This is an optimization exercise on Yosys and OpenROAD, whose aim is small area, not a production implementation.
At most, simulation tests tie the RTL to the original design; equivalence was not proved.
The series may have gaps, and a smaller design here may also do less where the tests do not look.
No functional check of the RTL was part of runs 2 to 8.
Power and IR drop assume default switching activity.

[design.v]
module alu (
    input clk,
    input [31:0] a,
    input [31:0] b,
    input [4:0] op,
    output reg [31:0] out,
    output reg zflag,       
    output reg nflag,       
    output reg cflag,        
    output reg vflag,        
    output wire sflag,        
    output reg hflag        
);
    assign sflag = nflag ^ vflag;
    always @(posedge clk) begin
        case (op)
            5'h01: begin
                out = a;
            end
            5'h03: begin
                out = a + b;
                cflag = (out < a);
                vflag = (out[31] && a[31]==0 && b[31]==0)||(~out[31] && a[31] && b[31]);    
                hflag = ((a[15:0] + b[15:0]) < a[15:0]);     
                zflag = (out == 0);
                nflag = (out[31]);
            end
            5'h04: begin
                out = a - b;
                cflag = (out > a);
                hflag = ((a[15:0] + b[15:0]) > a[15:0]);     
                zflag = (out == 0);
                nflag = (out[31]);
                vflag = (out[31] && a[31]==0 && b[31]==0)||(~out[31] && a[31] && b[31]);    
            end
            5'h05: begin 
                out = a & b;
                cflag = 0;
                hflag = 0;
                zflag = (out == 0);
                nflag = (out[31]);
                vflag = 0;    
            end
            5'h06: begin
                out = a | b;
                cflag = 0;
                hflag = 0;
                zflag = (out == 0);
                nflag = (out[31]);
                vflag = 0;    
            end
            5'h07: begin
                out = a ^ b;
                cflag = 0;
                hflag = 0;
                zflag = (out == 0);
                nflag = (out[31]);
                vflag = (out[31] && a[31]==0 && b[31]==0)||(~out[31] && a[31] && b[31]);;    
            end
            5'h08: begin 
                out = ~a;
                cflag = 0;
                hflag = 0;
                zflag = (out == 0);
                nflag = (out[31]);
                vflag = 0;    
            end
            5'h09: begin
                out = a << (b-1);
                cflag = out[31];
                hflag = out[15];     
                out = out << 1;
                zflag = (out == 0);
                nflag = (out[31]);
                vflag = (out[31] && a[31]==0 && b[31]==0)||(~out[31] && a[31] && b[31]);;    
            end
            5'h0A: begin
                out = a >> (b-1);
                cflag = out[0];
                hflag = out[16];     
                out = out >> 1;
                zflag = (out == 0);
                nflag = (out[31]);
                vflag = (out[31] && a[31]==0 && b[31]==0)||(~out[31] && a[31] && b[31]);;    
            end
        endcase
    end
endmodule
[run.sh]
#!/bin/bash
# synth_recipe.tcl (not shown) runs the flow's synth.tcl, then flattens the netlist and writes it again
# the make line also repeats each setting of config.mk as NAME=value (left out here)
make -C /OpenROAD-flow-scripts/flow DESIGN_CONFIG=/design/flow/config.mk WORK_HOME=/design/flow/orfs CLKGATE_MAP_FILE= SYNTH_SCRIPT=/design/flow/synth_recipe.tcl finish
[config.mk]
export PLATFORM = sky130hd
export DESIGN_NAME = alu
export DESIGN_NICKNAME = alu
export VERILOG_FILES = /design/flow/design.v
export SDC_FILE = /design/flow/constraint.sdc
export NUM_CORES = 4
export LEC_CHECK = 0
export CAP_MARGIN = 20
export CORE_MARGIN = 2
export CORE_UTILIZATION = 40
export SLEW_MARGIN = 20
[constraint.sdc]
create_clock -name core_clock -period 6.5 [get_ports {clk}]
set_input_delay 1.3000 -clock core_clock [delete_from_list [all_inputs] [get_ports {clk}]]
set_output_delay 1.3000 -clock core_clock [all_outputs]
set_load 0.01 [all_outputs]
==> run_1/cell_classes.png <==
The bar under the picture is 50 microns long.
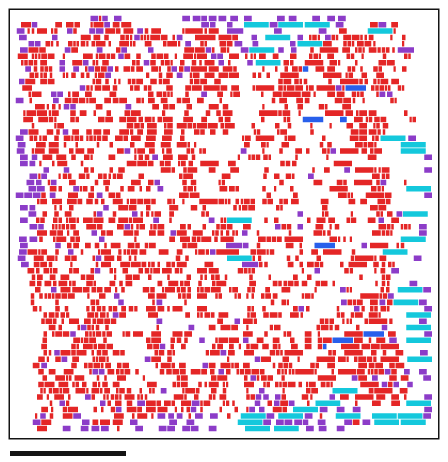
- all other logic: red (cells 1,583; share of their area 76%)
- clock drivers and dummy loads: blue (cells 8; share of their area 0.98%)
- other buffers and delay cells: purple (cells 269; share of their area 16%)
- flip-flops: cyan (cells 37; share of their area 7.4%)

==> run_1/met2.png <==
The bar under the picture is 50 microns long.
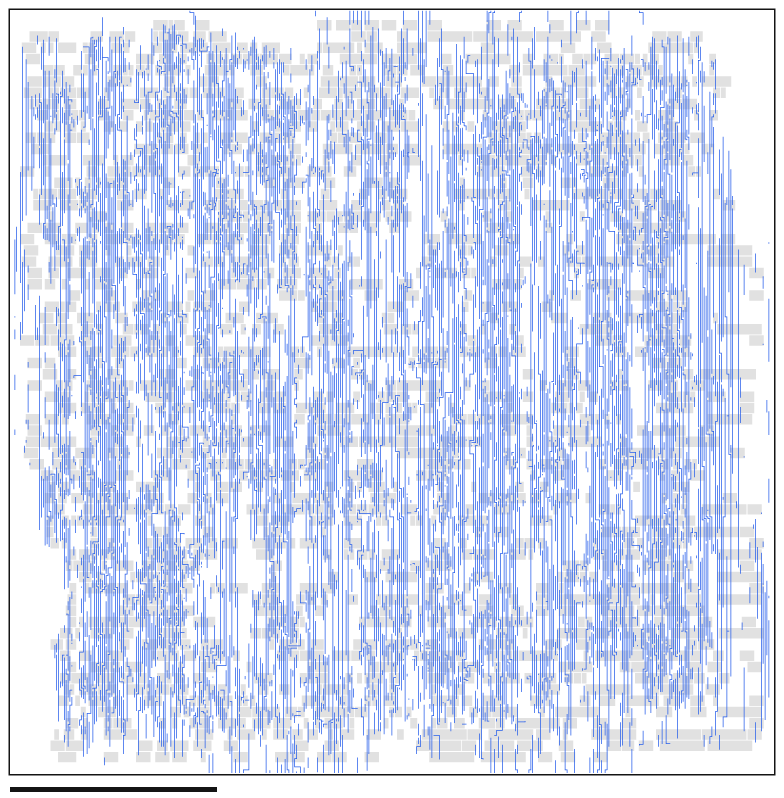
- share of all routed wire: 44%
- nets with wire on the layer: 1,783
- longest straight run: 85.8 microns

==> run_1/gate_families.png <==
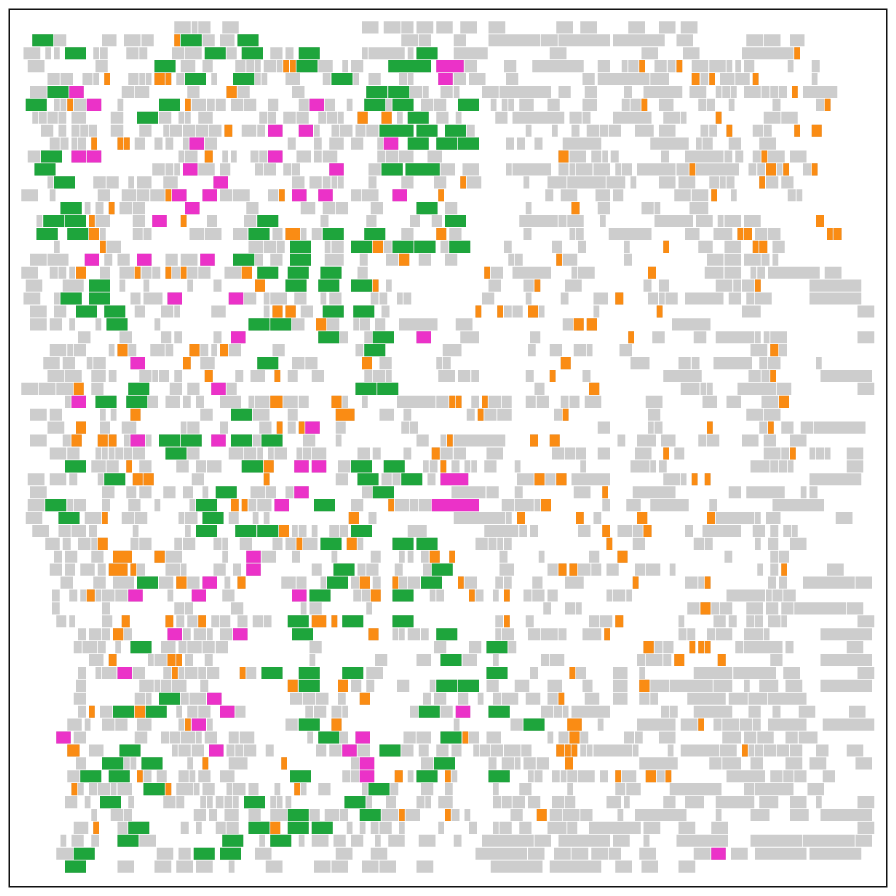
- NAND gates: orange (cells 226; most used nand2_1; where widely spread)
- adder and majority cells: green (cells 164; most used ha_1)
- XOR/XNOR gates: magenta (cells 61; most used xnor2_1)

==> summary.txt, run 1 <==
Run status
  – Outcome: timing/DRC/antenna clean

Synthesis
  – Number of enable flip-flop cells after synthesis: 37
  – Combined area of all synthesized cells: between 10,000 and 15,000 sq um
  – Total nets after synthesis: ~2,000
  – Most used flip-flop cell after synthesis: sky130_fd_sc_hd__edfxtp_1
  – Number of library cell types mapped by synthesis: 85
  – Async set or reset register ratio after synthesis: 0%
  – Sequential-to-total area share from yosys stat: under 10%
  – Flip-flop and latch count after synthesis: 37
  – Yosys warns: 1
  – Avg Cell Area, Syn: between 7 and 8 sq um
  – Post-synthesis cell count: ~1,800

Clock network
  – Buffers inserted by post-CTS timing repair: 0
  – Hold-fix buffer count after cts: 0
  – Clock buffer depth: 2
  – Clock sink total: 37
  – TritonCTS buffer count: 5
  – CTS tree: done
  – H-Tree Depth: 2
  – Clock transition at path regs: 0.08 ns
  – Root Driver: sky130_fd_sc_hd__clkbuf_16
  – Count of instances resized after the clock tree is built: 0

Place
  – Area post-placement: around 15,000 sq um
  – Number of placed instances, taps included: roughly 2,300
  – Placed wire-length estimate after detailed placement: 58,100 microns
  – Number of buffer cells added on primary ports: approximately 110
  – Final weighted congestion in routability-driven placement: approximately 1.1

Layout
  – Net count, final: ~2,100
  – Area added between synthesis and finish: 19.4%
  – Count of placed standard cells in the final layout, fillers left out: between 2,000 and 2,500
  – Leading cell types in the layout, fill and taps excluded: 161 x sky130_fd_sc_hd__ha_1, 159 x sky130_fd_sc_hd__buf_4, 155 x sky130_fd_sc_hd__nor2_1, 144 x sky130_fd_sc_hd__a21oi_1, 116 x sky130_fd_sc_hd__nand2_1
  – Commonest non-fill, non-tap cell in the layout: sky130_fd_sc_hd__ha_1
  – Proportion of layout cells with a drive suffix above 1: approximately 14%
  – Final design area excluding fillers: 15,600 sq um

Floorplan
  – Number of primary I/O pins: 108
  – DIE HEIGHT: 185 microns
  – Total number of placement rows: 66
  – Initial core utilization: 40.4%
  – Die area: ~34,000 sq um
  – Chip width: roughly 180 microns
  – Placeable core area: ~32,000 sq um

Timing
  – Headroom to the max-slew limit: 31.9%
  – Slew at the pin closest to its max-slew limit: 1.01 ns
  – RSZ-0062 raised after global routing: false
  – Setup TNS: 0 ns
  – Max-slew violation total from the final report: 0
  – Achievable clock frequency: about 0.16 GHz
  – Final Cycle Share: 94.8%
  – Minimum period implied by the final worst setup slack: a little over 6 ns
  – Hold Fails Final Rpt: 0
  – Count of endpoints failing setup in the final report: 0

Worst hold path
  – Launch point of the worst hold path: a[3]
  – Sink of the worst hold path: out[3]$_DFFE_PP_
  – Class of the most critical hold timing path: input pin to flip-flop
  – Cell depth of the worst hold path: 3

Global route
  – Grt total ovfl: 0
  – Maximum number of pins on one net before global-route repair: between 70 and 80
  – GRT Util Overall: between 40% and 50%
  – Vias in the first global route: 15,218
  – Number of antenna violations at the first check in global routing: 6
  – First-pass GRT wire length: 105,000 microns

Route
  – DRC errors left: 0
  – Number of design-rule violations left by the first detailed-router iteration: roughly 2,400
  – Total Wirelength: between 70,000 and 80,000 microns
  – Wire per inst: ~31 microns
  – Count of TritonRoute iterations in the first routing pass: 8
  – Total vias in the final route: 16,162
  – Vias per std cell: 6.90
  – Antenna-violating nets left: 0

Worst setup path
  – Worst EP required: between 6 and 7 ns
  – Type of the setup path with the least slack: input pin to flip-flop
  – Setup crit end kind: flip-flop
  – Largest driver fanout on the critical path: 3
  – WP data arrival: 6.21 ns
  – Setup crit start kind: input pin

Power and ir drop
  – Worst-case vdd ir drop: approximately 0.00013 V
  – Post-layout total power: 0.00234 W
  – Leakage: 6.44 nW
  – Power density relative to cell area: ~150 nW/um^2

Job
  – Max-cap violations: 0
==> run 1: cell families after synthesis <==
kind of cell	share of synthesized area [%]
AOI/OAI and AO/OA	28.3
xor gates and xnor gates	4.10
adders and majority gates	15.9
buffers and inverters	7.73
DFF	8.52
muxes	13.8
and+or+nand+nor	21.7
==> run 1: critical path: stages <==
cell and delay [ns]:
sky130_fd_sc_hd__clkdlybuf4s50_1 0.53, sky130_fd_sc_hd__inv_1 0.11, sky130_fd_sc_hd__ha_1 0.33, sky130_fd_sc_hd__or2_2 0.31
sky130_fd_sc_hd__a2111oi_0 0.47, sky130_fd_sc_hd__buf_4 0.20, sky130_fd_sc_hd__o22a_1 0.22, sky130_fd_sc_hd__nand3_1 0.23
sky130_fd_sc_hd__nand3_1 0.20, sky130_fd_sc_hd__a311oi_1 0.14, sky130_fd_sc_hd__buf_4 0.17, sky130_fd_sc_hd__o211ai_1 0.15
sky130_fd_sc_hd__o41ai_1 0.10, sky130_fd_sc_hd__a211oi_1 0.47, sky130_fd_sc_hd__ha_1 0.35, sky130_fd_sc_hd__nor2b_1 0.13
sky130_fd_sc_hd__o21ai_0 0.14, sky130_fd_sc_hd__nand2b_1 0.07, sky130_fd_sc_hd__a21oi_1 0.16, sky130_fd_sc_hd__o21ai_0 0.10
sky130_fd_sc_hd__o21ai_0 0.19, sky130_fd_sc_hd__o211ai_1 0.14
==> run 1: power breakdown <==
| group | switching [W] | internal (W) |
|---|---|---|
| Sequential | 0.00000964 | 0.000298 |
| Clock | 0.000131 | 0.000144 |
| Combinational | 0.00109 | 0.000671 |
| Total | 0.00123 | 0.00111 |
==> run 1: per-stage QoR <==
stage | hold WS (ns) | utilization (%) | setup slack [ns]
after detailed placement | 2.11 | 47.7 | 0.0725
after global placement | 2.11 | 47.7 | 0.169
after CTS | 1.84 | 48.2 | 0.381
final | 1.84 | 48.2 | 0.336
after floorplan | 1.59 | - | 0.853
after global routing | 1.90 | 48.2 | 0.0579
==> run 1: layout make-up <==
cell class	instances	area (sq um)
antenna	2	5.00
clock buffer	5	125
clock inverter	3	21.3
fill	3270	16700
inverter	118	443
multi-input combinational	1465	11000
sequential	37	1110
tap	442	553
timing repair buffer	269	2330
==> run 1: sequential cells by signal (all words and copies together), names as in the netlist <==
| signal | count |
|---|---|
| vflag | 1 |
| out | 32 |
| zflag | 1 |
| nflag | 1 |
| hflag | 1 |
| cflag | 1 |
==> run 1: worst max path at each step <==
stage	from	to	slack, ns
CTS	a[7]	cflag$_DFFE_PP_	0.38
global route	a[1]	cflag$_DFFE_PP_	0.06
detailed placement	a[7]	cflag$_DFFE_PP_	0.07
finish	a[1]	cflag$_DFFE_PP_	0.34
global placement	a[1]	cflag$_DFFE_PP_	0.17
floorplan	b[0]	zflag$_DFFE_PN_	0.85
==> run 1: synthesized netlist by cell type (30+ instances only) <==
cell,instances,area (sq um)
sky130_fd_sc_hd__nor3_1,57,285
sky130_fd_sc_hd__a21oi_1,144,721
sky130_fd_sc_hd__nand2_1,116,435
sky130_fd_sc_hd__mux4_2,39,878
sky130_fd_sc_hd__nand3_1,37,185
sky130_fd_sc_hd__nand4_1,47,294
sky130_fd_sc_hd__inv_1,115,432
sky130_fd_sc_hd__edfxtp_1,37,1110
sky130_fd_sc_hd__a21o_1,37,278
sky130_fd_sc_hd__xnor2_1,50,438
sky130_fd_sc_hd__a211oi_1,30,225
sky130_fd_sc_hd__ha_1,162,2030
sky130_fd_sc_hd__mux2i_1,60,601
sky130_fd_sc_hd__clkbuf_1,110,413
sky130_fd_sc_hd__nor4_1,32,200
sky130_fd_sc_hd__nor2_1,156,586
sky130_fd_sc_hd__o21ai_0,87,435
==> run 1: layer usage <==
metal | routed length, microns | up-vias | GRT usage, %
met5 | 45 | - | 0
met4 | 3700 | 6 | 18.5
met3 | 7660 | 216 | 7.03
met2 | 31900 | 1148 | 65.8
met1 | 29100 | 7836 | 56.3
li1 | - | 6956 | -
==> run_1/final_clocks.png <==
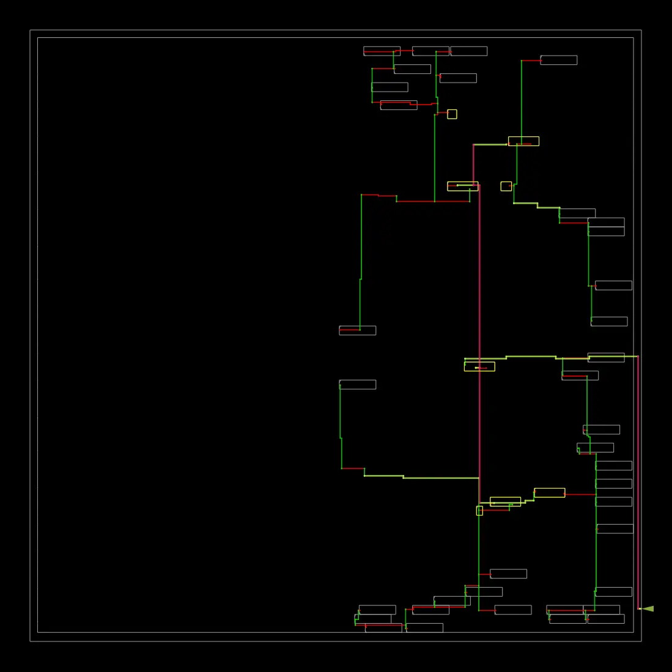

## Run 2: files that changed since run 1, shown whole
removed: run.sh
==> design.v <==
module alu (
    input clk,
    input [31:0] a,
    input [31:0] b,
    input [4:0] op,
    output reg [31:0] out,
    output reg zflag,
    output reg nflag,
    output reg cflag,
    output reg vflag,
    output wire sflag,
    output reg hflag
);
    assign sflag = nflag ^ vflag;
    wire op_ld  = (op == 5'h01);
    wire op_add = (op == 5'h03);
    wire op_sub = (op == 5'h04);
    wire op_and = (op == 5'h05);
    wire op_or  = (op == 5'h06);
    wire op_xor = (op == 5'h07);
    wire op_not = (op == 5'h08);
    wire op_sl  = (op == 5'h09);
    wire op_sr  = (op == 5'h0A);
    wire upd_f  = op_add | op_sub | op_and | op_or | op_xor | op_not | op_sl | op_sr;
    wire upd_o  = upd_f | op_ld;
    wire arith  = op_add | op_sub;
    wire bsel1 = op_add | op_xor | op_and | op_or | op_not;    
    wire bsel0 = op_sub | op_not;                             
    wire [31:0] bb = (b & {32{bsel1}}) | (~b & {32{bsel0}});
    wire [31:0] g  = a & bb;
    wire [31:0] t  = a | bb;
    wire [31:0] q  = a ^ bb;
    wire [7:0] bg, bp;
    genvar k;
    generate
        for (k = 0; k < 8; k = k + 1) begin : blk
            assign bg[k] = g[4*k+3] | (t[4*k+3] & g[4*k+2]) | (t[4*k+3] & t[4*k+2] & g[4*k+1])
                         | (t[4*k+3] & t[4*k+2] & t[4*k+1] & g[4*k]);
            assign bp[k] = t[4*k+3] & t[4*k+2] & t[4*k+1] & t[4*k];
        end
    endgenerate
    wire [8:0] bc;
    assign bc[0] = op_sub;
    generate
        for (k = 0; k < 8; k = k + 1) begin : bcar
            assign bc[k+1] = bg[k] | (bp[k] & bc[k]);
        end
    endgenerate
    wire [32:0] c;
    generate
        for (k = 0; k < 8; k = k + 1) begin : icar
            assign c[4*k]   = bc[k];
            assign c[4*k+1] = g[4*k]   | (t[4*k]   & c[4*k]);
            assign c[4*k+2] = g[4*k+1] | (t[4*k+1] & c[4*k+1]);
            assign c[4*k+3] = g[4*k+2] | (t[4*k+2] & c[4*k+2]);
        end
    endgenerate
    assign c[32] = bc[8];
    wire [31:0] kk  = ({32{arith}} & c[31:0]) | ({32{op_or}} & g) | ({32{op_and}} & t);
    wire [31:0] sum = q ^ kk;
    wire [15:0] hg = a[15:0] & b[15:0];
    wire [15:0] ht = a[15:0] | b[15:0];
    wire [3:0] hbg, hbp;
    generate
        for (k = 0; k < 4; k = k + 1) begin : hblk
            assign hbg[k] = hg[4*k+3] | (ht[4*k+3] & hg[4*k+2]) | (ht[4*k+3] & ht[4*k+2] & hg[4*k+1])
                          | (ht[4*k+3] & ht[4*k+2] & ht[4*k+1] & hg[4*k]);
            assign hbp[k] = ht[4*k+3] & ht[4*k+2] & ht[4*k+1] & ht[4*k];
        end
    endgenerate
    wire hc1 = hbg[0];
    wire hc2 = hbg[1] | (hbp[1] & hc1);
    wire hc3 = hbg[2] | (hbp[2] & hc2);
    wire k16 = hbg[3] | (hbp[3] & hc3);
    wire [4:0] s = b[4:0] - 5'd1;
    wire sh_ok = (b[31:6] == 26'd0) & (b[5] ? (b[4:0] == 5'd0) : (b[4:0] != 5'd0));
    wire [31:0] ar;
    generate
        for (k = 0; k < 32; k = k + 1) begin : rev
            assign ar[k] = a[31-k];
        end
    endgenerate
    wire [31:0] x  = op_sr ? ar : a;
    wire [31:0] x1 = s[0] ? {x[30:0], 1'b0} : x;
    wire [31:0] x2 = s[1] ? {x1[29:0], 2'b0} : x1;
    wire [31:0] x3 = s[2] ? {x2[27:0], 4'b0} : x2;
    wire [31:0] x4 = s[3] ? {x3[23:0], 8'b0} : x3;
    wire [31:0] sh = s[4] ? {x4[15:0], 16'b0} : x4;
    wire [31:0] shr;
    generate
        for (k = 0; k < 31; k = k + 1) begin : rev2
            assign shr[k] = sh[30-k];
        end
    endgenerate
    assign shr[31] = 1'b0;
    wire en_sl = op_sl & sh_ok;
    wire en_sr = op_sr & sh_ok;
    wire sel_sum = op_ld | op_add | op_sub | op_and | op_or | op_xor | op_not;
    wire [31:0] res = ({32{sel_sum}} & sum)
                    | ({32{en_sl}} & {sh[30:0], 1'b0})
                    | ({32{en_sr}} & shr);
    wire vv = (res[31] & ~a[31] & ~b[31]) | (~res[31] & a[31] & b[31]);
    wire z_n = (res == 32'd0);
    wire n_n = res[31];
    wire v_n = (arith | op_xor | op_sl | op_sr) & vv;
    wire c_n = (op_add & c[32]) | (op_sub & ~c[32]) | ((en_sl | en_sr) & sh[31]);
    wire h_n = (op_add & c[16]) | (op_sub & ~k16 & (b[15:0] != 16'd0)) | ((en_sl | en_sr) & sh[15]);
    wire [31:0] out_n = res | ({32{~upd_o}} & out);
    wire [4:0] fl = {zflag, nflag, cflag, vflag, hflag};
    wire [4:0] fl_n = ({5{upd_f}} & {z_n, n_n, c_n, v_n, h_n}) | ({5{~upd_f}} & fl);
    always @(posedge clk) begin
        out <= out_n;
        {zflag, nflag, cflag, vflag, hflag} <= fl_n;
    end
endmodule
==> flow/run.sh <==
#!/bin/bash
# Own layout flow: the standard ORFS flow (standard.sh) with two changes:
#  - synthesis runs synth_recipe.tcl with Yosys's abc pass pointed at an
#    area-oriented ABC mapping script (flow/abc_area.script);
#  - the port buffers that global placement inserts are buf_1 cells.
set -euo pipefail
W=$(pwd)
{ head -1 synth_recipe.tcl; cat flow/my_abc_proc.tcl; tail -n +2 synth_recipe.tcl; } > my_synth.tcl
export MY_ABC_SCRIPT=$W/flow/abc_area.script
bash standard.sh SYNTH_SCRIPT=$W/my_synth.tcl \
  "BUFFER_PORTS_ARGS=-buffer_cell sky130_fd_sc_hd__buf_1" finish > standard_flow.log 2>&1
==> flow/abc_area.script <==
strash
dch
map -D 3500
topo
stime -c
buffer -c
upsize -c
dnsize -c
==> flow/my_abc_proc.tcl <==
# Yosys's abc pass runs the ABC script named by MY_ABC_SCRIPT instead of
# ORFS's abc_area/abc_speed script; everything else is synth_recipe.tcl.
proc abc {args} {
  if {[info exists ::env(MY_ABC_SCRIPT)] && $::env(MY_ABC_SCRIPT) ne ""} {
    set i [lsearch $args -script]
    if {$i >= 0} { set args [lreplace $args [expr {$i+1}] [expr {$i+1}] $::env(MY_ABC_SCRIPT)] }
  }
  puts "my_synth: abc [lsearch -inline -all $args *.script]"
  yosys abc {*}$args
}
==> standard.sh <==
#!/bin/bash
# synth_recipe.tcl (not shown) runs the flow's synth.tcl, then flattens the netlist and writes it again
# the make line also repeats each setting of config.mk as NAME=value (left out here)
make -C /OpenROAD-flow-scripts/flow DESIGN_CONFIG=/design/flow/config.mk WORK_HOME=/design/flow/orfs CLKGATE_MAP_FILE= SYNTH_SCRIPT=/design/flow/synth_recipe.tcl "${@:-finish}"
==> config.mk <==
export PLATFORM = sky130hd
export DESIGN_NAME = alu
export DESIGN_NICKNAME = alu
export VERILOG_FILES = /design/flow/design.v
export SDC_FILE = /design/flow/constraint.sdc
export NUM_CORES = 4
export LEC_CHECK = 0
export ABC_AREA = 1
export CAP_MARGIN = 20
export CORE_MARGIN = 2
export CORE_UTILIZATION = 40
export SLEW_MARGIN = 20
==> run_2/final_clocks.png <==
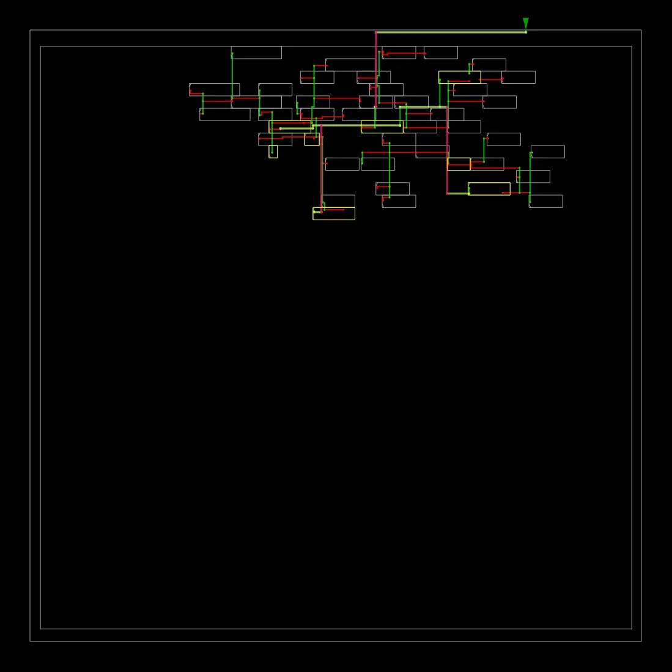
Worst-Skew Late Latency: 0.28 ns
TritonCTS buffer count: 5
clock sink total: 37
power in the clock group: 0.000246 W

==> run_2/cell_classes.png <==
The bar under the picture is 50 microns long.
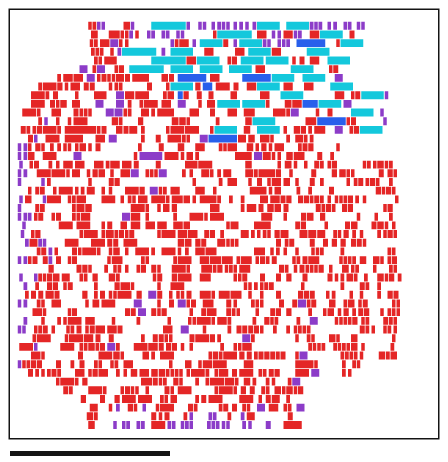
- clock drivers and dummy loads: blue (cells 8; share of their area 2.1%)
- all other logic: red (cells 1,032; share of their area 78%)
- other buffers and delay cells: purple (cells 144; share of their area 9.4%)
- flip-flops: cyan (cells 37; share of their area 11%)
placeable core area: 16,600 sq um
fraction of the core area covered by cells at the end of the flow: 46.2%
total number of placement rows: 47
final design area excluding fillers: 7660 sq um
fraction of area in registers: 10.3%

==> summary.txt, run 2 <==
Global route
  – Number of antenna violations at the first check in global routing: 0
  – Vias in the first global route: ~7,400
  – Maximum number of pins on one net before global-route repair: 38
  – GRT Util Overall: between 20% and 30%
  – Grt total ovfl: 0
  – First-pass GRT wire length: ~40,000 microns

Layout
  – Net count, final: 1,355
  – Antenna diodes: 0
  – Proportion of layout cells with a drive suffix above 1: roughly a tenth
  – Area added between synthesis and finish: 13.1%
  – Commonest non-fill, non-tap cell in the layout: sky130_fd_sc_hd__nand2_1
  – Leading cell types in the layout, fill and taps excluded: 247 x sky130_fd_sc_hd__nand2_1, 152 x sky130_fd_sc_hd__inv_1, 133 x sky130_fd_sc_hd__o21ai_0, 106 x sky130_fd_sc_hd__buf_1, 102 x sky130_fd_sc_hd__nor2_1

Power and ir drop
  – Leakage: 3.21 nW
  – Power density relative to cell area: about 150 nW/um^2
  – Worst-case vdd ir drop: roughly 0.00013 V

Clock network
  – Clock buffer depth: 2
  – Hold-fix buffer count after cts: 0
  – Clock transition at path regs: about 0.060 ns
  – H-Tree Depth: 2
  – CTS tree: done
  – Root Driver: sky130_fd_sc_hd__clkbuf_16

Run status
  – Outcome: timing/DRC/antenna clean

Worst setup path
  – Reg-to-reg setup timing slack: around 5.8 ns
  – Critical-path cell with the highest stage delay: sky130_fd_sc_hd__nor3_1
  – Start point of the critical path: op[2]
  – CP peak stage delay: 0.33 ns
  – Top Family by Delay on Critical Path: simple AND/OR/NAND/NOR gates
  – Worst EP required: about 6.6 ns
  – Setup crit start kind: input pin
  – Capture instance of the worst register-to-register path: out[18]$_DFF_P_
  – Stages on the worst setup path: 38
  – WP data arrival: ~6.1 ns
  – Number of buffer and inverter instances along the worst setup path: 8
  – Startpoint of the lowest-slack register-to-register path: out[18]$_DFF_P_
  – Setup crit end kind: flip-flop
  – Type of the setup path with the least slack: input pin to flip-flop
  – Length in cells of the worst reg-to-reg path: 1
  – Largest driver fanout on the critical path: 10

Synthesis
  – Proportion of netlist area held by the largest area contributor: 13.7%
  – Sequential-to-total area share from yosys stat: around an eighth
  – Library cell with the highest instance count after synthesis: sky130_fd_sc_hd__nand2_1
  – Most used standard cells in the synthesized netlist: 247 x sky130_fd_sc_hd__nand2_1, 152 x sky130_fd_sc_hd__inv_1, 133 x sky130_fd_sc_hd__o21ai_0
  – Ranking of synthesized cells by area: sky130_fd_sc_hd__nand2_1 14%, sky130_fd_sc_hd__ha_1 12%, sky130_fd_sc_hd__o21ai_0 9.8%
  – Number of enable flip-flop cells after synthesis: 5
  – Area leader, netlist: sky130_fd_sc_hd__nand2_1
  – Post-synthesis cell count: between 1,000 and 1,500
  – Total nets after synthesis: about 1,300
  – Number of library cell types mapped by synthesis: 60
  – Avg Cell Area, Syn: approximately 6 sq um
  – Most used flip-flop cell after synthesis: sky130_fd_sc_hd__dfxtp_1
  – Yosys warns: 1
  – Async set or reset register ratio after synthesis: 0%
  – Combined area of all synthesized cells: around 6800 sq um
  – Flip-flop and latch count after synthesis: 37

Place
  – Placed wire-length estimate after detailed placement: roughly 22,000 microns
  – Worst setup slack after placement: about 0.24 ns
  – Number of buffer cells added on primary ports: approximately 110
  – Area post-placement: approximately 7500 sq um
  – Final weighted congestion in routability-driven placement: between 1 and 1.5

Timing
  – Hold Fails Final Rpt: 0
  – Setup TNS: 0 ns
  – Count of endpoints failing setup in the final report: 0
  – Minimum period implied by the final worst setup slack: about 6 ns
  – Final Cycle Share: between 90% and 100%
  – RSZ-0062 raised after global routing: false
  – Final clock skew: 0 ns
  – Tightest hold margin: roughly 0.47 ns
  – Achievable clock frequency: 0.168 GHz
  – Headroom to the max-slew limit: about 47%
  – Max-slew violation total from the final report: 0
  – Final setup slack of the worst path: 0.546 ns
  – Slew at the pin closest to its max-slew limit: 0.787 ns

Route
  – Wire per inst: 18.3 microns
  – Sum of met2 wire segment lengths after detailed routing: 11,900 microns
  – DRC errors left: 0
  – Count of TritonRoute iterations in the first routing pass: 8
  – Number of design-rule violations left by the first detailed-router iteration: roughly 710
  – Met3 WL: 1970 microns
  – Antenna-violating nets left: 0
  – Uppermost layer routed: met4
  – Met1 Routed Length: roughly 12,000 microns
  – Vias per std cell: 5.58

Floorplan
  – DIE HEIGHT: roughly 130 microns
  – Die area: ~18,000 sq um
  – Chip width: 134 microns
  – Initial core utilization: 40.9%
  – Number of primary I/O pins: ~110

Job
  – Max-cap violations: 0

Worst hold path
  – Class of the most critical hold timing path: flip-flop to flip-flop
==> run_2/met2.png <==
The bar under the picture is 50 microns long.
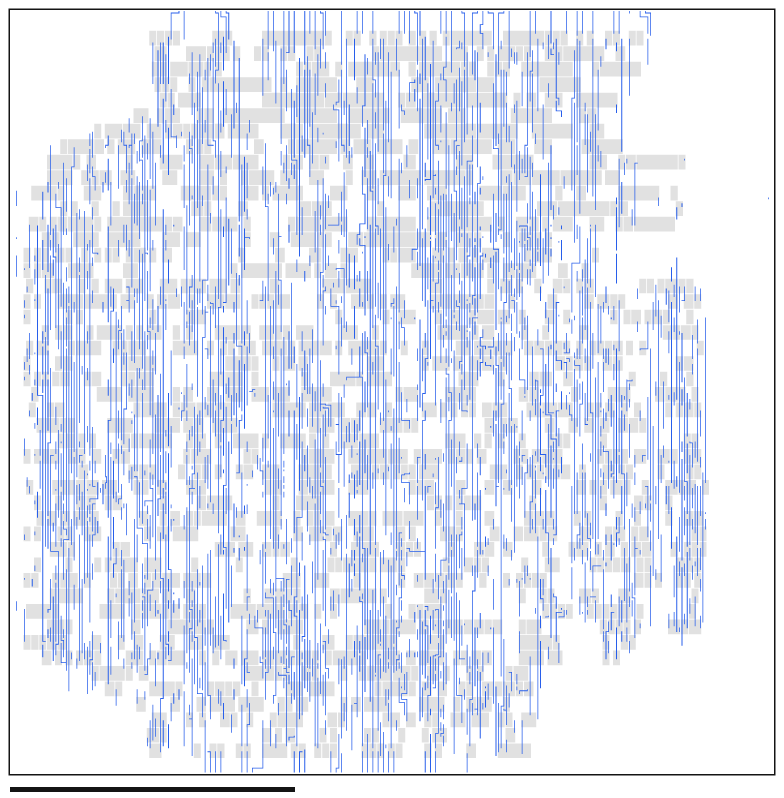
- main direction: vertical
- wire length on this layer: 11,900 microns
- share of all routed wire: 45%
- nets with wire on the layer: 1,054
- longest straight run: 70.0 microns
total vias in the final route: 8,041
fraction of met2 tracks used by global routing: 47.6%
Total Wirelength: 26,300 microns

==> run_2/zoom.png <==
The bar under the picture is 10 microns long. Window x 81 to 121, y 81 to 121 microns. Cells in gray, sequential cells in the stronger gray; small squares are vias.
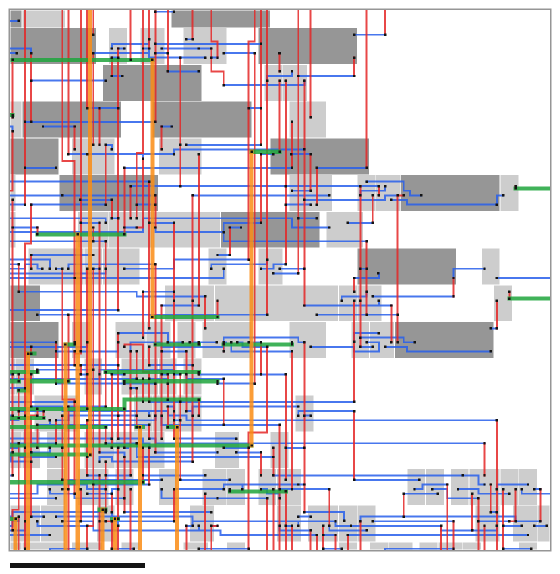
- met1: blue
- met4: orange
- met2: red
- met3: green
- netlist names of flops here include: `out` (11)
- sequential cells in the window: 11
- cells with their middle in the window: 87
- most frequent: nand2_1 (16), nor2_1 (12), dfxtp_1 (11)

==> run 2: routing by layer <==
metal,GRT usage [%],vias to the layer above
met4,9.77,0
met1,38.5,3663
met3,5.06,53
met2,47.6,316
li1,-,4009
met5,0,-
==> run 2: area by class of cell <==
class                           count  area, sq um
Fill cell                        1835         8920
Clock inverter                      2         13.8
Timing Repair Buffer              144          693
Multi-Input combinational cell    869         5140
Clock buffer                        6          139
Inverter                          163          613
Tap cell                          220          275
Sequential cell                    37          791
==> run 2: worst min path at each step <==
| stage | to | from | depth (start not counted) | slack, ns |
|---|---|---|---|---|
| 2_1_floorplan | out[10]$_DFF_P_ | out[10]$_DFF_P_ | 2 | 0.49 |
| 3_3_place_gp | out[28]$_DFF_P_ | out[28]$_DFF_P_ | 2 | 0.46 |
| 3_5_place_dp | out[19]$_DFF_P_ | out[19]$_DFF_P_ | 2 | 0.46 |
| 4_1_cts | out[19]$_DFF_P_ | out[19]$_DFF_P_ | 2 | 0.47 |
| 5_1_grt | out[8]$_DFF_P_ | out[8]$_DFF_P_ | 2 | 0.49 |
| 6_report | out[8]$_DFF_P_ | out[8]$_DFF_P_ | 2 | 0.47 |
==> run 2: power breakdown <==
part | total [W] | switching [W] | internal, W
registers | 0.000325 | 0.0000341 | 0.000291
clock network | 0.000246 | 0.0000936 | 0.000152
logic | 0.000616 | 0.000404 | 0.000211
==> run 2: cells by family (layout without fill, tap and decap cells) <==
kind of cell | Yosys count | after routing | synth area share [%]
AOI/OAI and AO/OA | 335 | 335 | 31.0
xor gates and xnor gates | 27 | 27 | 3.49
adders and majority gates | 65 | 65 | 12.0
buffers and inverters | 227 | 315 | 13.4
DFF | 37 | 37 | 11.7
muxes | 13 | 13 | 1.92
and+or+nand+nor | 429 | 429 | 26.5
==> run 2: metrics by stage <==
stage,power (W),util [%],instances
finish,0.00119,46.2,1441
global route,0.00127,46.2,1441
CTS,0.00118,46.0,1441
detailed placement,0.000931,45.1,1433
global placement,0.000931,45.1,1433
floorplan,0.000711,-,1133
==> run 2: worst min-delay path, delay by kind of cell, from the launching register on <==
kind,cells,cell delay [ns]
flops,1,0.31
simple gates,2,0.12
==> run 2: what timing repair did <==
item	in CTS	in global routing
setup buffers	0	0
hold endpoints to repair	0	0
gates resized for setup	0	5
endpoints found under the setup margin	0	1
==> run_2/gate_families.png <==
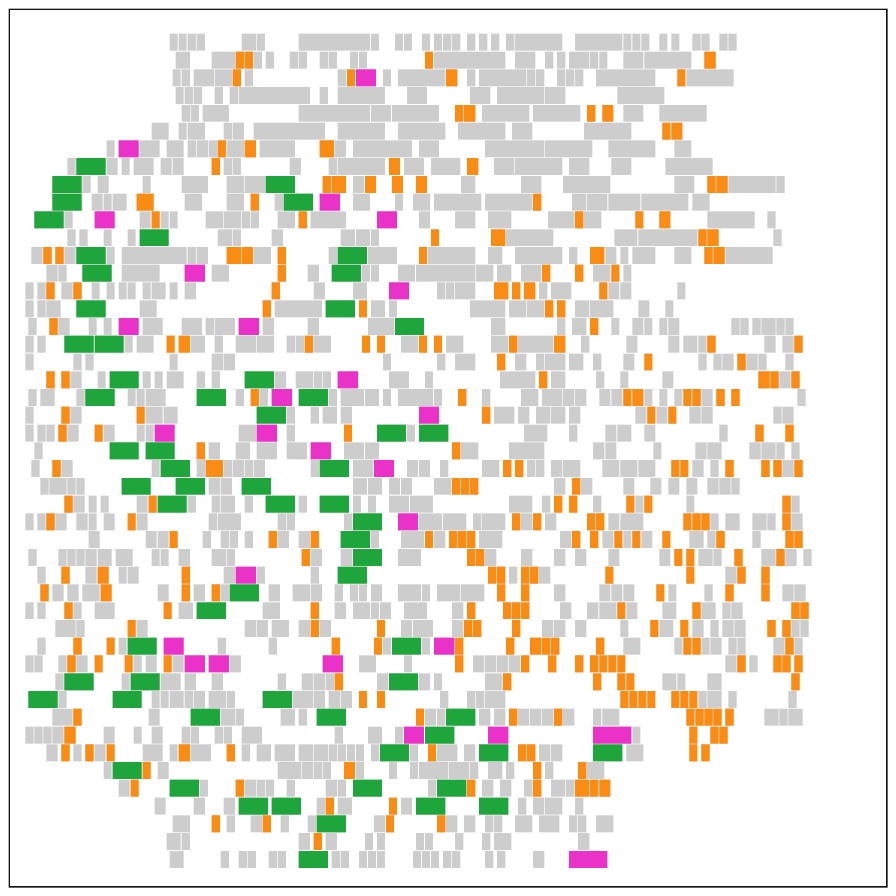

==> run 3, diff against run 2 <==
==> flow/abc_area.script (replaced) <==
strash
dch
map -D 3000
topo
stime -c
buffer -c
upsize -c
dnsize -c
==> run_3/gate_families.png <==
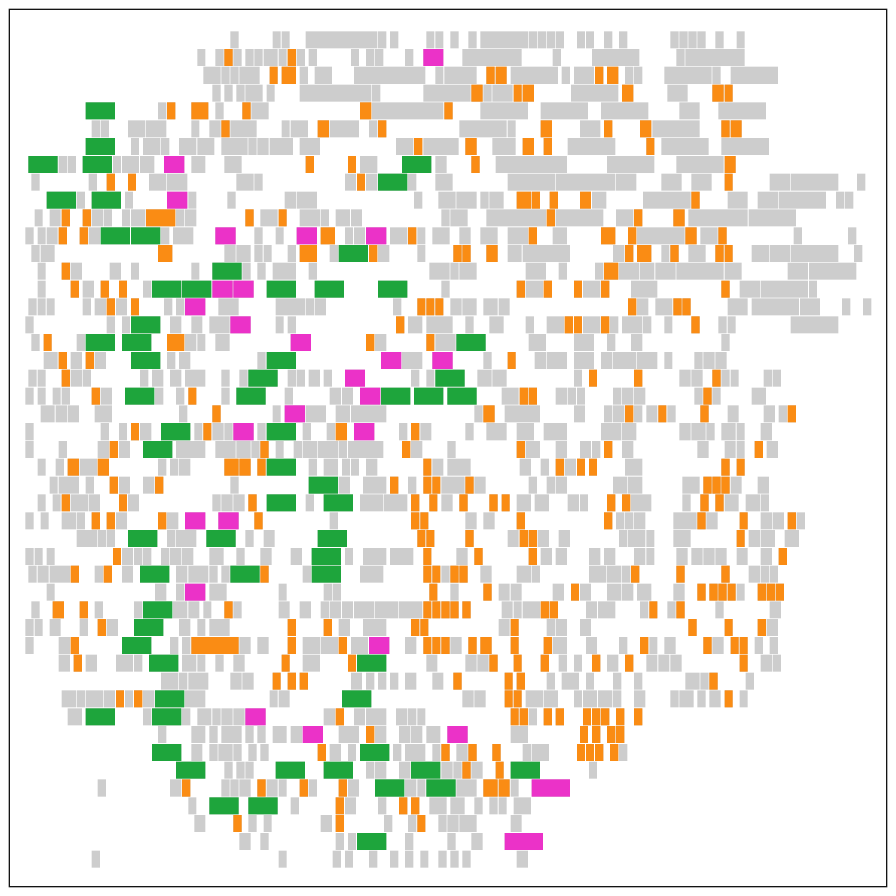
- XOR/XNOR gates: magenta (cells 27; most used xor2_1)
- adder and majority cells: green (cells 65; most used ha_1)
- NAND gates: orange (cells 296; most used nand2_1; where widely spread)
proportion of cell area occupied by multi-input gates: 67.4%
commonest non-fill, non-tap cell in the layout: sky130_fd_sc_hd__nand2_1
count of placed standard cells in the final layout, fillers left out: 1,434

==> run_3/zoom.png <==
The bar under the picture is 10 microns long. Window x 80 to 120, y 80 to 120 microns. Cells in gray, sequential cells in the stronger gray; small squares are vias.
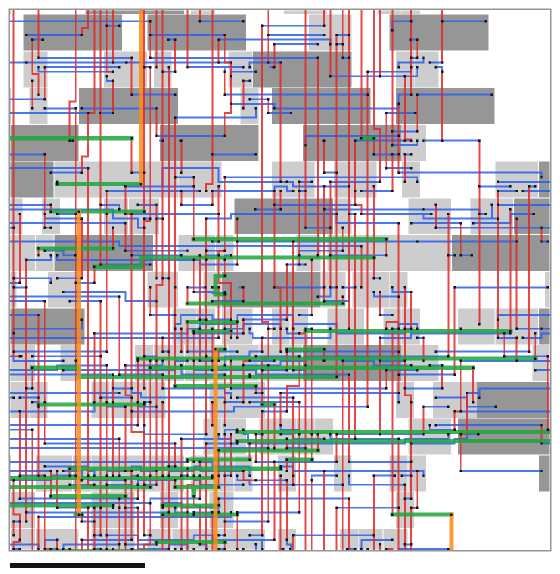
- met2: red
- met3: green
- met1: blue
- met4: orange
- netlist names of flops here include: `out` (17)
- most frequent: nand2_1 (27), dfxtp_1 (17), a31o_2 (13)
- sequential cells in the window: 17
- cells with their middle in the window: 110

==> summary.txt, run 3 <==
Worst setup path
  – Number of buffer and inverter instances along the worst setup path: 8
  – Largest driver fanout on the critical path: 7
  – CP peak stage delay: approximately 0.57 ns
  – Top Family by Delay on Critical Path: simple AND/OR/NAND/NOR gates
  – Type of the setup path with the least slack: input pin to flip-flop
  – Critical-path cell with the highest stage delay: sky130_fd_sc_hd__a221oi_1
  – WP data arrival: roughly 6.2 ns

Layout
  – Area added between synthesis and finish: 12.2%
  – Net count, final: ~1,300
  – Final design area excluding fillers: 7550 sq um
  – Antenna diodes: 0

Timing
  – RSZ-0062 raised after global routing: false
  – Minimum period implied by the final worst setup slack: slightly above 6 ns
  – Max-slew violation total from the final report: 0
  – Setup TNS: 0 ns
  – Headroom to the max-slew limit: between 30% and 40%
  – Final Cycle Share: between 90% and 100%
  – Hold Fails Final Rpt: 0
  – Achievable clock frequency: about 0.16 GHz

Route
  – DRC errors left: 0
  – Antenna-violating nets left: 0
  – Vias per std cell: 5.62
  – Number of design-rule violations left by the first detailed-router iteration: between 800 and 900
  – Total Wirelength: about 26,000 microns
  – Wire per inst: about 18 microns
  – Count of TritonRoute iterations in the first routing pass: 6

Clock network
  – Root Driver: sky130_fd_sc_hd__clkbuf_16
  – TritonCTS buffer count: 5
  – Buffers inserted by post-CTS timing repair: 0

Floorplan
  – Number of primary I/O pins: 108
  – Die area: around 18,000 sq um
  – Initial core utilization: 40.7%
  – Chip width: between 100 and 150 microns
  – Total number of placement rows: 47
  – DIE HEIGHT: 134 microns

Run status
  – Outcome: timing/DRC/antenna clean

Global route
  – Number of antenna violations at the first check in global routing: 0
  – Vias in the first global route: 7,363
  – GRT Util Overall: 28.7%

Power and ir drop
  – Switching power: 0.000525 W
  – Power density relative to cell area: approximately 160 nW/um^2
  – Reg power frac: roughly 28%
  – Leakage: about 3.2 nW
  – Switching part of the total: roughly 45%
  – Internal power consumption: about 0.00065 W
  – Worst-case vdd ir drop: roughly 0.00013 V

Synthesis
  – Most used flip-flop cell after synthesis: sky130_fd_sc_hd__dfxtp_1
  – Most used standard cells in the synthesized netlist: 256 x sky130_fd_sc_hd__nand2_1, 157 x sky130_fd_sc_hd__inv_1, 133 x sky130_fd_sc_hd__o21ai_0
  – Library cell with the highest instance count after synthesis: sky130_fd_sc_hd__nand2_1
  – Proportion of netlist area held by the largest area contributor: approximately 14%
  – Total nets after synthesis: 1,265
  – Async set or reset register ratio after synthesis: 0%
  – Yosys warns: 1
  – Post-synthesis cell count: ~1,100
  – Area leader, netlist: sky130_fd_sc_hd__nand2_1
  – Sequential-to-total area share from yosys stat: about an eighth
  – Avg Cell Area, Syn: slightly below 6 sq um
  – Number of library cell types mapped by synthesis: 60
  – Ranking of synthesized cells by area: sky130_fd_sc_hd__nand2_1 14%, sky130_fd_sc_hd__ha_1 12%, sky130_fd_sc_hd__o21ai_0 9.9%

Worst hold path
  – Class of the most critical hold timing path: flip-flop to flip-flop

Place
  – Final weighted congestion in routability-driven placement: just under 1
  – Area post-placement: 7410 sq um
  – Number of buffer cells added on primary ports: approximately 110
==> run_3/final_clocks.png <==
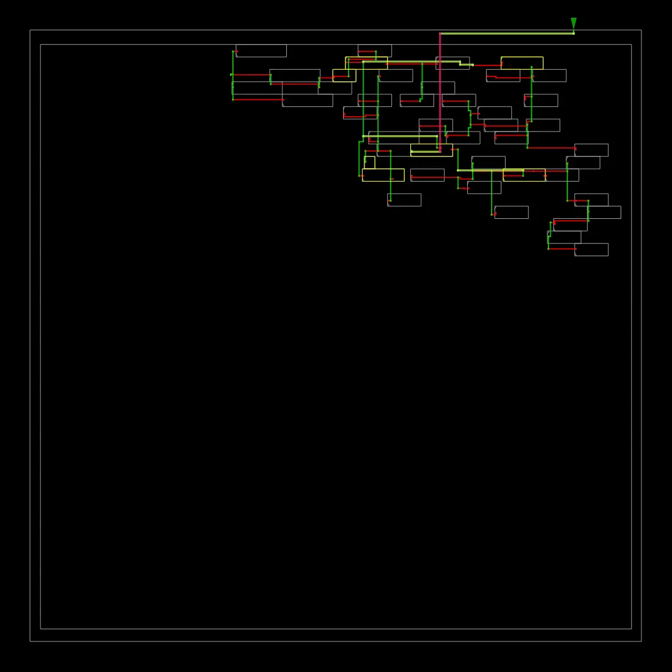
power in the clock group: 0.000242 W
final clock skew: 0 ns
number of sequential cells in the layout: 37

==> run_3/met2.png <==
The bar under the picture is 50 microns long.
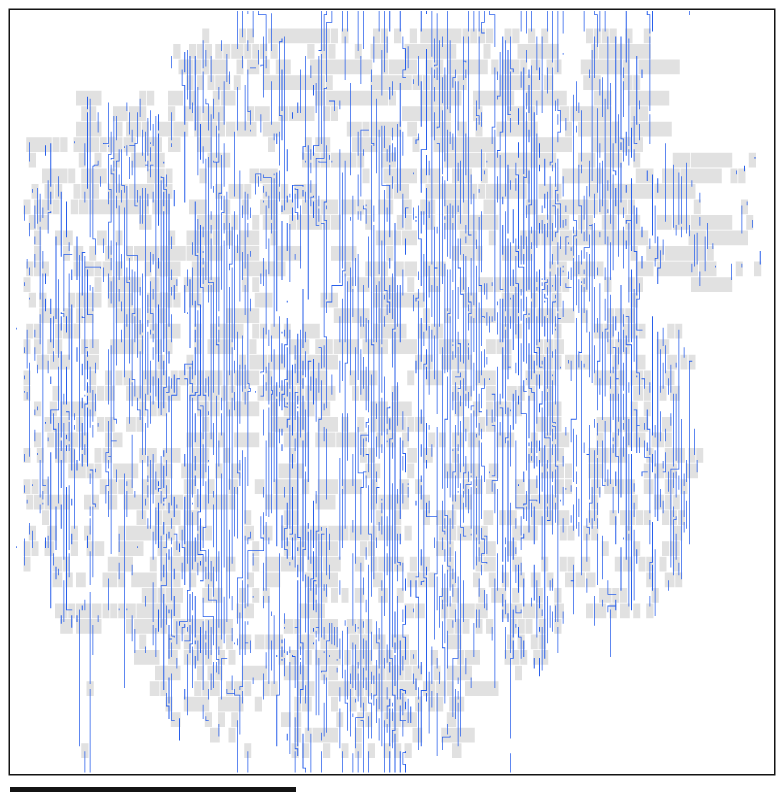
- nets with wire on the layer: 1,061
- main direction: vertical
- wire length on this layer: 11,900 microns
- share of all routed wire: 46%
- longest straight run: 75.1 microns

run 3: cells by family after synthesis:
group           count (synthesis)  synth area share [%]
simple gates                  431                  26.7
flops                          37                  11.7
buf+inv                       224                  13.1
compound gates                334                  31.0
fa+ha+maj                      65                  12.1
xor+xnor                       27                  3.51
mux                            12                  1.78
run 3: final timing paths:
path | depth (start not counted) | to | startpoint | slack, ns
worst min register to register | 2 | out[14]$_DFF_P_ | out[14]$_DFF_P_ | 0.47
worst min-delay path | 2 | out[14]$_DFF_P_ | out[14]$_DFF_P_ | 0.47
worst max-delay path | 32 | flip-flop | op[2] | 0.43
worst max register to register | 1 | out[6]$_DFF_P_ | out[6]$_DFF_P_ | 5.88
run 3: final cells by class:
cell class	instances	area [sq um]
Inverter	162	608
Fill cell	1826	8970
Sequential cell	37	791
Clock buffer	6	139
Tap cell	220	275
Multi-Input combinational cell	869	5090
Timing Repair Buffer	139	643
Clock inverter	1	6.26
run 3: worst min-delay path: cells and delay by family (launching register included):
family,cells,cell delay (ns)
AND/OR/NAND/NOR,2,0.12
flip-flops,1,0.31
run 3: power by group through the flow:
| stage | sequential (W) | combinational [W] | clock (W) |
|---|---|---|---|
| floorplan | 0.000350 | 0.000359 | 0 |
| global placement | 0.000328 | 0.000594 | 0 |
| detailed placement | 0.000329 | 0.000593 | 0 |
| CTS | 0.000325 | 0.000596 | 0.000241 |
| global route | 0.000330 | 0.000668 | 0.000254 |
| finish | 0.000324 | 0.000608 | 0.000242 |
run 3: metal layers:
layer / wire length, microns / track usage, % / vias up
li1: - / - / 3996
met1: 11500 / 37.8 / 3663
met2: 11900 / 48.1 / 357
met3: 2010 / 5.06 / 47
met4: 727 / 7.92 / 0
met5: 0 / 0 / -
run 3: per-stage QoR:
stage / setup slack (ns) / power, W / instances / util [%] / hold slack, ns
global route: 0.00198 / 0.00125 / 1434 / 45.7 / 0.490
floorplan: 1.00 / 0.000710 / 1130 / - / 0.494
global placement: 0.285 / 0.000922 / 1427 / 44.8 / 0.463
CTS: 0.548 / 0.00116 / 1434 / 45.7 / 0.475
detailed placement: 0.298 / 0.000922 / 1427 / 44.8 / 0.465
finish: 0.426 / 0.00117 / 1434 / 45.7 / 0.473
==> run_3/cell_classes.png <==
The bar under the picture is 50 microns long.
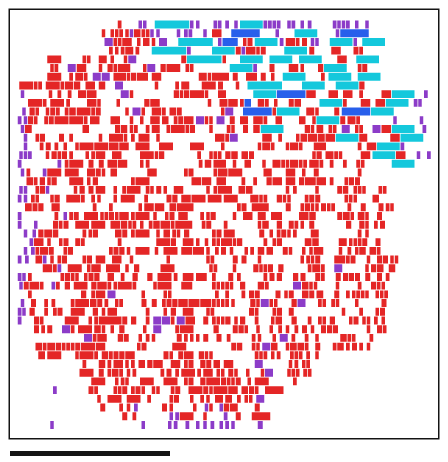

==> run 4, diff against run 3 <==
==> flow/run.sh (replaced) <==
#!/bin/bash
# Own layout flow: the standard ORFS flow (standard.sh) with two changes:
#  - synthesis runs synth_recipe.tcl with Yosys's abc pass pointed at an
#    area-oriented ABC mapping script (flow/abc_area.script);
#  - no full/half-adder extraction before ABC (ADDER_MAP_FILE empty);
#  - the port buffers that global placement inserts are buf_1 cells.
set -euo pipefail
W=$(pwd)
{ head -1 synth_recipe.tcl; cat flow/my_abc_proc.tcl; tail -n +2 synth_recipe.tcl; } > my_synth.tcl
export MY_ABC_SCRIPT=$W/flow/abc_area.script
bash standard.sh SYNTH_SCRIPT=$W/my_synth.tcl \
  "BUFFER_PORTS_ARGS=-buffer_cell sky130_fd_sc_hd__buf_1" ADDER_MAP_FILE= finish > standard_flow.log 2>&1
==> flow/abc_area.script (replaced) <==
strash
dch
map -D 3000
==> run_4/cell_classes.png <==
The bar under the picture is 50 microns long.
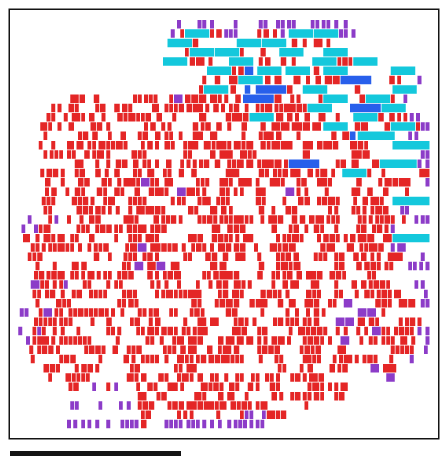
- other buffers and delay cells: purple (cells 126; share of their area 8.3%)
- clock drivers and dummy loads: blue (cells 8; share of their area 2.2%)
- all other logic: red (cells 1,093; share of their area 78%)
- flip-flops: cyan (cells 37; share of their area 12%)
total number of placement rows: 44
fraction of the core area covered by cells at the end of the flow: 47.3%

==> run_4/gate_families.png <==
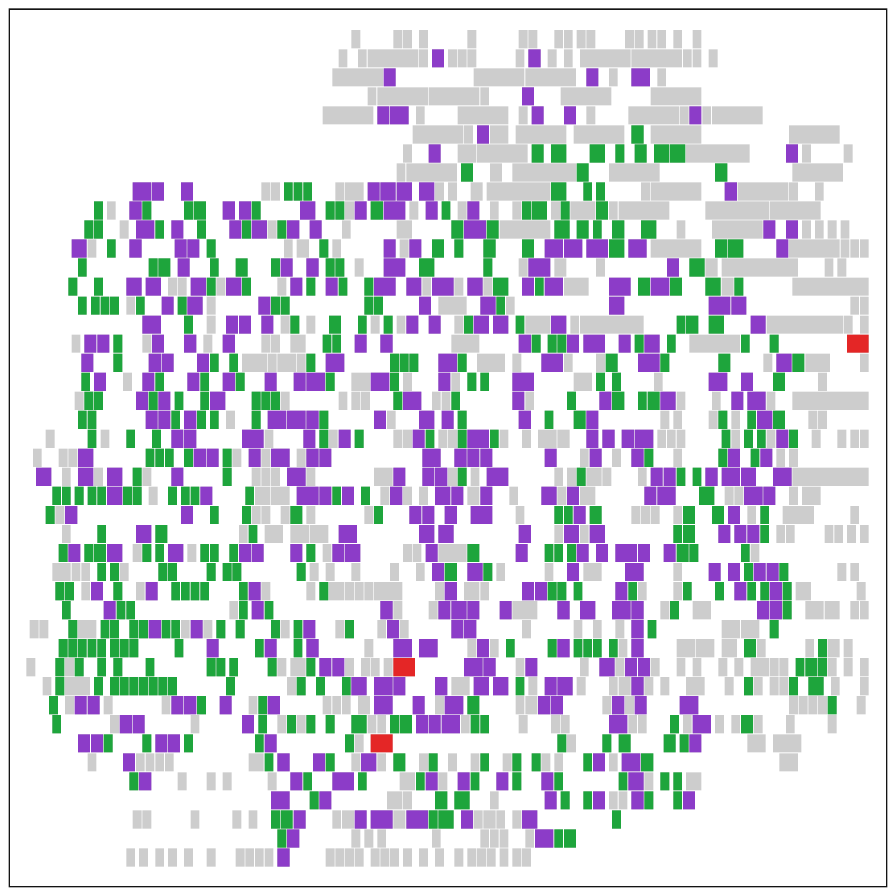
- NAND gates: green (cells 392; most used nand2_1)
- inverting AOI/OAI gates: purple (cells 352; most used o21ai_0)
- XOR/XNOR gates: red (cells 3; most used xor2_1)

==> run_4/final_clocks.png <==
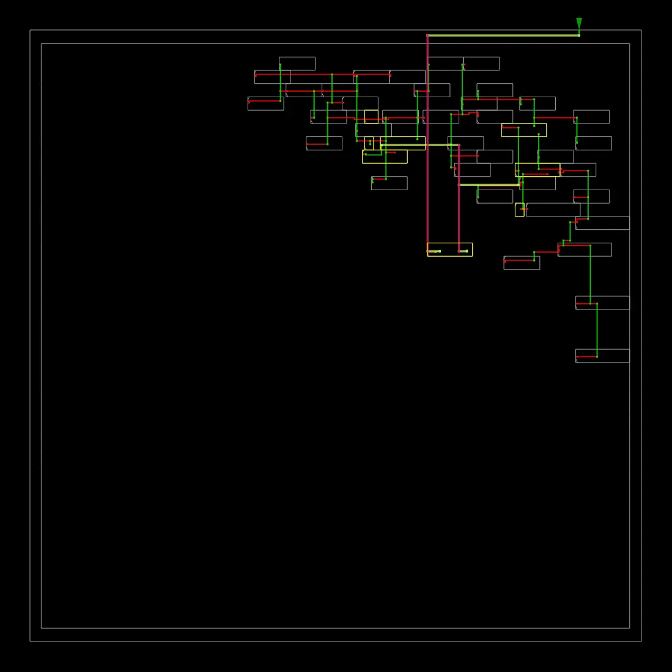
number of clock buffer instances in the layout: 5
power in the clock group: 0.000234 W

==> run_4/zoom.png <==
The bar under the picture is 10 microns long. Window x 74 to 114, y 74 to 114 microns. Cells in gray, sequential cells in the stronger gray; small squares are vias.
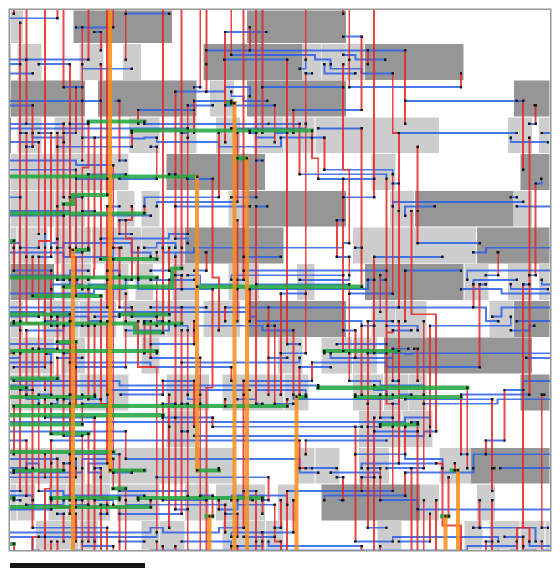
- met4: orange
- met2: red
- met3: green
- met1: blue
- most frequent: nand3_1 (16), nand2_1 (16), dfxtp_1 (15)
- cells with their middle in the window: 118
- netlist names of flops here include: `out` (15)
- sequential cells in the window: 17

==> summary.txt, run 4 <==
Run status
  – Outcome: timing/DRC/antenna clean

Synthesis
  – Proportion of netlist area held by the largest area contributor: between 20 and 25%
  – Number of library cell types mapped by synthesis: 37
  – Combined area of all synthesized cells: 5880 sq um
  – Avg Cell Area, Syn: between 5 and 6 sq um
  – Library cell with the highest instance count after synthesis: sky130_fd_sc_hd__nand2_1
  – Total nets after synthesis: roughly 1,200
  – Most used flip-flop cell after synthesis: sky130_fd_sc_hd__dfxtp_1
  – Ranking of synthesized cells by area: sky130_fd_sc_hd__nand2_1 20%, sky130_fd_sc_hd__o21ai_0 14%, sky130_fd_sc_hd__dfxtp_1 11%
  – Area leader, netlist: sky130_fd_sc_hd__nand2_1
  – Post-synthesis cell count: between 1,000 and 1,500
  – Yosys warns: 1

Route
  – Uppermost layer routed: met4
  – Antenna-violating nets left: 0
  – Sum of met2 wire segment lengths after detailed routing: 10,800 microns
  – Total Wirelength: around 25,000 microns
  – Met3 WL: roughly 2500 microns
  – Count of TritonRoute iterations in the first routing pass: 8
  – Met1 Routed Length: around 11,000 microns
  – DRC errors left: 0
  – Wire per inst: between 15 and 20 microns
  – Total vias in the final route: ~8,500

Layout
  – Net count, final: 1,333
  – Antenna diodes: 0
  – Final design area excluding fillers: 6820 sq um
  – Area added between synthesis and finish: 16.0%
  – Count of placed standard cells in the final layout, fillers left out: 1,448
  – Commonest non-fill, non-tap cell in the layout: sky130_fd_sc_hd__nand2_1

Floorplan
  – Die area: between 15,000 and 20,000 sq um
  – Number of primary I/O pins: about 110
  – DIE HEIGHT: about 130 microns
  – Chip width: between 100 and 150 microns
  – Placeable core area: 14,400 sq um
  – Initial core utilization: around two fifths

Clock network
  – CTS tree: done
  – Clock transition at path regs: approximately 0.060 ns
  – Root Driver: sky130_fd_sc_hd__clkbuf_16
  – Count of instances resized after the clock tree is built: 0
  – TritonCTS buffer count: 5
  – Clock buffer depth: 2
  – Buffers inserted by post-CTS timing repair: 0
  – Clock sink total: 37
  – Worst-Skew Late Latency: about 0.28 ns
  – H-Tree Depth: 2

Power and ir drop
  – Reg power frac: 29.2%
  – Combinational group share of total power: between 40% and 50%
  – Post-layout total power: 0.00110 W
  – Internal power consumption: about 0.00060 W
  – Switching power: roughly 0.0005 W
  – Power density relative to cell area: ~160 nW/um^2
  – Leakage: approximately 2.5 nW

Place
  – Placed wire-length estimate after detailed placement: just over 20,000 microns
  – Number of placed instances, taps included: ~1,400
  – Worst setup slack after placement: 0.826 ns
  – Final weighted congestion in routability-driven placement: a little over 1

Timing
  – Count of endpoints failing setup in the final report: 0
  – Minimum period implied by the final worst setup slack: 5.53 ns
  – Achievable clock frequency: roughly 0.18 GHz
  – Final clock skew: 0 ns
  – Hold Fails Final Rpt: 0
  – RSZ-0062 raised after global routing: false
  – Final Cycle Share: 85.1%
  – Setup TNS: 0 ns
  – Max-slew violation total from the final report: 0
  – Final setup slack of the worst path: between 0.9 and 1 ns
  – Headroom to the max-slew limit: between 40% and 50%

Global route
  – Maximum number of pins on one net before global-route repair: 63
  – Number of antenna violations at the first check in global routing: 0
  – First-pass GRT wire length: 39,500 microns

Worst hold path
  – Class of the most critical hold timing path: flip-flop to flip-flop

Worst setup path
  – WP data arrival: 5.65 ns
  – Setup crit end kind: flip-flop
  – Worst EP required: approximately 6.6 ns
  – Setup crit start kind: input pin
  – Largest driver fanout on the critical path: 10

Job
  – Max-cap violations: 0
-- run 4: kinds of logic after synthesis --
| group | after synthesis | synth area share [%] |
|---|---|---|
| buffers and inverters | 141 | 9.00 |
| multiplexers | 2 | 0.341 |
| AND/OR/NAND/NOR | 582 | 40.2 |
| AO/OA/AOI/OAI | 365 | 36.5 |
| XOR/XNOR | 3 | 0.447 |
| flip-flops | 37 | 13.5 |
-- run 4: layer usage --
layer | vias to the layer above | GRT usage (%)
li1 | 4209 | -
met1 | 3764 | 43.2
met2 | 484 | 48.7
met3 | 77 | 4.15
met4 | 0 | 12.3
met5 | - | 0
-- run 4: power groups by stage --
| stage | Sequential [W] | Clock, W | Combinational, W |
|---|---|---|---|
| floorplan | 0.000350 | 0 | 0.000309 |
| global placement | 0.000327 | 0 | 0.000530 |
| detailed placement | 0.000327 | 0 | 0.000531 |
| CTS | 0.000323 | 0.000235 | 0.000534 |
| global route | 0.000328 | 0.000248 | 0.000606 |
| finish | 0.000322 | 0.000234 | 0.000546 |
-- run 4: cell type report --
class | count | area, sq um
tap | 184 | 230
sequential | 37 | 791
clock buffer | 5 | 125
multi-input combinational | 952 | 4580
inverter | 141 | 529
fill | 1639 | 7610
timing repair buffer | 126 | 544
clock inverter | 3 | 17.5
-- run 4: through the flow --
| stage | hold slack [ns] | utilization, % |
|---|---|---|
| final | 0.453 | 47.3 |
| after global routing | 0.486 | 47.3 |
| after CTS | 0.455 | 47.3 |
| after detailed placement | 0.446 | 46.3 |
| after global placement | 0.444 | 46.3 |
| after floorplan | 0.477 | - |
-- run 4: final timing paths --
check,start,endpoint,slack [ns],cells past startpoint
max,op[3],flip-flop,0.97,26
min,out[2]$_DFF_P_,out[2]$_DFF_P_,0.45,2
max reg2reg,out[17]$_DFF_P_,out[17]$_DFF_P_,5.76,2
min reg2reg,out[2]$_DFF_P_,out[2]$_DFF_P_,0.45,2
-- run 4: critical path, cell delays in order --
cell and delay (ns):
sky130_fd_sc_hd__buf_1 0.10, sky130_fd_sc_hd__nor2_1 0.15, sky130_fd_sc_hd__nand2_1 0.12, sky130_fd_sc_hd__nor2_1 0.18, sky130_fd_sc_hd__nor2_2 0.13, sky130_fd_sc_hd__o21ai_0 0.34, sky130_fd_sc_hd__nor2_1 0.14, sky130_fd_sc_hd__nor2_1 0.11
sky130_fd_sc_hd__o21ai_0 0.10, sky130_fd_sc_hd__o21a_1 0.14, sky130_fd_sc_hd__nand2_1 0.06, sky130_fd_sc_hd__nand2_1 0.08, sky130_fd_sc_hd__o21bai_1 0.23, sky130_fd_sc_hd__nand3_1 0.13, sky130_fd_sc_hd__a211oi_1 0.29, sky130_fd_sc_hd__nor2_1 0.12
sky130_fd_sc_hd__o2111a_1 0.29, sky130_fd_sc_hd__nor3_1 0.22, sky130_fd_sc_hd__nor2_1 0.13, sky130_fd_sc_hd__o211ai_1 0.24, sky130_fd_sc_hd__nand3_1 0.14, sky130_fd_sc_hd__nand2_1 0.08, sky130_fd_sc_hd__a31oi_1 0.08, sky130_fd_sc_hd__a221oi_1 0.39
sky130_fd_sc_hd__nand4_1 0.17, sky130_fd_sc_hd__nor3_1 0.19
==> run_4/met2.png <==
The bar under the picture is 50 microns long.
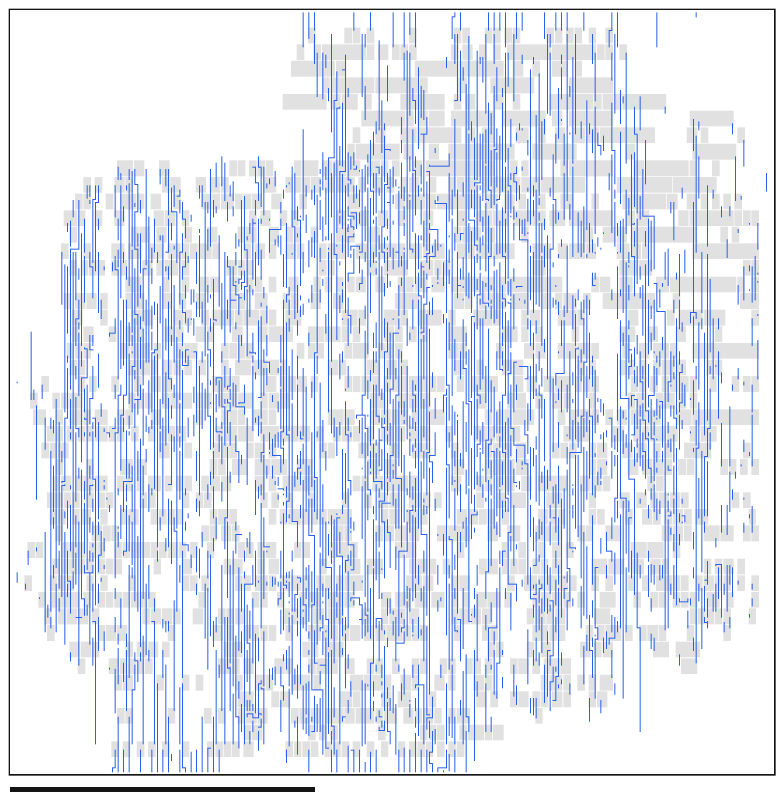

==> run 5, diff against run 4 <==
==> flow/abc_area.script (replaced) <==
strash
dch
map -D 3000
topo
stime -c
buffer -c
upsize -c
dnsize -c
==> run_5/met2.png <==
The bar under the picture is 50 microns long.
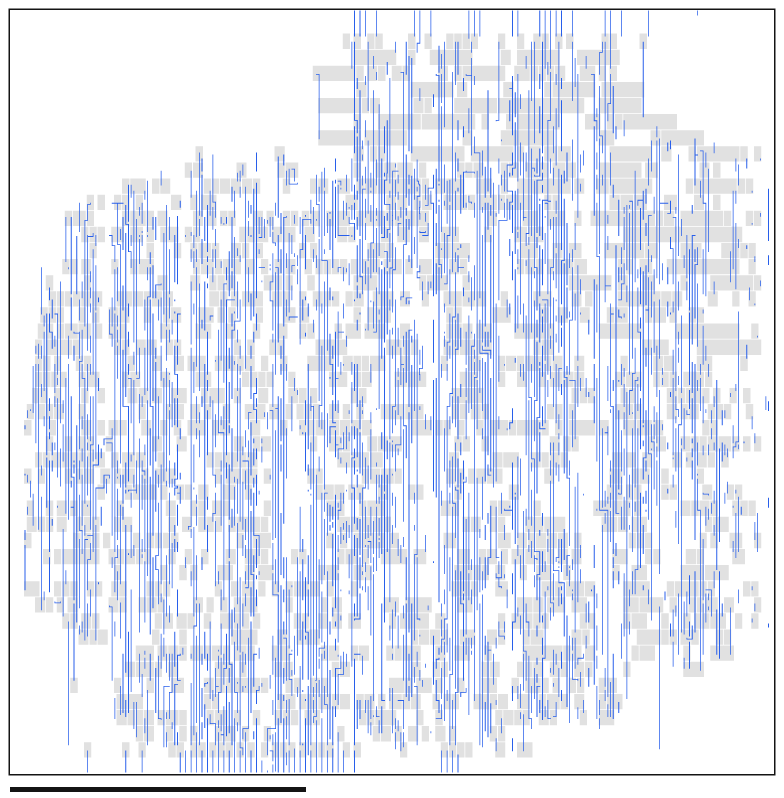
- main direction: vertical
- longest straight run: 56.4 microns
fraction of met2 tracks used by global routing: 49.8%
total vias in the final route: 8,375
Total Wirelength: 25,400 microns

==> run_5/final_clocks.png <==
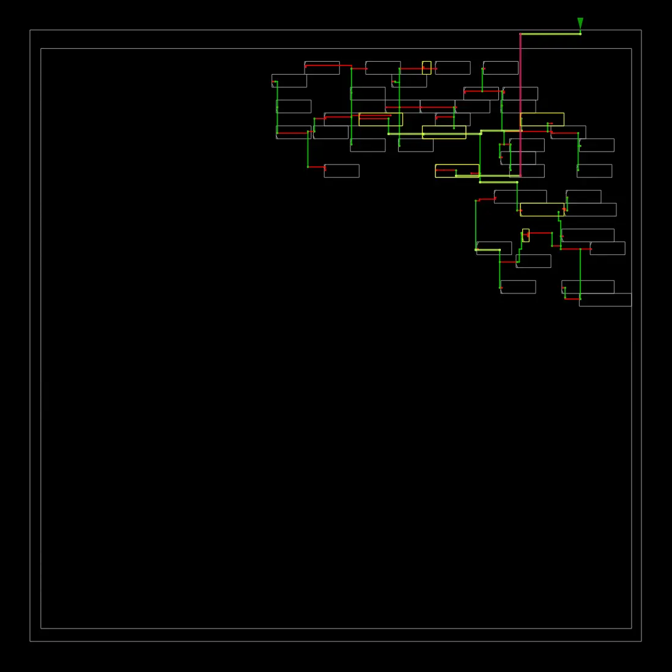
Worst-Skew Late Latency: 0.27 ns
number of clock buffer instances in the layout: 6

==> summary.txt, run 5 <==
Timing
  – Count of endpoints failing setup in the final report: 0
  – Slew at the pin closest to its max-slew limit: approximately 0.80 ns
  – Tightest hold margin: 0.452 ns
  – Achievable clock frequency: between 0.15 and 0.2 GHz
  – Headroom to the max-slew limit: ~47%
  – Hold Fails Final Rpt: 0
  – Setup TNS: 0 ns
  – RSZ-0062 raised after global routing: false
  – Final clock skew: 0 ns
  – Final Cycle Share: between 80% and 90%

Floorplan
  – Initial core utilization: between 40% and 50%
  – Die area: roughly 17,000 sq um
  – Total number of placement rows: 45
  – Chip width: roughly 130 microns
  – Placeable core area: ~15,000 sq um
  – DIE HEIGHT: approximately 130 microns

Synthesis
  – Post-Synth Simple-Gate Area: around two fifths
  – Total nets after synthesis: 1,264
  – Most used flip-flop cell after synthesis: sky130_fd_sc_hd__dfxtp_1
  – Number of enable flip-flop cells after synthesis: 5
  – Async set or reset register ratio after synthesis: 0%
  – Sequential-to-total area share from yosys stat: between 10% and 20%
  – Post-synthesis cell count: ~1,200
  – Largest family of logic cells by synthesized area: simple AND/OR/NAND/NOR gates
  – Compound-Gate Fraction of Synth Area: around a third
  – Library cell with the highest instance count after synthesis: sky130_fd_sc_hd__nand2_1
  – Ranking of synthesized cells by area: sky130_fd_sc_hd__nand2_1 19%, sky130_fd_sc_hd__o21ai_0 11%, sky130_fd_sc_hd__dfxtp_1 10%
  – Combined area of all synthesized cells: roughly 6300 sq um
  – Yosys warns: 1
  – Portion of netlist area occupied by mux cells: 0.320%

Route
  – Antenna-violating nets left: 0
  – DRC errors left: 0
  – Vias per std cell: ~5.7
  – Wire per inst: between 15 and 20 microns
  – Number of design-rule violations left by the first detailed-router iteration: 840

Global route
  – Grt total ovfl: 0
  – Vias in the first global route: 7,372
  – GRT Util Overall: between 30% and 40%
  – First-pass GRT wire length: ~40,000 microns
  – Maximum number of pins on one net before global-route repair: 63
  – GR Util met3: between 3 and 4%
  – Met1 track demand over resource: 42.1%
  – Number of antenna violations at the first check in global routing: 0

Layout
  – Fraction of the core area covered by cells at the end of the flow: between 40 and 50%
  – Final design area excluding fillers: 6940 sq um
  – Net count, final: approximately 1,300
  – Leading cell types in the layout, fill and taps excluded: 316 x sky130_fd_sc_hd__nand2_1, 151 x sky130_fd_sc_hd__nor2_1, 137 x sky130_fd_sc_hd__inv_1, 133 x sky130_fd_sc_hd__o21ai_0, 107 x sky130_fd_sc_hd__buf_1
  – Proportion of layout cells with a drive suffix above 1: under 10%
  – Area added between synthesis and finish: 11.0%
  – Commonest non-fill, non-tap cell in the layout: sky130_fd_sc_hd__nand2_1

Power and ir drop
  – Switching power: about 0.00049 W
  – Clock network power share: 20.0%
  – Power density relative to cell area: approximately 160 nW/um^2
  – Internal power consumption: between 0.0005 and 0.0006 W
  – Worst-case vdd ir drop: roughly 0.00011 V
  – Switching part of the total: between 40% and 50%
  – Leakage: roughly 3.1 nW
  – Reg power frac: a little under 30%

Worst hold path
  – Class of the most critical hold timing path: flip-flop to flip-flop

Clock network
  – Clock transition at path regs: approximately 0.060 ns
  – H-Tree Depth: 2
  – Root Driver: sky130_fd_sc_hd__clkbuf_16
  – Clock buffer depth: 2
  – TritonCTS buffer count: 5
  – Buffers inserted by post-CTS timing repair: 0
  – CTS tree: done

Place
  – Number of placed instances, taps included: around 1,500
  – Area post-placement: 6810 sq um

Run status
  – Outcome: timing/DRC/antenna clean

Worst setup path
  – Largest driver fanout on the critical path: 18

Job
  – Max-cap violations: 0
==> run_5/gate_families.png <==
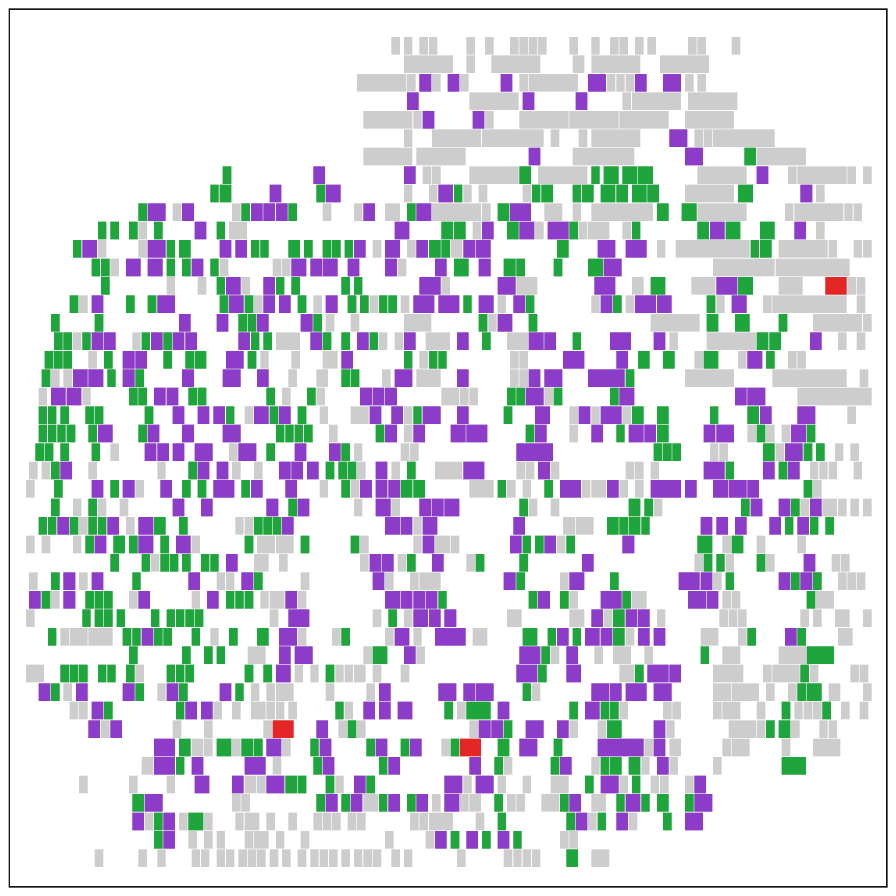
- inverting AOI/OAI gates: purple (cells 352; most used o21ai_0)
- XOR/XNOR gates: red (cells 3; most used xor2_1)
- NAND gates: green (cells 392; most used nand2_1)
count of placed standard cells in the final layout, fillers left out: 1,472
proportion of cell area occupied by multi-input gates: 67.6%

==> run_5/zoom.png <==
The bar under the picture is 10 microns long. Window x 77 to 117, y 77 to 117 microns. Cells in gray, sequential cells in the stronger gray; small squares are vias.
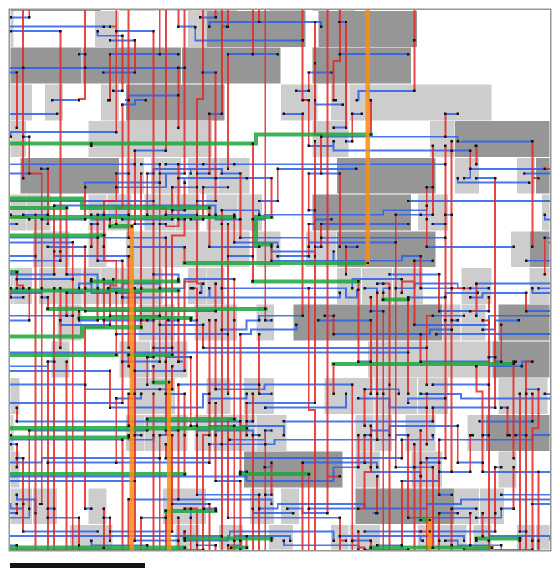
- met4: orange
- met1: blue
- met3: green
- met2: red
- sequential cells in the window: 16
- cells with their middle in the window: 111
- most frequent: dfxtp_1 (15), nand3_1 (14), nand4_1 (14)
- netlist names of flops here include: `out` (15)

run 5: cell count changes after synthesis, sizes merged:
cell,previous run,this run
inv,0,141
clkbuf,0,48
buf,0,16
clkinv,141,0
run 5: worst max-delay path, stage by stage:
cell	delay, ns
sky130_fd_sc_hd__buf_1	0.12
sky130_fd_sc_hd__nor2_4	0.15
sky130_fd_sc_hd__nand2_4	0.08
sky130_fd_sc_hd__nor2_4	0.37
sky130_fd_sc_hd__nor2_1	0.10
sky130_fd_sc_hd__nand3_2	0.30
sky130_fd_sc_hd__nand2_1	0.11
sky130_fd_sc_hd__o21ai_2	0.09
sky130_fd_sc_hd__inv_2	0.04
sky130_fd_sc_hd__nand2_1	0.13
sky130_fd_sc_hd__nand3_1	0.09
sky130_fd_sc_hd__o21a_1	0.20
sky130_fd_sc_hd__nand2_1	0.07
sky130_fd_sc_hd__nand2_2	0.07
sky130_fd_sc_hd__o21bai_4	0.15
sky130_fd_sc_hd__nand3_2	0.10
sky130_fd_sc_hd__a211oi_2	0.23
sky130_fd_sc_hd__nor2_1	0.10
sky130_fd_sc_hd__o2111a_1	0.29
sky130_fd_sc_hd__nor3_2	0.21
sky130_fd_sc_hd__nor2_2	0.10
sky130_fd_sc_hd__o211ai_2	0.17
sky130_fd_sc_hd__nand3_1	0.12
sky130_fd_sc_hd__nand2_1	0.09
sky130_fd_sc_hd__a31oi_1	0.09
sky130_fd_sc_hd__a221oi_2	0.32
sky130_fd_sc_hd__nand4_1	0.16
sky130_fd_sc_hd__nor3_2	0.17
run 5: power by group through the flow:
| stage | sequential (W) | clock, W | combinational [W] |
|---|---|---|---|
| 2_1_floorplan | 0.000348 | 0 | 0.000329 |
| 3_3_place_gp | 0.000325 | 0 | 0.000536 |
| 3_5_place_dp | 0.000326 | 0 | 0.000538 |
| 4_1_cts | 0.000321 | 0.000224 | 0.000541 |
| 5_1_grt | 0.000327 | 0.000234 | 0.000616 |
| 6_report | 0.000321 | 0.000219 | 0.000552 |
run 5: kinds of logic (layout without fill, tap and decap cells):
kind of cell	Yosys count	after routing
and+or+nand+nor	582	582
AOI/OAI and AO/OA	365	365
buffers and inverters	205	272
DFF	37	37
xor gates and xnor gates	3	3
muxes	2	2
run 5: layout make-up:
| cell class | count | area (sq um) |
|---|---|---|
| fill | 1729 | 8320 |
| multi-input combinational | 952 | 4690 |
| sequential | 37 | 791 |
| timing repair buffer | 124 | 529 |
| inverter | 141 | 529 |
| tap | 211 | 264 |
| clock buffer | 6 | 129 |
| clock inverter | 1 | 5.00 |
run 5: worst paths after layout:
kind,cells past startpoint,endpoint,start,slack [ns]
worst max-delay path,28,flip-flop,op[3],1.08
worst min-delay path,2,out[31]$_DFF_P_,out[31]$_DFF_P_,0.45
worst max register to register,2,out[14]$_DFF_P_,out[14]$_DFF_P_,5.79
worst min register to register,2,out[31]$_DFF_P_,out[31]$_DFF_P_,0.45
run 5: through the flow:
stage / total power, W / worst slack (ns)
floorplan: 0.000676 / 1.96
global placement: 0.000861 / 0.885
detailed placement: 0.000864 / 0.831
CTS: 0.00109 / 1.08
global route: 0.00118 / 0.655
finish: 0.00109 / 1.08
run 5: routing by layer:
layer	share of wire, %	vias up
met1	43	3704
met5	0	-
li1	-	4186
met2	45	441
met4	3.1	0
met3	9.4	44
==> run_5/cell_classes.png <==
The bar under the picture is 50 microns long.
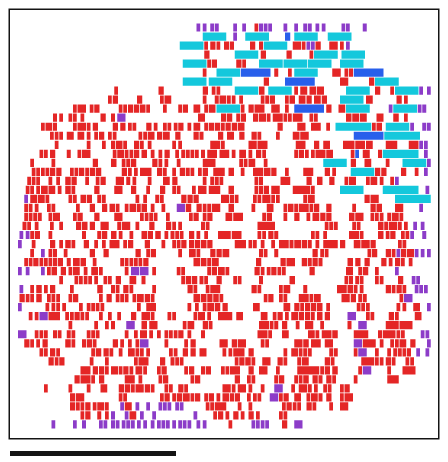

==> run 6, diff against run 5 <==
==> flow/abc_area.script (replaced) <==
strash
dch
map -D 4000
==> run_6/cell_classes.png <==
The bar under the picture is 20 microns long.
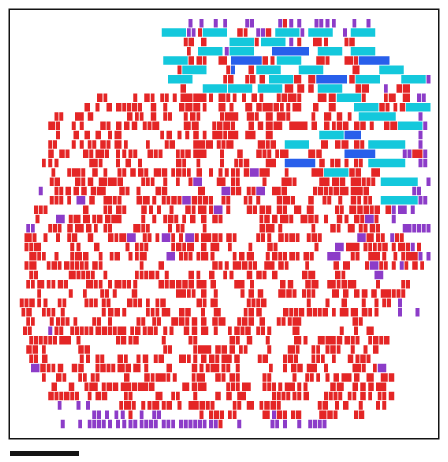
- clock drivers and dummy loads: blue (cells 8; share of their area 2.6%)
- other buffers and delay cells: purple (cells 129; share of their area 8.6%)
- all other logic: red (cells 1,092; share of their area 77%)
- flip-flops: cyan (cells 37; share of their area 12%)

==> run_6/met2.png <==
The bar under the picture is 20 microns long.
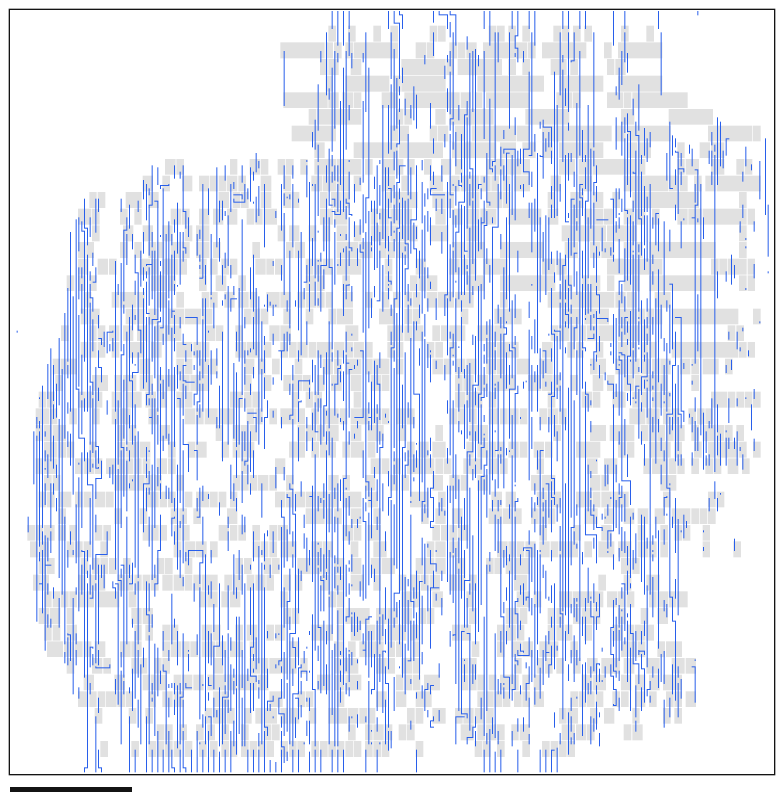
- main direction: vertical
- longest straight run: 75.1 microns
- nets with wire on the layer: 1,077
- share of all routed wire: 43%

==> summary.txt, run 6 <==
Power and ir drop
  – Combinational group share of total power: 47.4%
  – Switching power: between 0.0004 and 0.0005 W
  – Reg power frac: ~28%
  – Clock network power share: 24.5%
  – Worst-case vdd ir drop: ~0.00011 V
  – Switching part of the total: between 40% and 50%
  – Internal power consumption: around 0.00065 W
  – Post-layout total power: roughly 0.0011 W
  – Power density relative to cell area: 167 nW/um^2
  – Leakage: between 2 and 3 nW

Timing
  – Headroom to the max-slew limit: between 40% and 50%
  – Max-slew violation total from the final report: 0
  – Minimum period implied by the final worst setup slack: just under 6 ns
  – Final clock skew: 0 ns
  – Count of endpoints failing setup in the final report: 0
  – Hold Fails Final Rpt: 0
  – Final setup slack of the worst path: between 0.5 and 0.6 ns
  – Achievable clock frequency: ~0.17 GHz
  – Tightest hold margin: 0.456 ns
  – Final Cycle Share: about nine tenths
  – Slew at the pin closest to its max-slew limit: roughly 0.85 ns

Clock network
  – CTS tree: done
  – Clock buffer depth: 2
  – Hold-fix buffer count after cts: 0
  – Root Driver: sky130_fd_sc_hd__clkbuf_16
  – Clock sink total: 37
  – Clock transition at path regs: around 0.060 ns
  – Count of instances resized after the clock tree is built: 0
  – Worst-Skew Late Latency: about 0.28 ns
  – H-Tree Depth: 2
  – Buffers inserted by post-CTS timing repair: 0
  – TritonCTS buffer count: 5

Route
  – Antenna-violating nets left: 0
  – Number of design-rule violations left by the first detailed-router iteration: approximately 870
  – Wire per inst: roughly 17 microns
  – Count of TritonRoute iterations in the first routing pass: 6
  – Total vias in the final route: 8,397
  – DRC errors left: 0
  – Vias per std cell: slightly below 6
  – Total Wirelength: around 25,000 microns

Layout
  – Final design area excluding fillers: ~7000 sq um
  – Antenna diodes: 0
  – Area added between synthesis and finish: 17.3%
  – Commonest non-fill, non-tap cell in the layout: sky130_fd_sc_hd__nand2_1
  – Net count, final: ~1,300
  – Leading cell types in the layout, fill and taps excluded: 292 x sky130_fd_sc_hd__nand2_1, 170 x sky130_fd_sc_hd__nor2_1, 159 x sky130_fd_sc_hd__o21ai_0, 153 x sky130_fd_sc_hd__clkinv_1, 107 x sky130_fd_sc_hd__buf_1
  – Proportion of layout cells with a drive suffix above 1: 4.19%

Synthesis
  – Post-synthesis cell count: around 1,100
  – Combined area of all synthesized cells: approximately 5800 sq um
  – Yosys warns: 1
  – Avg Cell Area, Syn: approximately 5.2 sq um
  – Sequential-to-total area share from yosys stat: around 14%
  – Number of library cell types mapped by synthesis: 39
  – Proportion of netlist area held by the largest area contributor: around a fifth
  – Area leader, netlist: sky130_fd_sc_hd__nand2_1
  – Total nets after synthesis: approximately 1,200
  – Most used flip-flop cell after synthesis: sky130_fd_sc_hd__dfxtp_1
  – Async set or reset register ratio after synthesis: 0%
  – Most used standard cells in the synthesized netlist: 292 x sky130_fd_sc_hd__nand2_1, 176 x sky130_fd_sc_hd__nor2_1, 161 x sky130_fd_sc_hd__o21ai_0
  – Number of enable flip-flop cells after synthesis: 5
  – Ranking of synthesized cells by area: sky130_fd_sc_hd__nand2_1 19%, sky130_fd_sc_hd__o21ai_0 14%, sky130_fd_sc_hd__nor2_1 11%
  – Library cell with the highest instance count after synthesis: sky130_fd_sc_hd__nand2_1
  – Flip-flop and latch count after synthesis: 37

Worst hold path
  – Class of the most critical hold timing path: flip-flop to flip-flop
  – Sink of the worst hold path: out[26]$_DFF_P_
  – Cell depth of the worst hold path: 2
  – Launch point of the worst hold path: out[26]$_DFF_P_

Place
  – Final weighted congestion in routability-driven placement: 0.995
  – Number of buffer cells added on primary ports: around 110
  – Area post-placement: between 6000 and 7000 sq um
  – Placed wire-length estimate after detailed placement: about 20,000 microns
  – Worst setup slack after placement: 0.168 ns

Worst setup path
  – Capture instance of the worst register-to-register path: out[2]$_DFF_P_
  – Crit path top cell by count: sky130_fd_sc_hd__clkinv_1
  – Setup crit start kind: input pin
  – Type of the setup path with the least slack: input pin to flip-flop
  – Reg-to-reg setup timing slack: 5.80 ns
  – Largest driver fanout on the critical path: 6
  – Length in cells of the worst reg-to-reg path: 2
  – Startpoint of the lowest-slack register-to-register path: out[2]$_DFF_P_
  – Setup crit end kind: flip-flop
  – WP data arrival: about 6 ns
  – Worst EP required: 6.53 ns
  – Critical-path cell with the highest stage delay: sky130_fd_sc_hd__a211oi_1
  – CP peak stage delay: between 0.3 and 0.4 ns

Global route
  – GRT Util Overall: between 30% and 40%
  – Grt total ovfl: 0
  – Number of antenna violations at the first check in global routing: 0
  – First-pass GRT wire length: 38,500 microns
  – Vias in the first global route: around 7,300
  – Maximum number of pins on one net before global-route repair: 44

Floorplan
  – Die area: roughly 16,000 sq um
  – DIE HEIGHT: between 100 and 150 microns
  – Total number of placement rows: 44
  – Placeable core area: ~14,000 sq um
  – Chip width: ~120 microns
  – Number of primary I/O pins: ~110
  – Initial core utilization: 40.5%

Job
  – Max-cap violations: 0

Run status
  – Outcome: timing/DRC/antenna clean
==> run_6/zoom.png <==
The bar under the picture is 10 microns long. Window x 74 to 114, y 74 to 114 microns. Cells in gray, sequential cells in the stronger gray; small squares are vias.
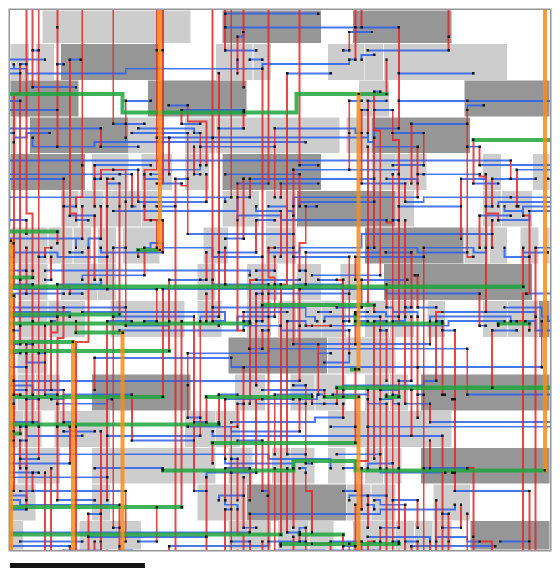
- met2: red
- met3: green
- met1: blue
- met4: orange
- sequential cells in the window: 19
- most frequent: dfxtp_1 (15), nand4_1 (14)
- netlist names of flops here include: `out` (15)
- cells with their middle in the window: 118

==> run_6/final_clocks.png <==
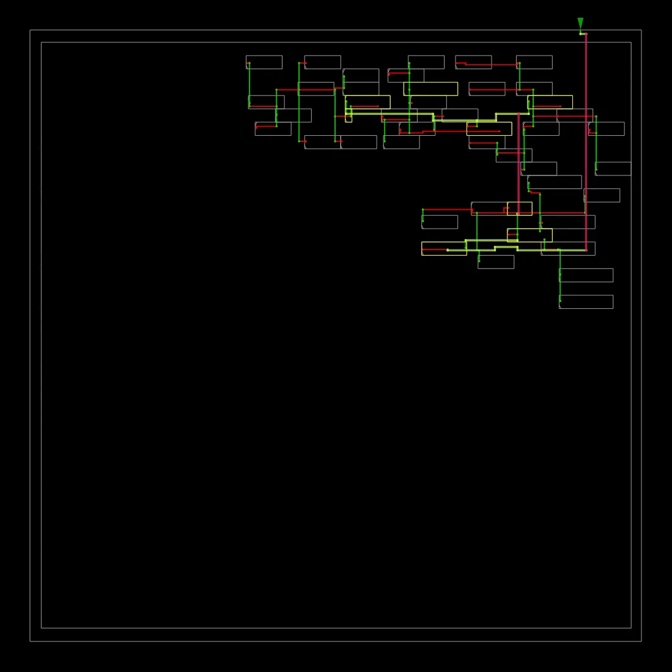
power in the clock group: 0.000281 W
number of clock buffer instances in the layout: 7

run 6: changes by cell type in the layout (fill, tap and decap cells not counted), sizes merged, moves of 4 or more:
| cell | before | now |
|---|---|---|
| a21oi | 70 | 81 |
| nor2 | 160 | 176 |
| buf | 124 | 129 |
| inv | 141 | 0 |
| o211ai | 25 | 17 |
| nor3 | 13 | 23 |
| nand2 | 319 | 292 |
| nand3 | 53 | 40 |
| clkinv | 1 | 153 |
| o22ai | 19 | 23 |
run 6: layer usage:
layer | routed length [microns] | part of all wire [%] | global-route usage [%] | up-vias
met4 | 1110 | 4.5 | 12.5 | 0
met5 | 0 | 0 | 0 | -
met2 | 10500 | 43 | 47.7 | 412
met1 | 10300 | 42 | 41.5 | 3735
li1 | - | - | - | 4193
met3 | 2620 | 11 | 5.97 | 57
run 6: logic make-up after synthesis:
kind of cell              after synthesis  synth area share [%]
AOI/OAI and AO/OA                     367                  36.5
xor gates and xnor gates                2                 0.300
buffers and inverters                 153                  9.82
DFF                                    37                  13.5
muxes                                   1                 0.171
and+or+nand+nor                       569                  39.6
run 6: per-stage QoR:
| stage | std cells | TNS [ns] | util (%) |
|---|---|---|---|
| after floorplan | 1129 | 0 | - |
| after global placement | 1442 | 0 | 46.2 |
| after detailed placement | 1442 | 0 | 46.2 |
| after CTS | 1450 | 0 | 47.4 |
| after global routing | 1450 | -0.0174 | 47.5 |
| final | 1450 | 0 | 47.5 |
run 6: layout make-up:
type | instances | area, sq um
multi-input combinational | 939 | 4520
inverter | 153 | 574
fill | 1634 | 7570
clock inverter | 1 | 30.0
timing repair buffer | 129 | 571
clock buffer | 7 | 143
tap | 184 | 230
sequential | 37 | 791
run 6: how the worst max path moves through the flow:
| stage | endpoint | slack [ns] | start | cells after the start |
|---|---|---|---|---|
| CTS | flip-flop | 0.42 | op[3] | 34 |
| global placement | flip-flop | 0.31 | op[1] | 34 |
| detailed placement | flip-flop | 0.17 | op[3] | 34 |
| floorplan | flip-flop | 0.15 | op[3] | 36 |
| global route | flip-flop | -0.02 | op[4] | 37 |
| finish | flip-flop | 0.54 | op[4] | 37 |
run 6: power by group through the flow:
stage | clock (W) | sequential (W) | combinational (W)
2_1_floorplan | 0 | 0.000349 | 0.000309
3_3_place_gp | 0 | 0.000326 | 0.000524
3_5_place_dp | 0 | 0.000326 | 0.000527
4_1_cts | 0.000283 | 0.000323 | 0.000530
5_1_grt | 0.000293 | 0.000329 | 0.000608
6_report | 0.000281 | 0.000322 | 0.000543
run 6: worst max-delay path, delay by kind of cell:
kind,cells,cell delay [ns]
compound gates,13,2.20
simple gates,17,1.77
buf+inv,7,0.71
==> run_6/gate_families.png <==
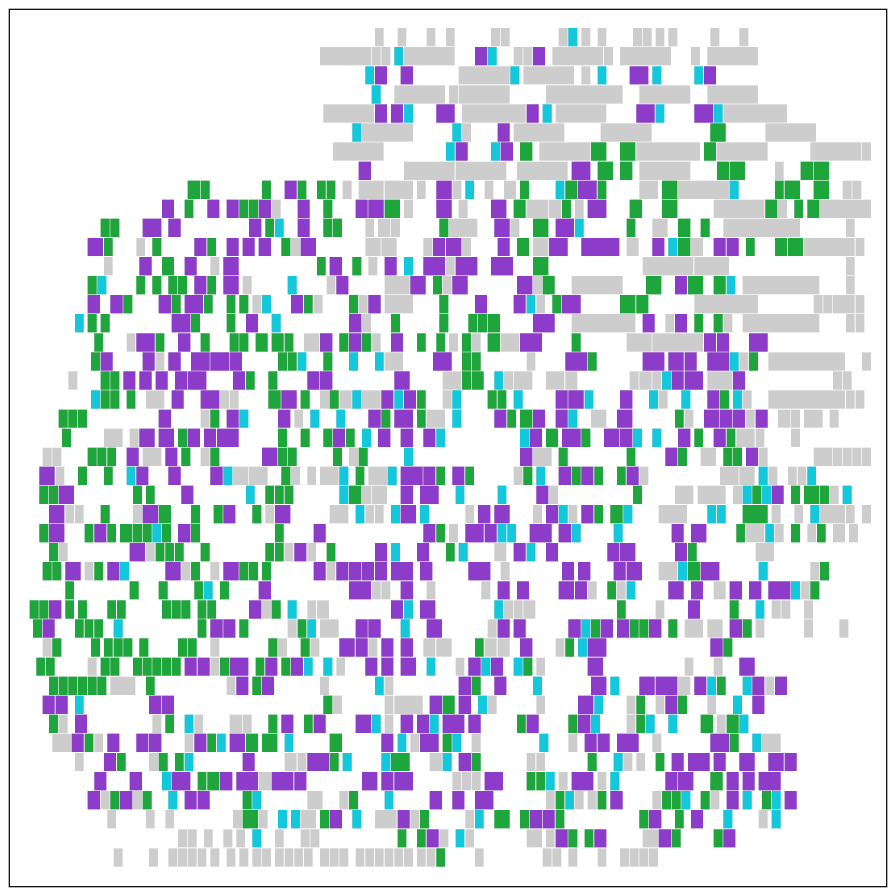

==> run 7, diff against run 6 <==
==> flow/abc_area.script (replaced) <==
strash
dch
map -D 5000
==> run_7/gate_families.png <==
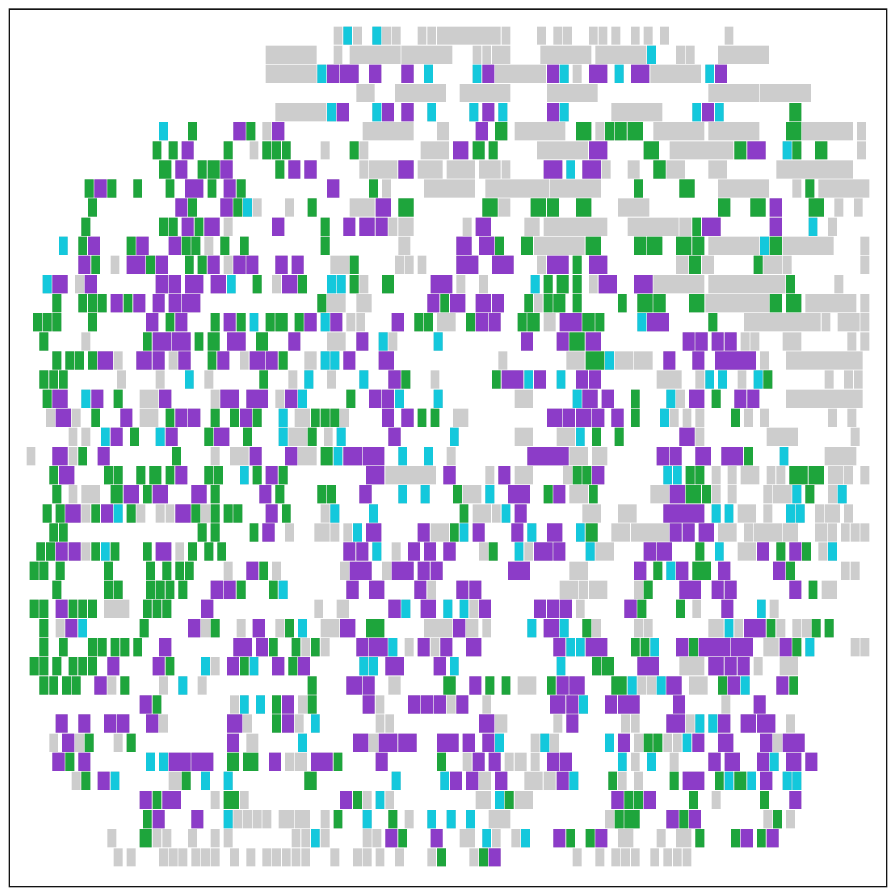
- inverters: cyan (cells 151; most used clkinv_1; where widely spread)
- NAND gates: green (cells 350; most used nand2_1; where widely spread)
- inverting AOI/OAI gates: purple (cells 357; most used o21ai_0; where widely spread)
count of placed standard cells in the final layout, fillers left out: 1,468
proportion of cell area occupied by multi-input gates: 64.8%

==> run_7/final_clocks.png <==
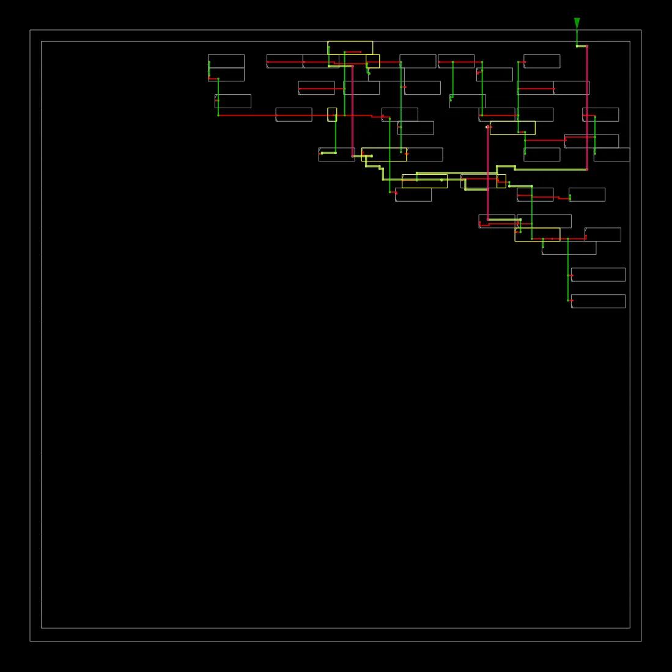
power in the clock group: 0.000232 W
number of clock buffer instances in the layout: 5

==> summary.txt, run 7 <==
Place
  – Number of buffer cells added on primary ports: around 110
  – Worst setup slack after placement: between 0.03 and 0.04 ns
  – Number of placed instances, taps included: about 1,500
  – Placed wire-length estimate after detailed placement: 20,500 microns
  – Final weighted congestion in routability-driven placement: 1.03

Route
  – DRC errors left: 0
  – Antenna-violating nets left: 0
  – Count of TritonRoute iterations in the first routing pass: 5
  – Number of design-rule violations left by the first detailed-router iteration: ~860
  – Wire per inst: around 17 microns
  – Total vias in the final route: about 8,300
  – Total Wirelength: roughly 25,000 microns
  – Vias per std cell: approximately 5.7

Worst setup path
  – WP data arrival: approximately 6.1 ns
  – Number of buffer and inverter instances along the worst setup path: 9
  – Largest driver fanout on the critical path: 4
  – Crit path top cell by count: sky130_fd_sc_hd__nor2_1
  – Top Family by Delay on Critical Path: simple AND/OR/NAND/NOR gates
  – Critical-path cell with the highest stage delay: sky130_fd_sc_hd__or4_2
  – Setup crit end kind: flip-flop
  – Worst EP required: around 6.6 ns
  – CP peak stage delay: between 0.5 and 0.6 ns
  – Setup crit start kind: input pin
  – Type of the setup path with the least slack: input pin to flip-flop

Synthesis
  – Library cell with the highest instance count after synthesis: sky130_fd_sc_hd__nand2_1
  – Total nets after synthesis: 1,195
  – Most used standard cells in the synthesized netlist: 288 x sky130_fd_sc_hd__nand2_1, 184 x sky130_fd_sc_hd__nor2_1, 158 x sky130_fd_sc_hd__o21ai_0
  – Number of library cell types mapped by synthesis: 38
  – Post-synthesis cell count: around 1,100
  – Proportion of netlist area held by the largest area contributor: 18.6%
  – Async set or reset register ratio after synthesis: 0%
  – Flip-flop and latch count after synthesis: 37
  – Sequential-to-total area share from yosys stat: ~14%
  – Ranking of synthesized cells by area: sky130_fd_sc_hd__nand2_1 19%, sky130_fd_sc_hd__o21ai_0 14%, sky130_fd_sc_hd__nor2_1 12%
  – Area leader, netlist: sky130_fd_sc_hd__nand2_1
  – Yosys warns: 1
  – Number of enable flip-flop cells after synthesis: 5
  – Most used flip-flop cell after synthesis: sky130_fd_sc_hd__dfxtp_1
  – Combined area of all synthesized cells: about 5800 sq um
  – Avg Cell Area, Syn: between 5 and 6 sq um

Floorplan
  – Die area: approximately 16,000 sq um
  – Number of primary I/O pins: around 110
  – DIE HEIGHT: between 100 and 150 microns
  – Chip width: around 120 microns
  – Placeable core area: between 10,000 and 15,000 sq um
  – Total number of placement rows: 44
  – Initial core utilization: 40.6%

Layout
  – Leading cell types in the layout, fill and taps excluded: 286 x sky130_fd_sc_hd__nand2_1, 173 x sky130_fd_sc_hd__nor2_1, 155 x sky130_fd_sc_hd__o21ai_0, 145 x sky130_fd_sc_hd__clkinv_1, 107 x sky130_fd_sc_hd__buf_1
  – Proportion of layout cells with a drive suffix above 1: 7.40%
  – Net count, final: about 1,400
  – Area added between synthesis and finish: 20.9%
  – Commonest non-fill, non-tap cell in the layout: sky130_fd_sc_hd__nand2_1
  – Antenna diodes: 0

Power and ir drop
  – Power density relative to cell area: about 160 nW/um^2
  – Internal power consumption: 0.000610 W
  – Post-layout total power: about 0.0011 W
  – Worst-case vdd ir drop: ~0.00012 V
  – Leakage: ~2.7 nW
  – Clock network power share: between 20% and 30%
  – Combinational group share of total power: between 50% and 60%
  – Reg power frac: 28.9%
  – Switching part of the total: 45.3%
  – Switching power: 0.000505 W

Clock network
  – Clock buffer depth: 2
  – Clock sink total: 37
  – Hold-fix buffer count after cts: 0
  – H-Tree Depth: 2
  – Clock transition at path regs: around 0.060 ns
  – CTS tree: done
  – Worst-Skew Late Latency: 0.28 ns
  – Root Driver: sky130_fd_sc_hd__clkbuf_16
  – TritonCTS buffer count: 5

Timing
  – Max-slew violation total from the final report: 0
  – Slew at the pin closest to its max-slew limit: around 0.70 ns
  – Headroom to the max-slew limit: 53.2%
  – Final setup slack of the worst path: 0.490 ns
  – Count of endpoints failing setup in the final report: 0
  – Minimum period implied by the final worst setup slack: about 6 ns
  – Tightest hold margin: 0.458 ns
  – Achievable clock frequency: around 0.17 GHz
  – Final Cycle Share: approximately 92%
  – Final clock skew: 0 ns
  – Hold Fails Final Rpt: 0

Run status
  – Outcome: timing/DRC/antenna clean

Global route
  – GRT Util Overall: a little under a third
  – Number of antenna violations at the first check in global routing: 0
  – Maximum number of pins on one net before global-route repair: between 50 and 60
  – Grt total ovfl: 0
  – Vias in the first global route: between 7,000 and 8,000
  – First-pass GRT wire length: roughly 40,000 microns

Job
  – Max-cap violations: 0

Worst hold path
  – Class of the most critical hold timing path: flip-flop to flip-flop
==> run_7/cell_classes.png <==
The bar under the picture is 20 microns long.
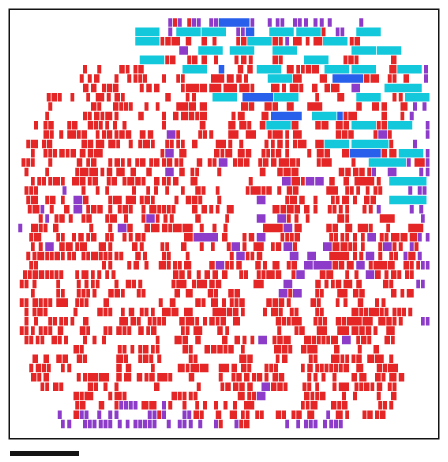
- all other logic: red (cells 1,088; share of their area 75%)
- other buffers and delay cells: purple (cells 151; share of their area 11%)
- clock drivers and dummy loads: blue (cells 8; share of their area 2.1%)
- flip-flops: cyan (cells 37; share of their area 12%)

==> run_7/met2.png <==
The bar under the picture is 20 microns long.
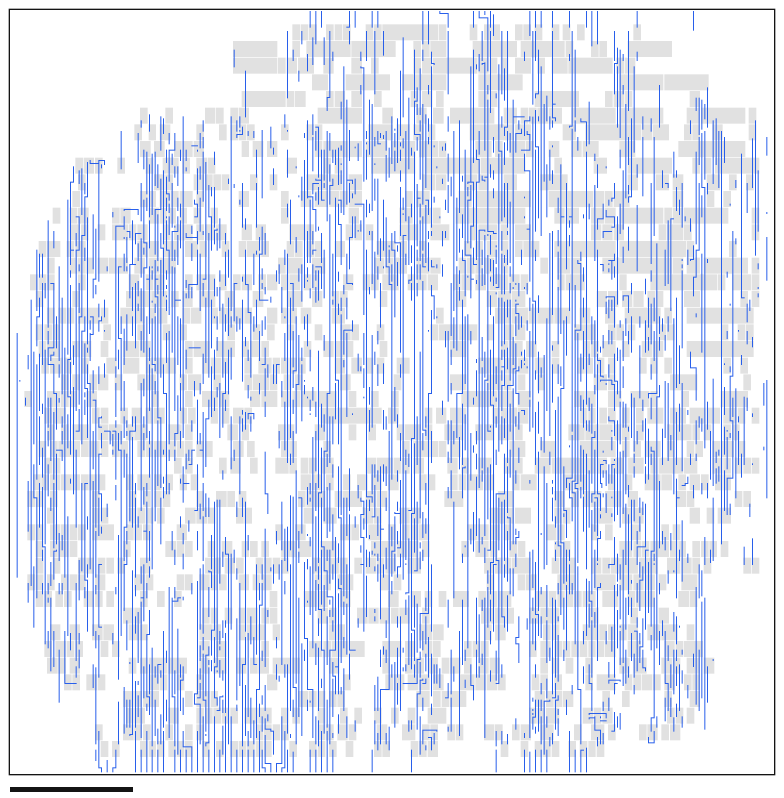
- wire length on this layer: 11,200 microns
- longest straight run: 67.3 microns
- main direction: vertical

-- run 7: stage by stage --
| stage | TNS (ns) | area, sq um | util, % |
|---|---|---|---|
| 2_1_floorplan | 0 | 5830 | - |
| 5_1_grt | -0.0662 | 7050 | 49.0 |
| 3_3_place_gp | 0 | 6770 | 47.1 |
| 3_5_place_dp | 0 | 6770 | 47.1 |
| 6_report | 0 | 7050 | 49.0 |
| 4_1_cts | 0 | 6910 | 48.1 |
-- run 7: area by class of cell --
cell class | count | area [sq um]
Multi-Input combinational cell | 937 | 4560
Timing Repair Buffer | 151 | 752
Tap cell | 184 | 230
Sequential cell | 37 | 791
Clock buffer | 5 | 125
Inverter | 151 | 567
Fill cell | 1610 | 7320
Clock inverter | 3 | 17.5
-- run 7: power by group through the flow --
stage               registers [W]  logic, W  clock network, W
floorplan                0.000349  0.000309                 0
global placement         0.000325  0.000538                 0
detailed placement       0.000326  0.000538                 0
CTS                      0.000322  0.000540          0.000237
global route             0.000329  0.000625          0.000248
finish                   0.000322  0.000560          0.000232
-- run 7: kinds of logic (layout without fill, tap and decap cells) --
| kind of cell | Yosys count | after routing | share of synthesized area (%) |
|---|---|---|---|
| AO/OA/AOI/OAI | 364 | 364 | 36.2 |
| XOR/XNOR | 2 | 2 | 0.301 |
| buffers and inverters | 151 | 310 | 9.73 |
| flip-flops | 37 | 37 | 13.6 |
| multiplexers | 1 | 1 | 0.172 |
| AND/OR/NAND/NOR | 570 | 570 | 40.0 |
-- run 7: metal layers --
layer	vias up	wire length (microns)	track usage, %
li1	4228	-	-
met1	3686	11200	43.7
met2	365	11200	50.7
met3	46	2040	4.38
met4	0	774	9.72
met5	-	0	0
-- run 7: repair_timing --
item                                   in CTS  in global routing
endpoints found under the hold margin       0                  0
setup buffers                               0                  7
resized for setup                           0                 29
setup endpoints to repair                   0                  7
-- run 7: worst paths after layout --
| check | start | endpoint | slack (ns) | cells past startpoint |
|---|---|---|---|---|
| setup reg to reg | out[11]$_DFF_P_ | out[11]$_DFF_P_ | 5.81 | 2 |
| setup / recovery | op[1] | flip-flop | 0.49 | 33 |
| hold / removal | out[2]$_DFF_P_ | out[2]$_DFF_P_ | 0.46 | 2 |
| hold reg to reg | out[2]$_DFF_P_ | out[2]$_DFF_P_ | 0.46 | 2 |
-- run 7: worst register-to-register path: stages (launching register included) --
cell and delay, ns:
sky130_fd_sc_hd__dfxtp_1 0.34, sky130_fd_sc_hd__clkinv_1 0.06, sky130_fd_sc_hd__o21ai_0 0.19
==> run_7/zoom.png <==
The bar under the picture is 10 microns long. Window x 74 to 114, y 74 to 114 microns. Cells in gray, sequential cells in the stronger gray; small squares are vias.
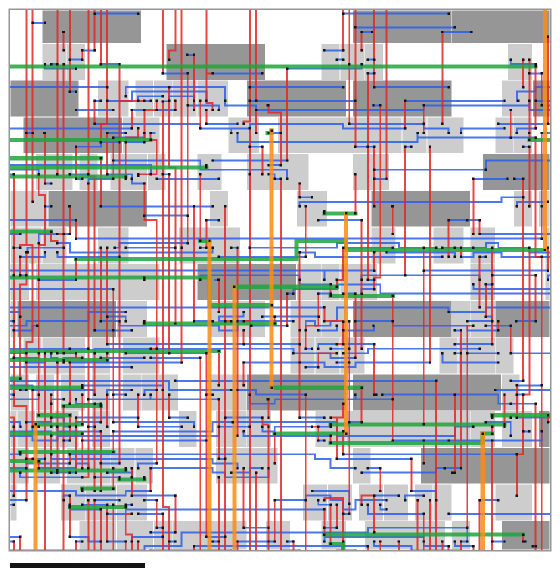

==> run 8, diff against run 7 <==
==> flow/abc_area.script (replaced) <==
strash
dch
map -D 3000
--- a/config.mk
+++ b/config.mk
@@ -9,4 +9,7 @@
 export CAP_MARGIN = 20
 export CORE_MARGIN = 2
 export CORE_UTILIZATION = 40
+export CTS_BUF_LIST = sky130_fd_sc_hd__clkbuf_8
+export CTS_CLUSTER_DIAMETER = 100
+export CTS_CLUSTER_SIZE = 40
 export SLEW_MARGIN = 20
==> run_8/zoom.png <==
The bar under the picture is 10 microns long. Window x 74 to 114, y 74 to 114 microns. Cells in gray, sequential cells in the stronger gray; small squares are vias.
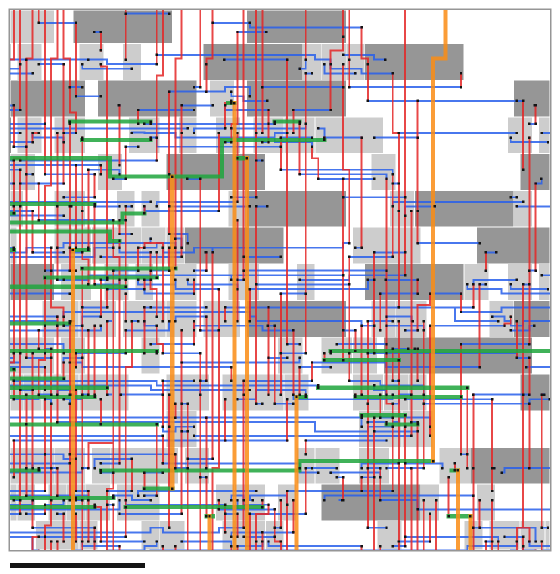
- met4: orange
- met1: blue
- met2: red
- met3: green
- most frequent: nand3_1 (16), nand2_1 (16), dfxtp_1 (15)
- sequential cells in the window: 17
- netlist names of flops here include: `out` (15)
- cells with their middle in the window: 117

==> run_8/met2.png <==
The bar under the picture is 50 microns long.
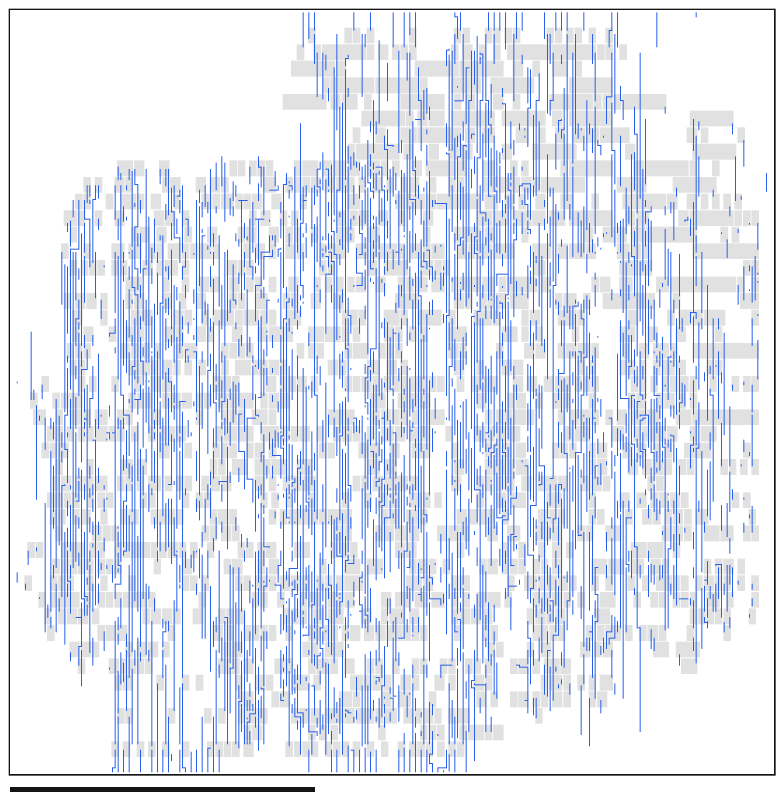
- longest straight run: 51.7 microns
- nets with wire on the layer: 1,073
- main direction: vertical
- share of all routed wire: 43%

==> run_8/gate_families.png <==
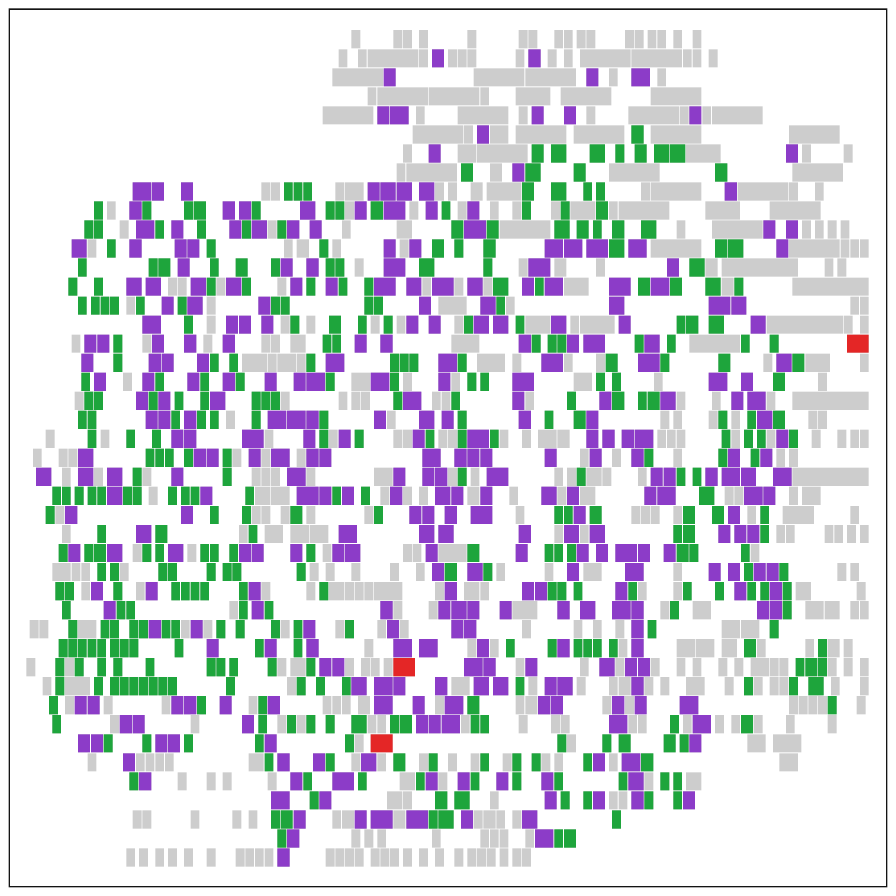
- NAND gates: green (cells 392; most used nand2_1)
- XOR/XNOR gates: red (cells 3; most used xor2_1)
- inverting AOI/OAI gates: purple (cells 352; most used o21ai_0)

==> run_8/final_clocks.png <==
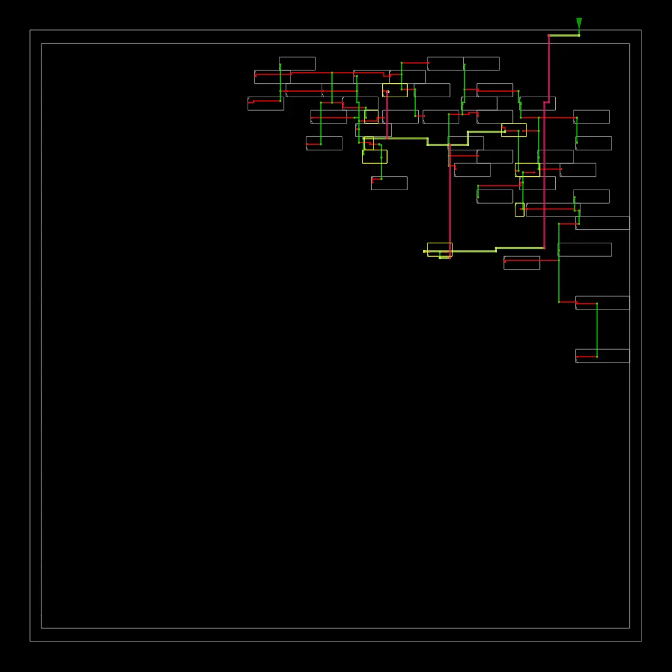
power in the clock group: 0.000160 W
Worst-Skew Late Latency: 0.29 ns

==> summary.txt, run 8 <==
Run status
  – Outcome: timing/DRC/antenna clean

Floorplan
  – DIE HEIGHT: about 130 microns
  – Initial core utilization: roughly 41%
  – Die area: 15,700 sq um
  – Total number of placement rows: 44
  – Placeable core area: 14,400 sq um

Power and ir drop
  – Worst-case vdd ir drop: a little under 0.0001 V
  – Leakage: 2.52 nW
  – Post-layout total power: around 0.001 W
  – Power density relative to cell area: about 150 nW/um^2

Global route
  – Grt total ovfl: 0
  – Maximum number of pins on one net before global-route repair: 63
  – GRT Util Overall: between 30% and 40%
  – Number of antenna violations at the first check in global routing: 0
  – First-pass GRT wire length: 39,600 microns

Layout
  – Proportion of layout cells with a drive suffix above 1: under 10%
  – Final design area excluding fillers: 6760 sq um
  – Commonest non-fill, non-tap cell in the layout: sky130_fd_sc_hd__nand2_1
  – Fraction of the core area covered by cells at the end of the flow: between 40% and 50%
  – Leading cell types in the layout, fill and taps excluded: 319 x sky130_fd_sc_hd__nand2_1, 164 x sky130_fd_sc_hd__o21ai_0, 156 x sky130_fd_sc_hd__nor2_1, 141 x sky130_fd_sc_hd__clkinv_1, 107 x sky130_fd_sc_hd__buf_1
  – Area added between synthesis and finish: 15.0%

Clock network
  – Buffers inserted by post-CTS timing repair: 0
  – Clock buffer depth: 2
  – Clock transition at path regs: roughly 0.080 ns
  – Hold-fix buffer count after cts: 0
  – CTS tree: done
  – TritonCTS buffer count: 5
  – Clock sink total: 37

Worst setup path
  – Worst EP required: around 6.6 ns
  – Startpoint of the lowest-slack register-to-register path: out[17]$_DFF_P_
  – Start point of the critical path: b[0]
  – Setup crit start kind: input pin
  – WP data arrival: between 5 and 6 ns

Worst hold path
  – Launch point of the worst hold path: out[2]$_DFF_P_
  – Class of the most critical hold timing path: flip-flop to flip-flop

Route
  – Met3 WL: 2690 microns
  – Count of TritonRoute iterations in the first routing pass: 6
  – Uppermost layer routed: met4
  – Met1 Routed Length: ~10,000 microns
  – Total Wirelength: 24,900 microns
  – DRC errors left: 0

Job
  – Max-cap violations: 0

Timing
  – RSZ-0062 raised after global routing: false
  – Count of endpoints failing setup in the final report: 0
  – Headroom to the max-slew limit: between 40% and 50%
  – Final Cycle Share: between 80% and 90%
  – Minimum period implied by the final worst setup slack: 5.53 ns
  – Hold Fails Final Rpt: 0
  – Max-slew violation total from the final report: 0

Synthesis
  – Most used flip-flop cell after synthesis: sky130_fd_sc_hd__dfxtp_1
  – Avg Cell Area, Syn: around 5.2 sq um
  – Flip-flop and latch count after synthesis: 37
  – Sequential-to-total area share from yosys stat: a little over an eighth
  – Post-synthesis cell count: 1,130
  – Async set or reset register ratio after synthesis: 0%
  – Most used standard cells in the synthesized netlist: 319 x sky130_fd_sc_hd__nand2_1, 164 x sky130_fd_sc_hd__o21ai_0, 160 x sky130_fd_sc_hd__nor2_1
  – Yosys warns: 1
  – Proportion of netlist area held by the largest area contributor: between 20% and 30%
  – Combined area of all synthesized cells: between 5000 and 6000 sq um

Place
  – Worst setup slack after placement: approximately 0.83 ns
  – Placed wire-length estimate after detailed placement: between 20,000 and 25,000 microns
  – Area post-placement: 6670 sq um
## run 8: layout make-up
type	instances	area, sq um
multi-input combinational	952	4580
clock inverter	3	17.5
inverter	141	529
sequential	37	791
tap	184	230
timing repair buffer	126	544
fill	1645	7660
clock buffer	5	68.8
## run 8: path summary, 6_finish.rpt
kind | end | slack [ns] | cells past startpoint
worst max-delay path | flip-flop | 0.97 | 18
worst min-delay path | out[2]$_DFF_P_ | 0.46 | 2
worst max register to register | out[17]$_DFF_P_ | 5.75 | 2
worst min register to register | out[2]$_DFF_P_ | 0.46 | 2
## run 8: cell families after synthesis
group                  share of synthesized area (%)
AO/OA/AOI/OAI                                   36.5
XOR/XNOR                                       0.447
buffers and inverters                           9.00
flip-flops                                      13.5
multiplexers                                   0.341
AND/OR/NAND/NOR                                 40.2
## run 8: worst max-delay path: stages
cell	delay [ns]
sky130_fd_sc_hd__buf_1	0.11
sky130_fd_sc_hd__clkinv_1	0.19
sky130_fd_sc_hd__buf_4	0.29
sky130_fd_sc_hd__nand3_1	0.15
sky130_fd_sc_hd__nor2_1	0.07
sky130_fd_sc_hd__clkinv_1	0.08
sky130_fd_sc_hd__nor2_1	0.08
sky130_fd_sc_hd__nor2_2	0.53
sky130_fd_sc_hd__clkinv_1	0.73
sky130_fd_sc_hd__a31oi_1	0.52
sky130_fd_sc_hd__o22ai_1	0.18
sky130_fd_sc_hd__a21oi_1	0.39
sky130_fd_sc_hd__nand3_1	0.14
sky130_fd_sc_hd__nor3_1	0.21
sky130_fd_sc_hd__nand4_1	0.15
sky130_fd_sc_hd__nor3_1	0.19
sky130_fd_sc_hd__nand4_1	0.14
sky130_fd_sc_hd__nor3_1	0.19
## run 8: routing by layer
metal	global-route usage [%]	vias up
met5	0	-
met4	12.5	0
met3	4.28	72
met2	48.7	480
met1	43.3	3739
li1	-	4210
## run 8: power by group
part	internal, W	switching [W]	total [W]
clock	0.0000740	0.0000858	0.000160
combinational	0.000167	0.000378	0.000546
sequential	0.000289	0.0000323	0.000322
total	0.000531	0.000496	0.00103
## run 8: per-stage QoR
stage / instances / hold WS [ns]
2_1_floorplan: 1130 / 0.477
3_3_place_gp: 1440 / 0.444
3_5_place_dp: 1440 / 0.446
4_1_cts: 1448 / 0.457
5_1_grt: 1448 / 0.489
6_report: 1448 / 0.455

-- re-timing with driven ports --
No port has a modelled driver above. Below, the same layouts with a new extraction and two added sets of constraints.
Step 1 assumes that a clkbuf_16 drives the clock port and a buf_2 every other input.
Step 2 also shifts input and output timing later by t, the mid clock arrival at the registers, as if the neighbouring blocks saw the same clock.
Slacks: no drivers / after step 1 / after step 2; pairs: no drivers / after step 1.
run | t (ns) | slack for setup (ns) | worst hold slack (ns) | worst register clock-pin slew, ns | pins driven straight from the clock port
run 1 | 0.351 | 0.336 / 0.359 / 0.007 | 1.845 / 1.819 / 2.123 | 0.08 / 0.08 | 1
run 2 | 0.309 | 0.546 / 0.552 / 0.243 | 0.472 / 0.472 / 0.472 | 0.06 / 0.06 | 1
run 3 | 0.309 | 0.426 / 0.435 / 0.125 | 0.473 / 0.473 / 0.473 | 0.06 / 0.06 | 1
run 4 | 0.312 | 0.971 / 0.986 / 0.673 | 0.453 / 0.453 / 0.453 | 0.06 / 0.06 | 1
run 5 | 0.300 | 1.085 / 1.096 / 0.796 | 0.452 / 0.452 / 0.452 | 0.06 / 0.06 | 1
run 6 | 0.312 | 0.536 / 0.549 / 0.236 | 0.456 / 0.456 / 0.456 | 0.06 / 0.06 | 1
run 7 | 0.314 | 0.490 / 0.505 / 0.191 | 0.458 / 0.458 / 0.458 | 0.06 / 0.06 | 1
run 8 | 0.322 | 0.969 / 0.971 / 0.649 | 0.455 / 0.455 / 0.455 | 0.08 / 0.08 | 1
After both steps setup and hold are still met in every run listed. For run 1, which loses most, drivers alone change the setup slack by +0.023 ns; drivers and shift together by -0.329 ns.
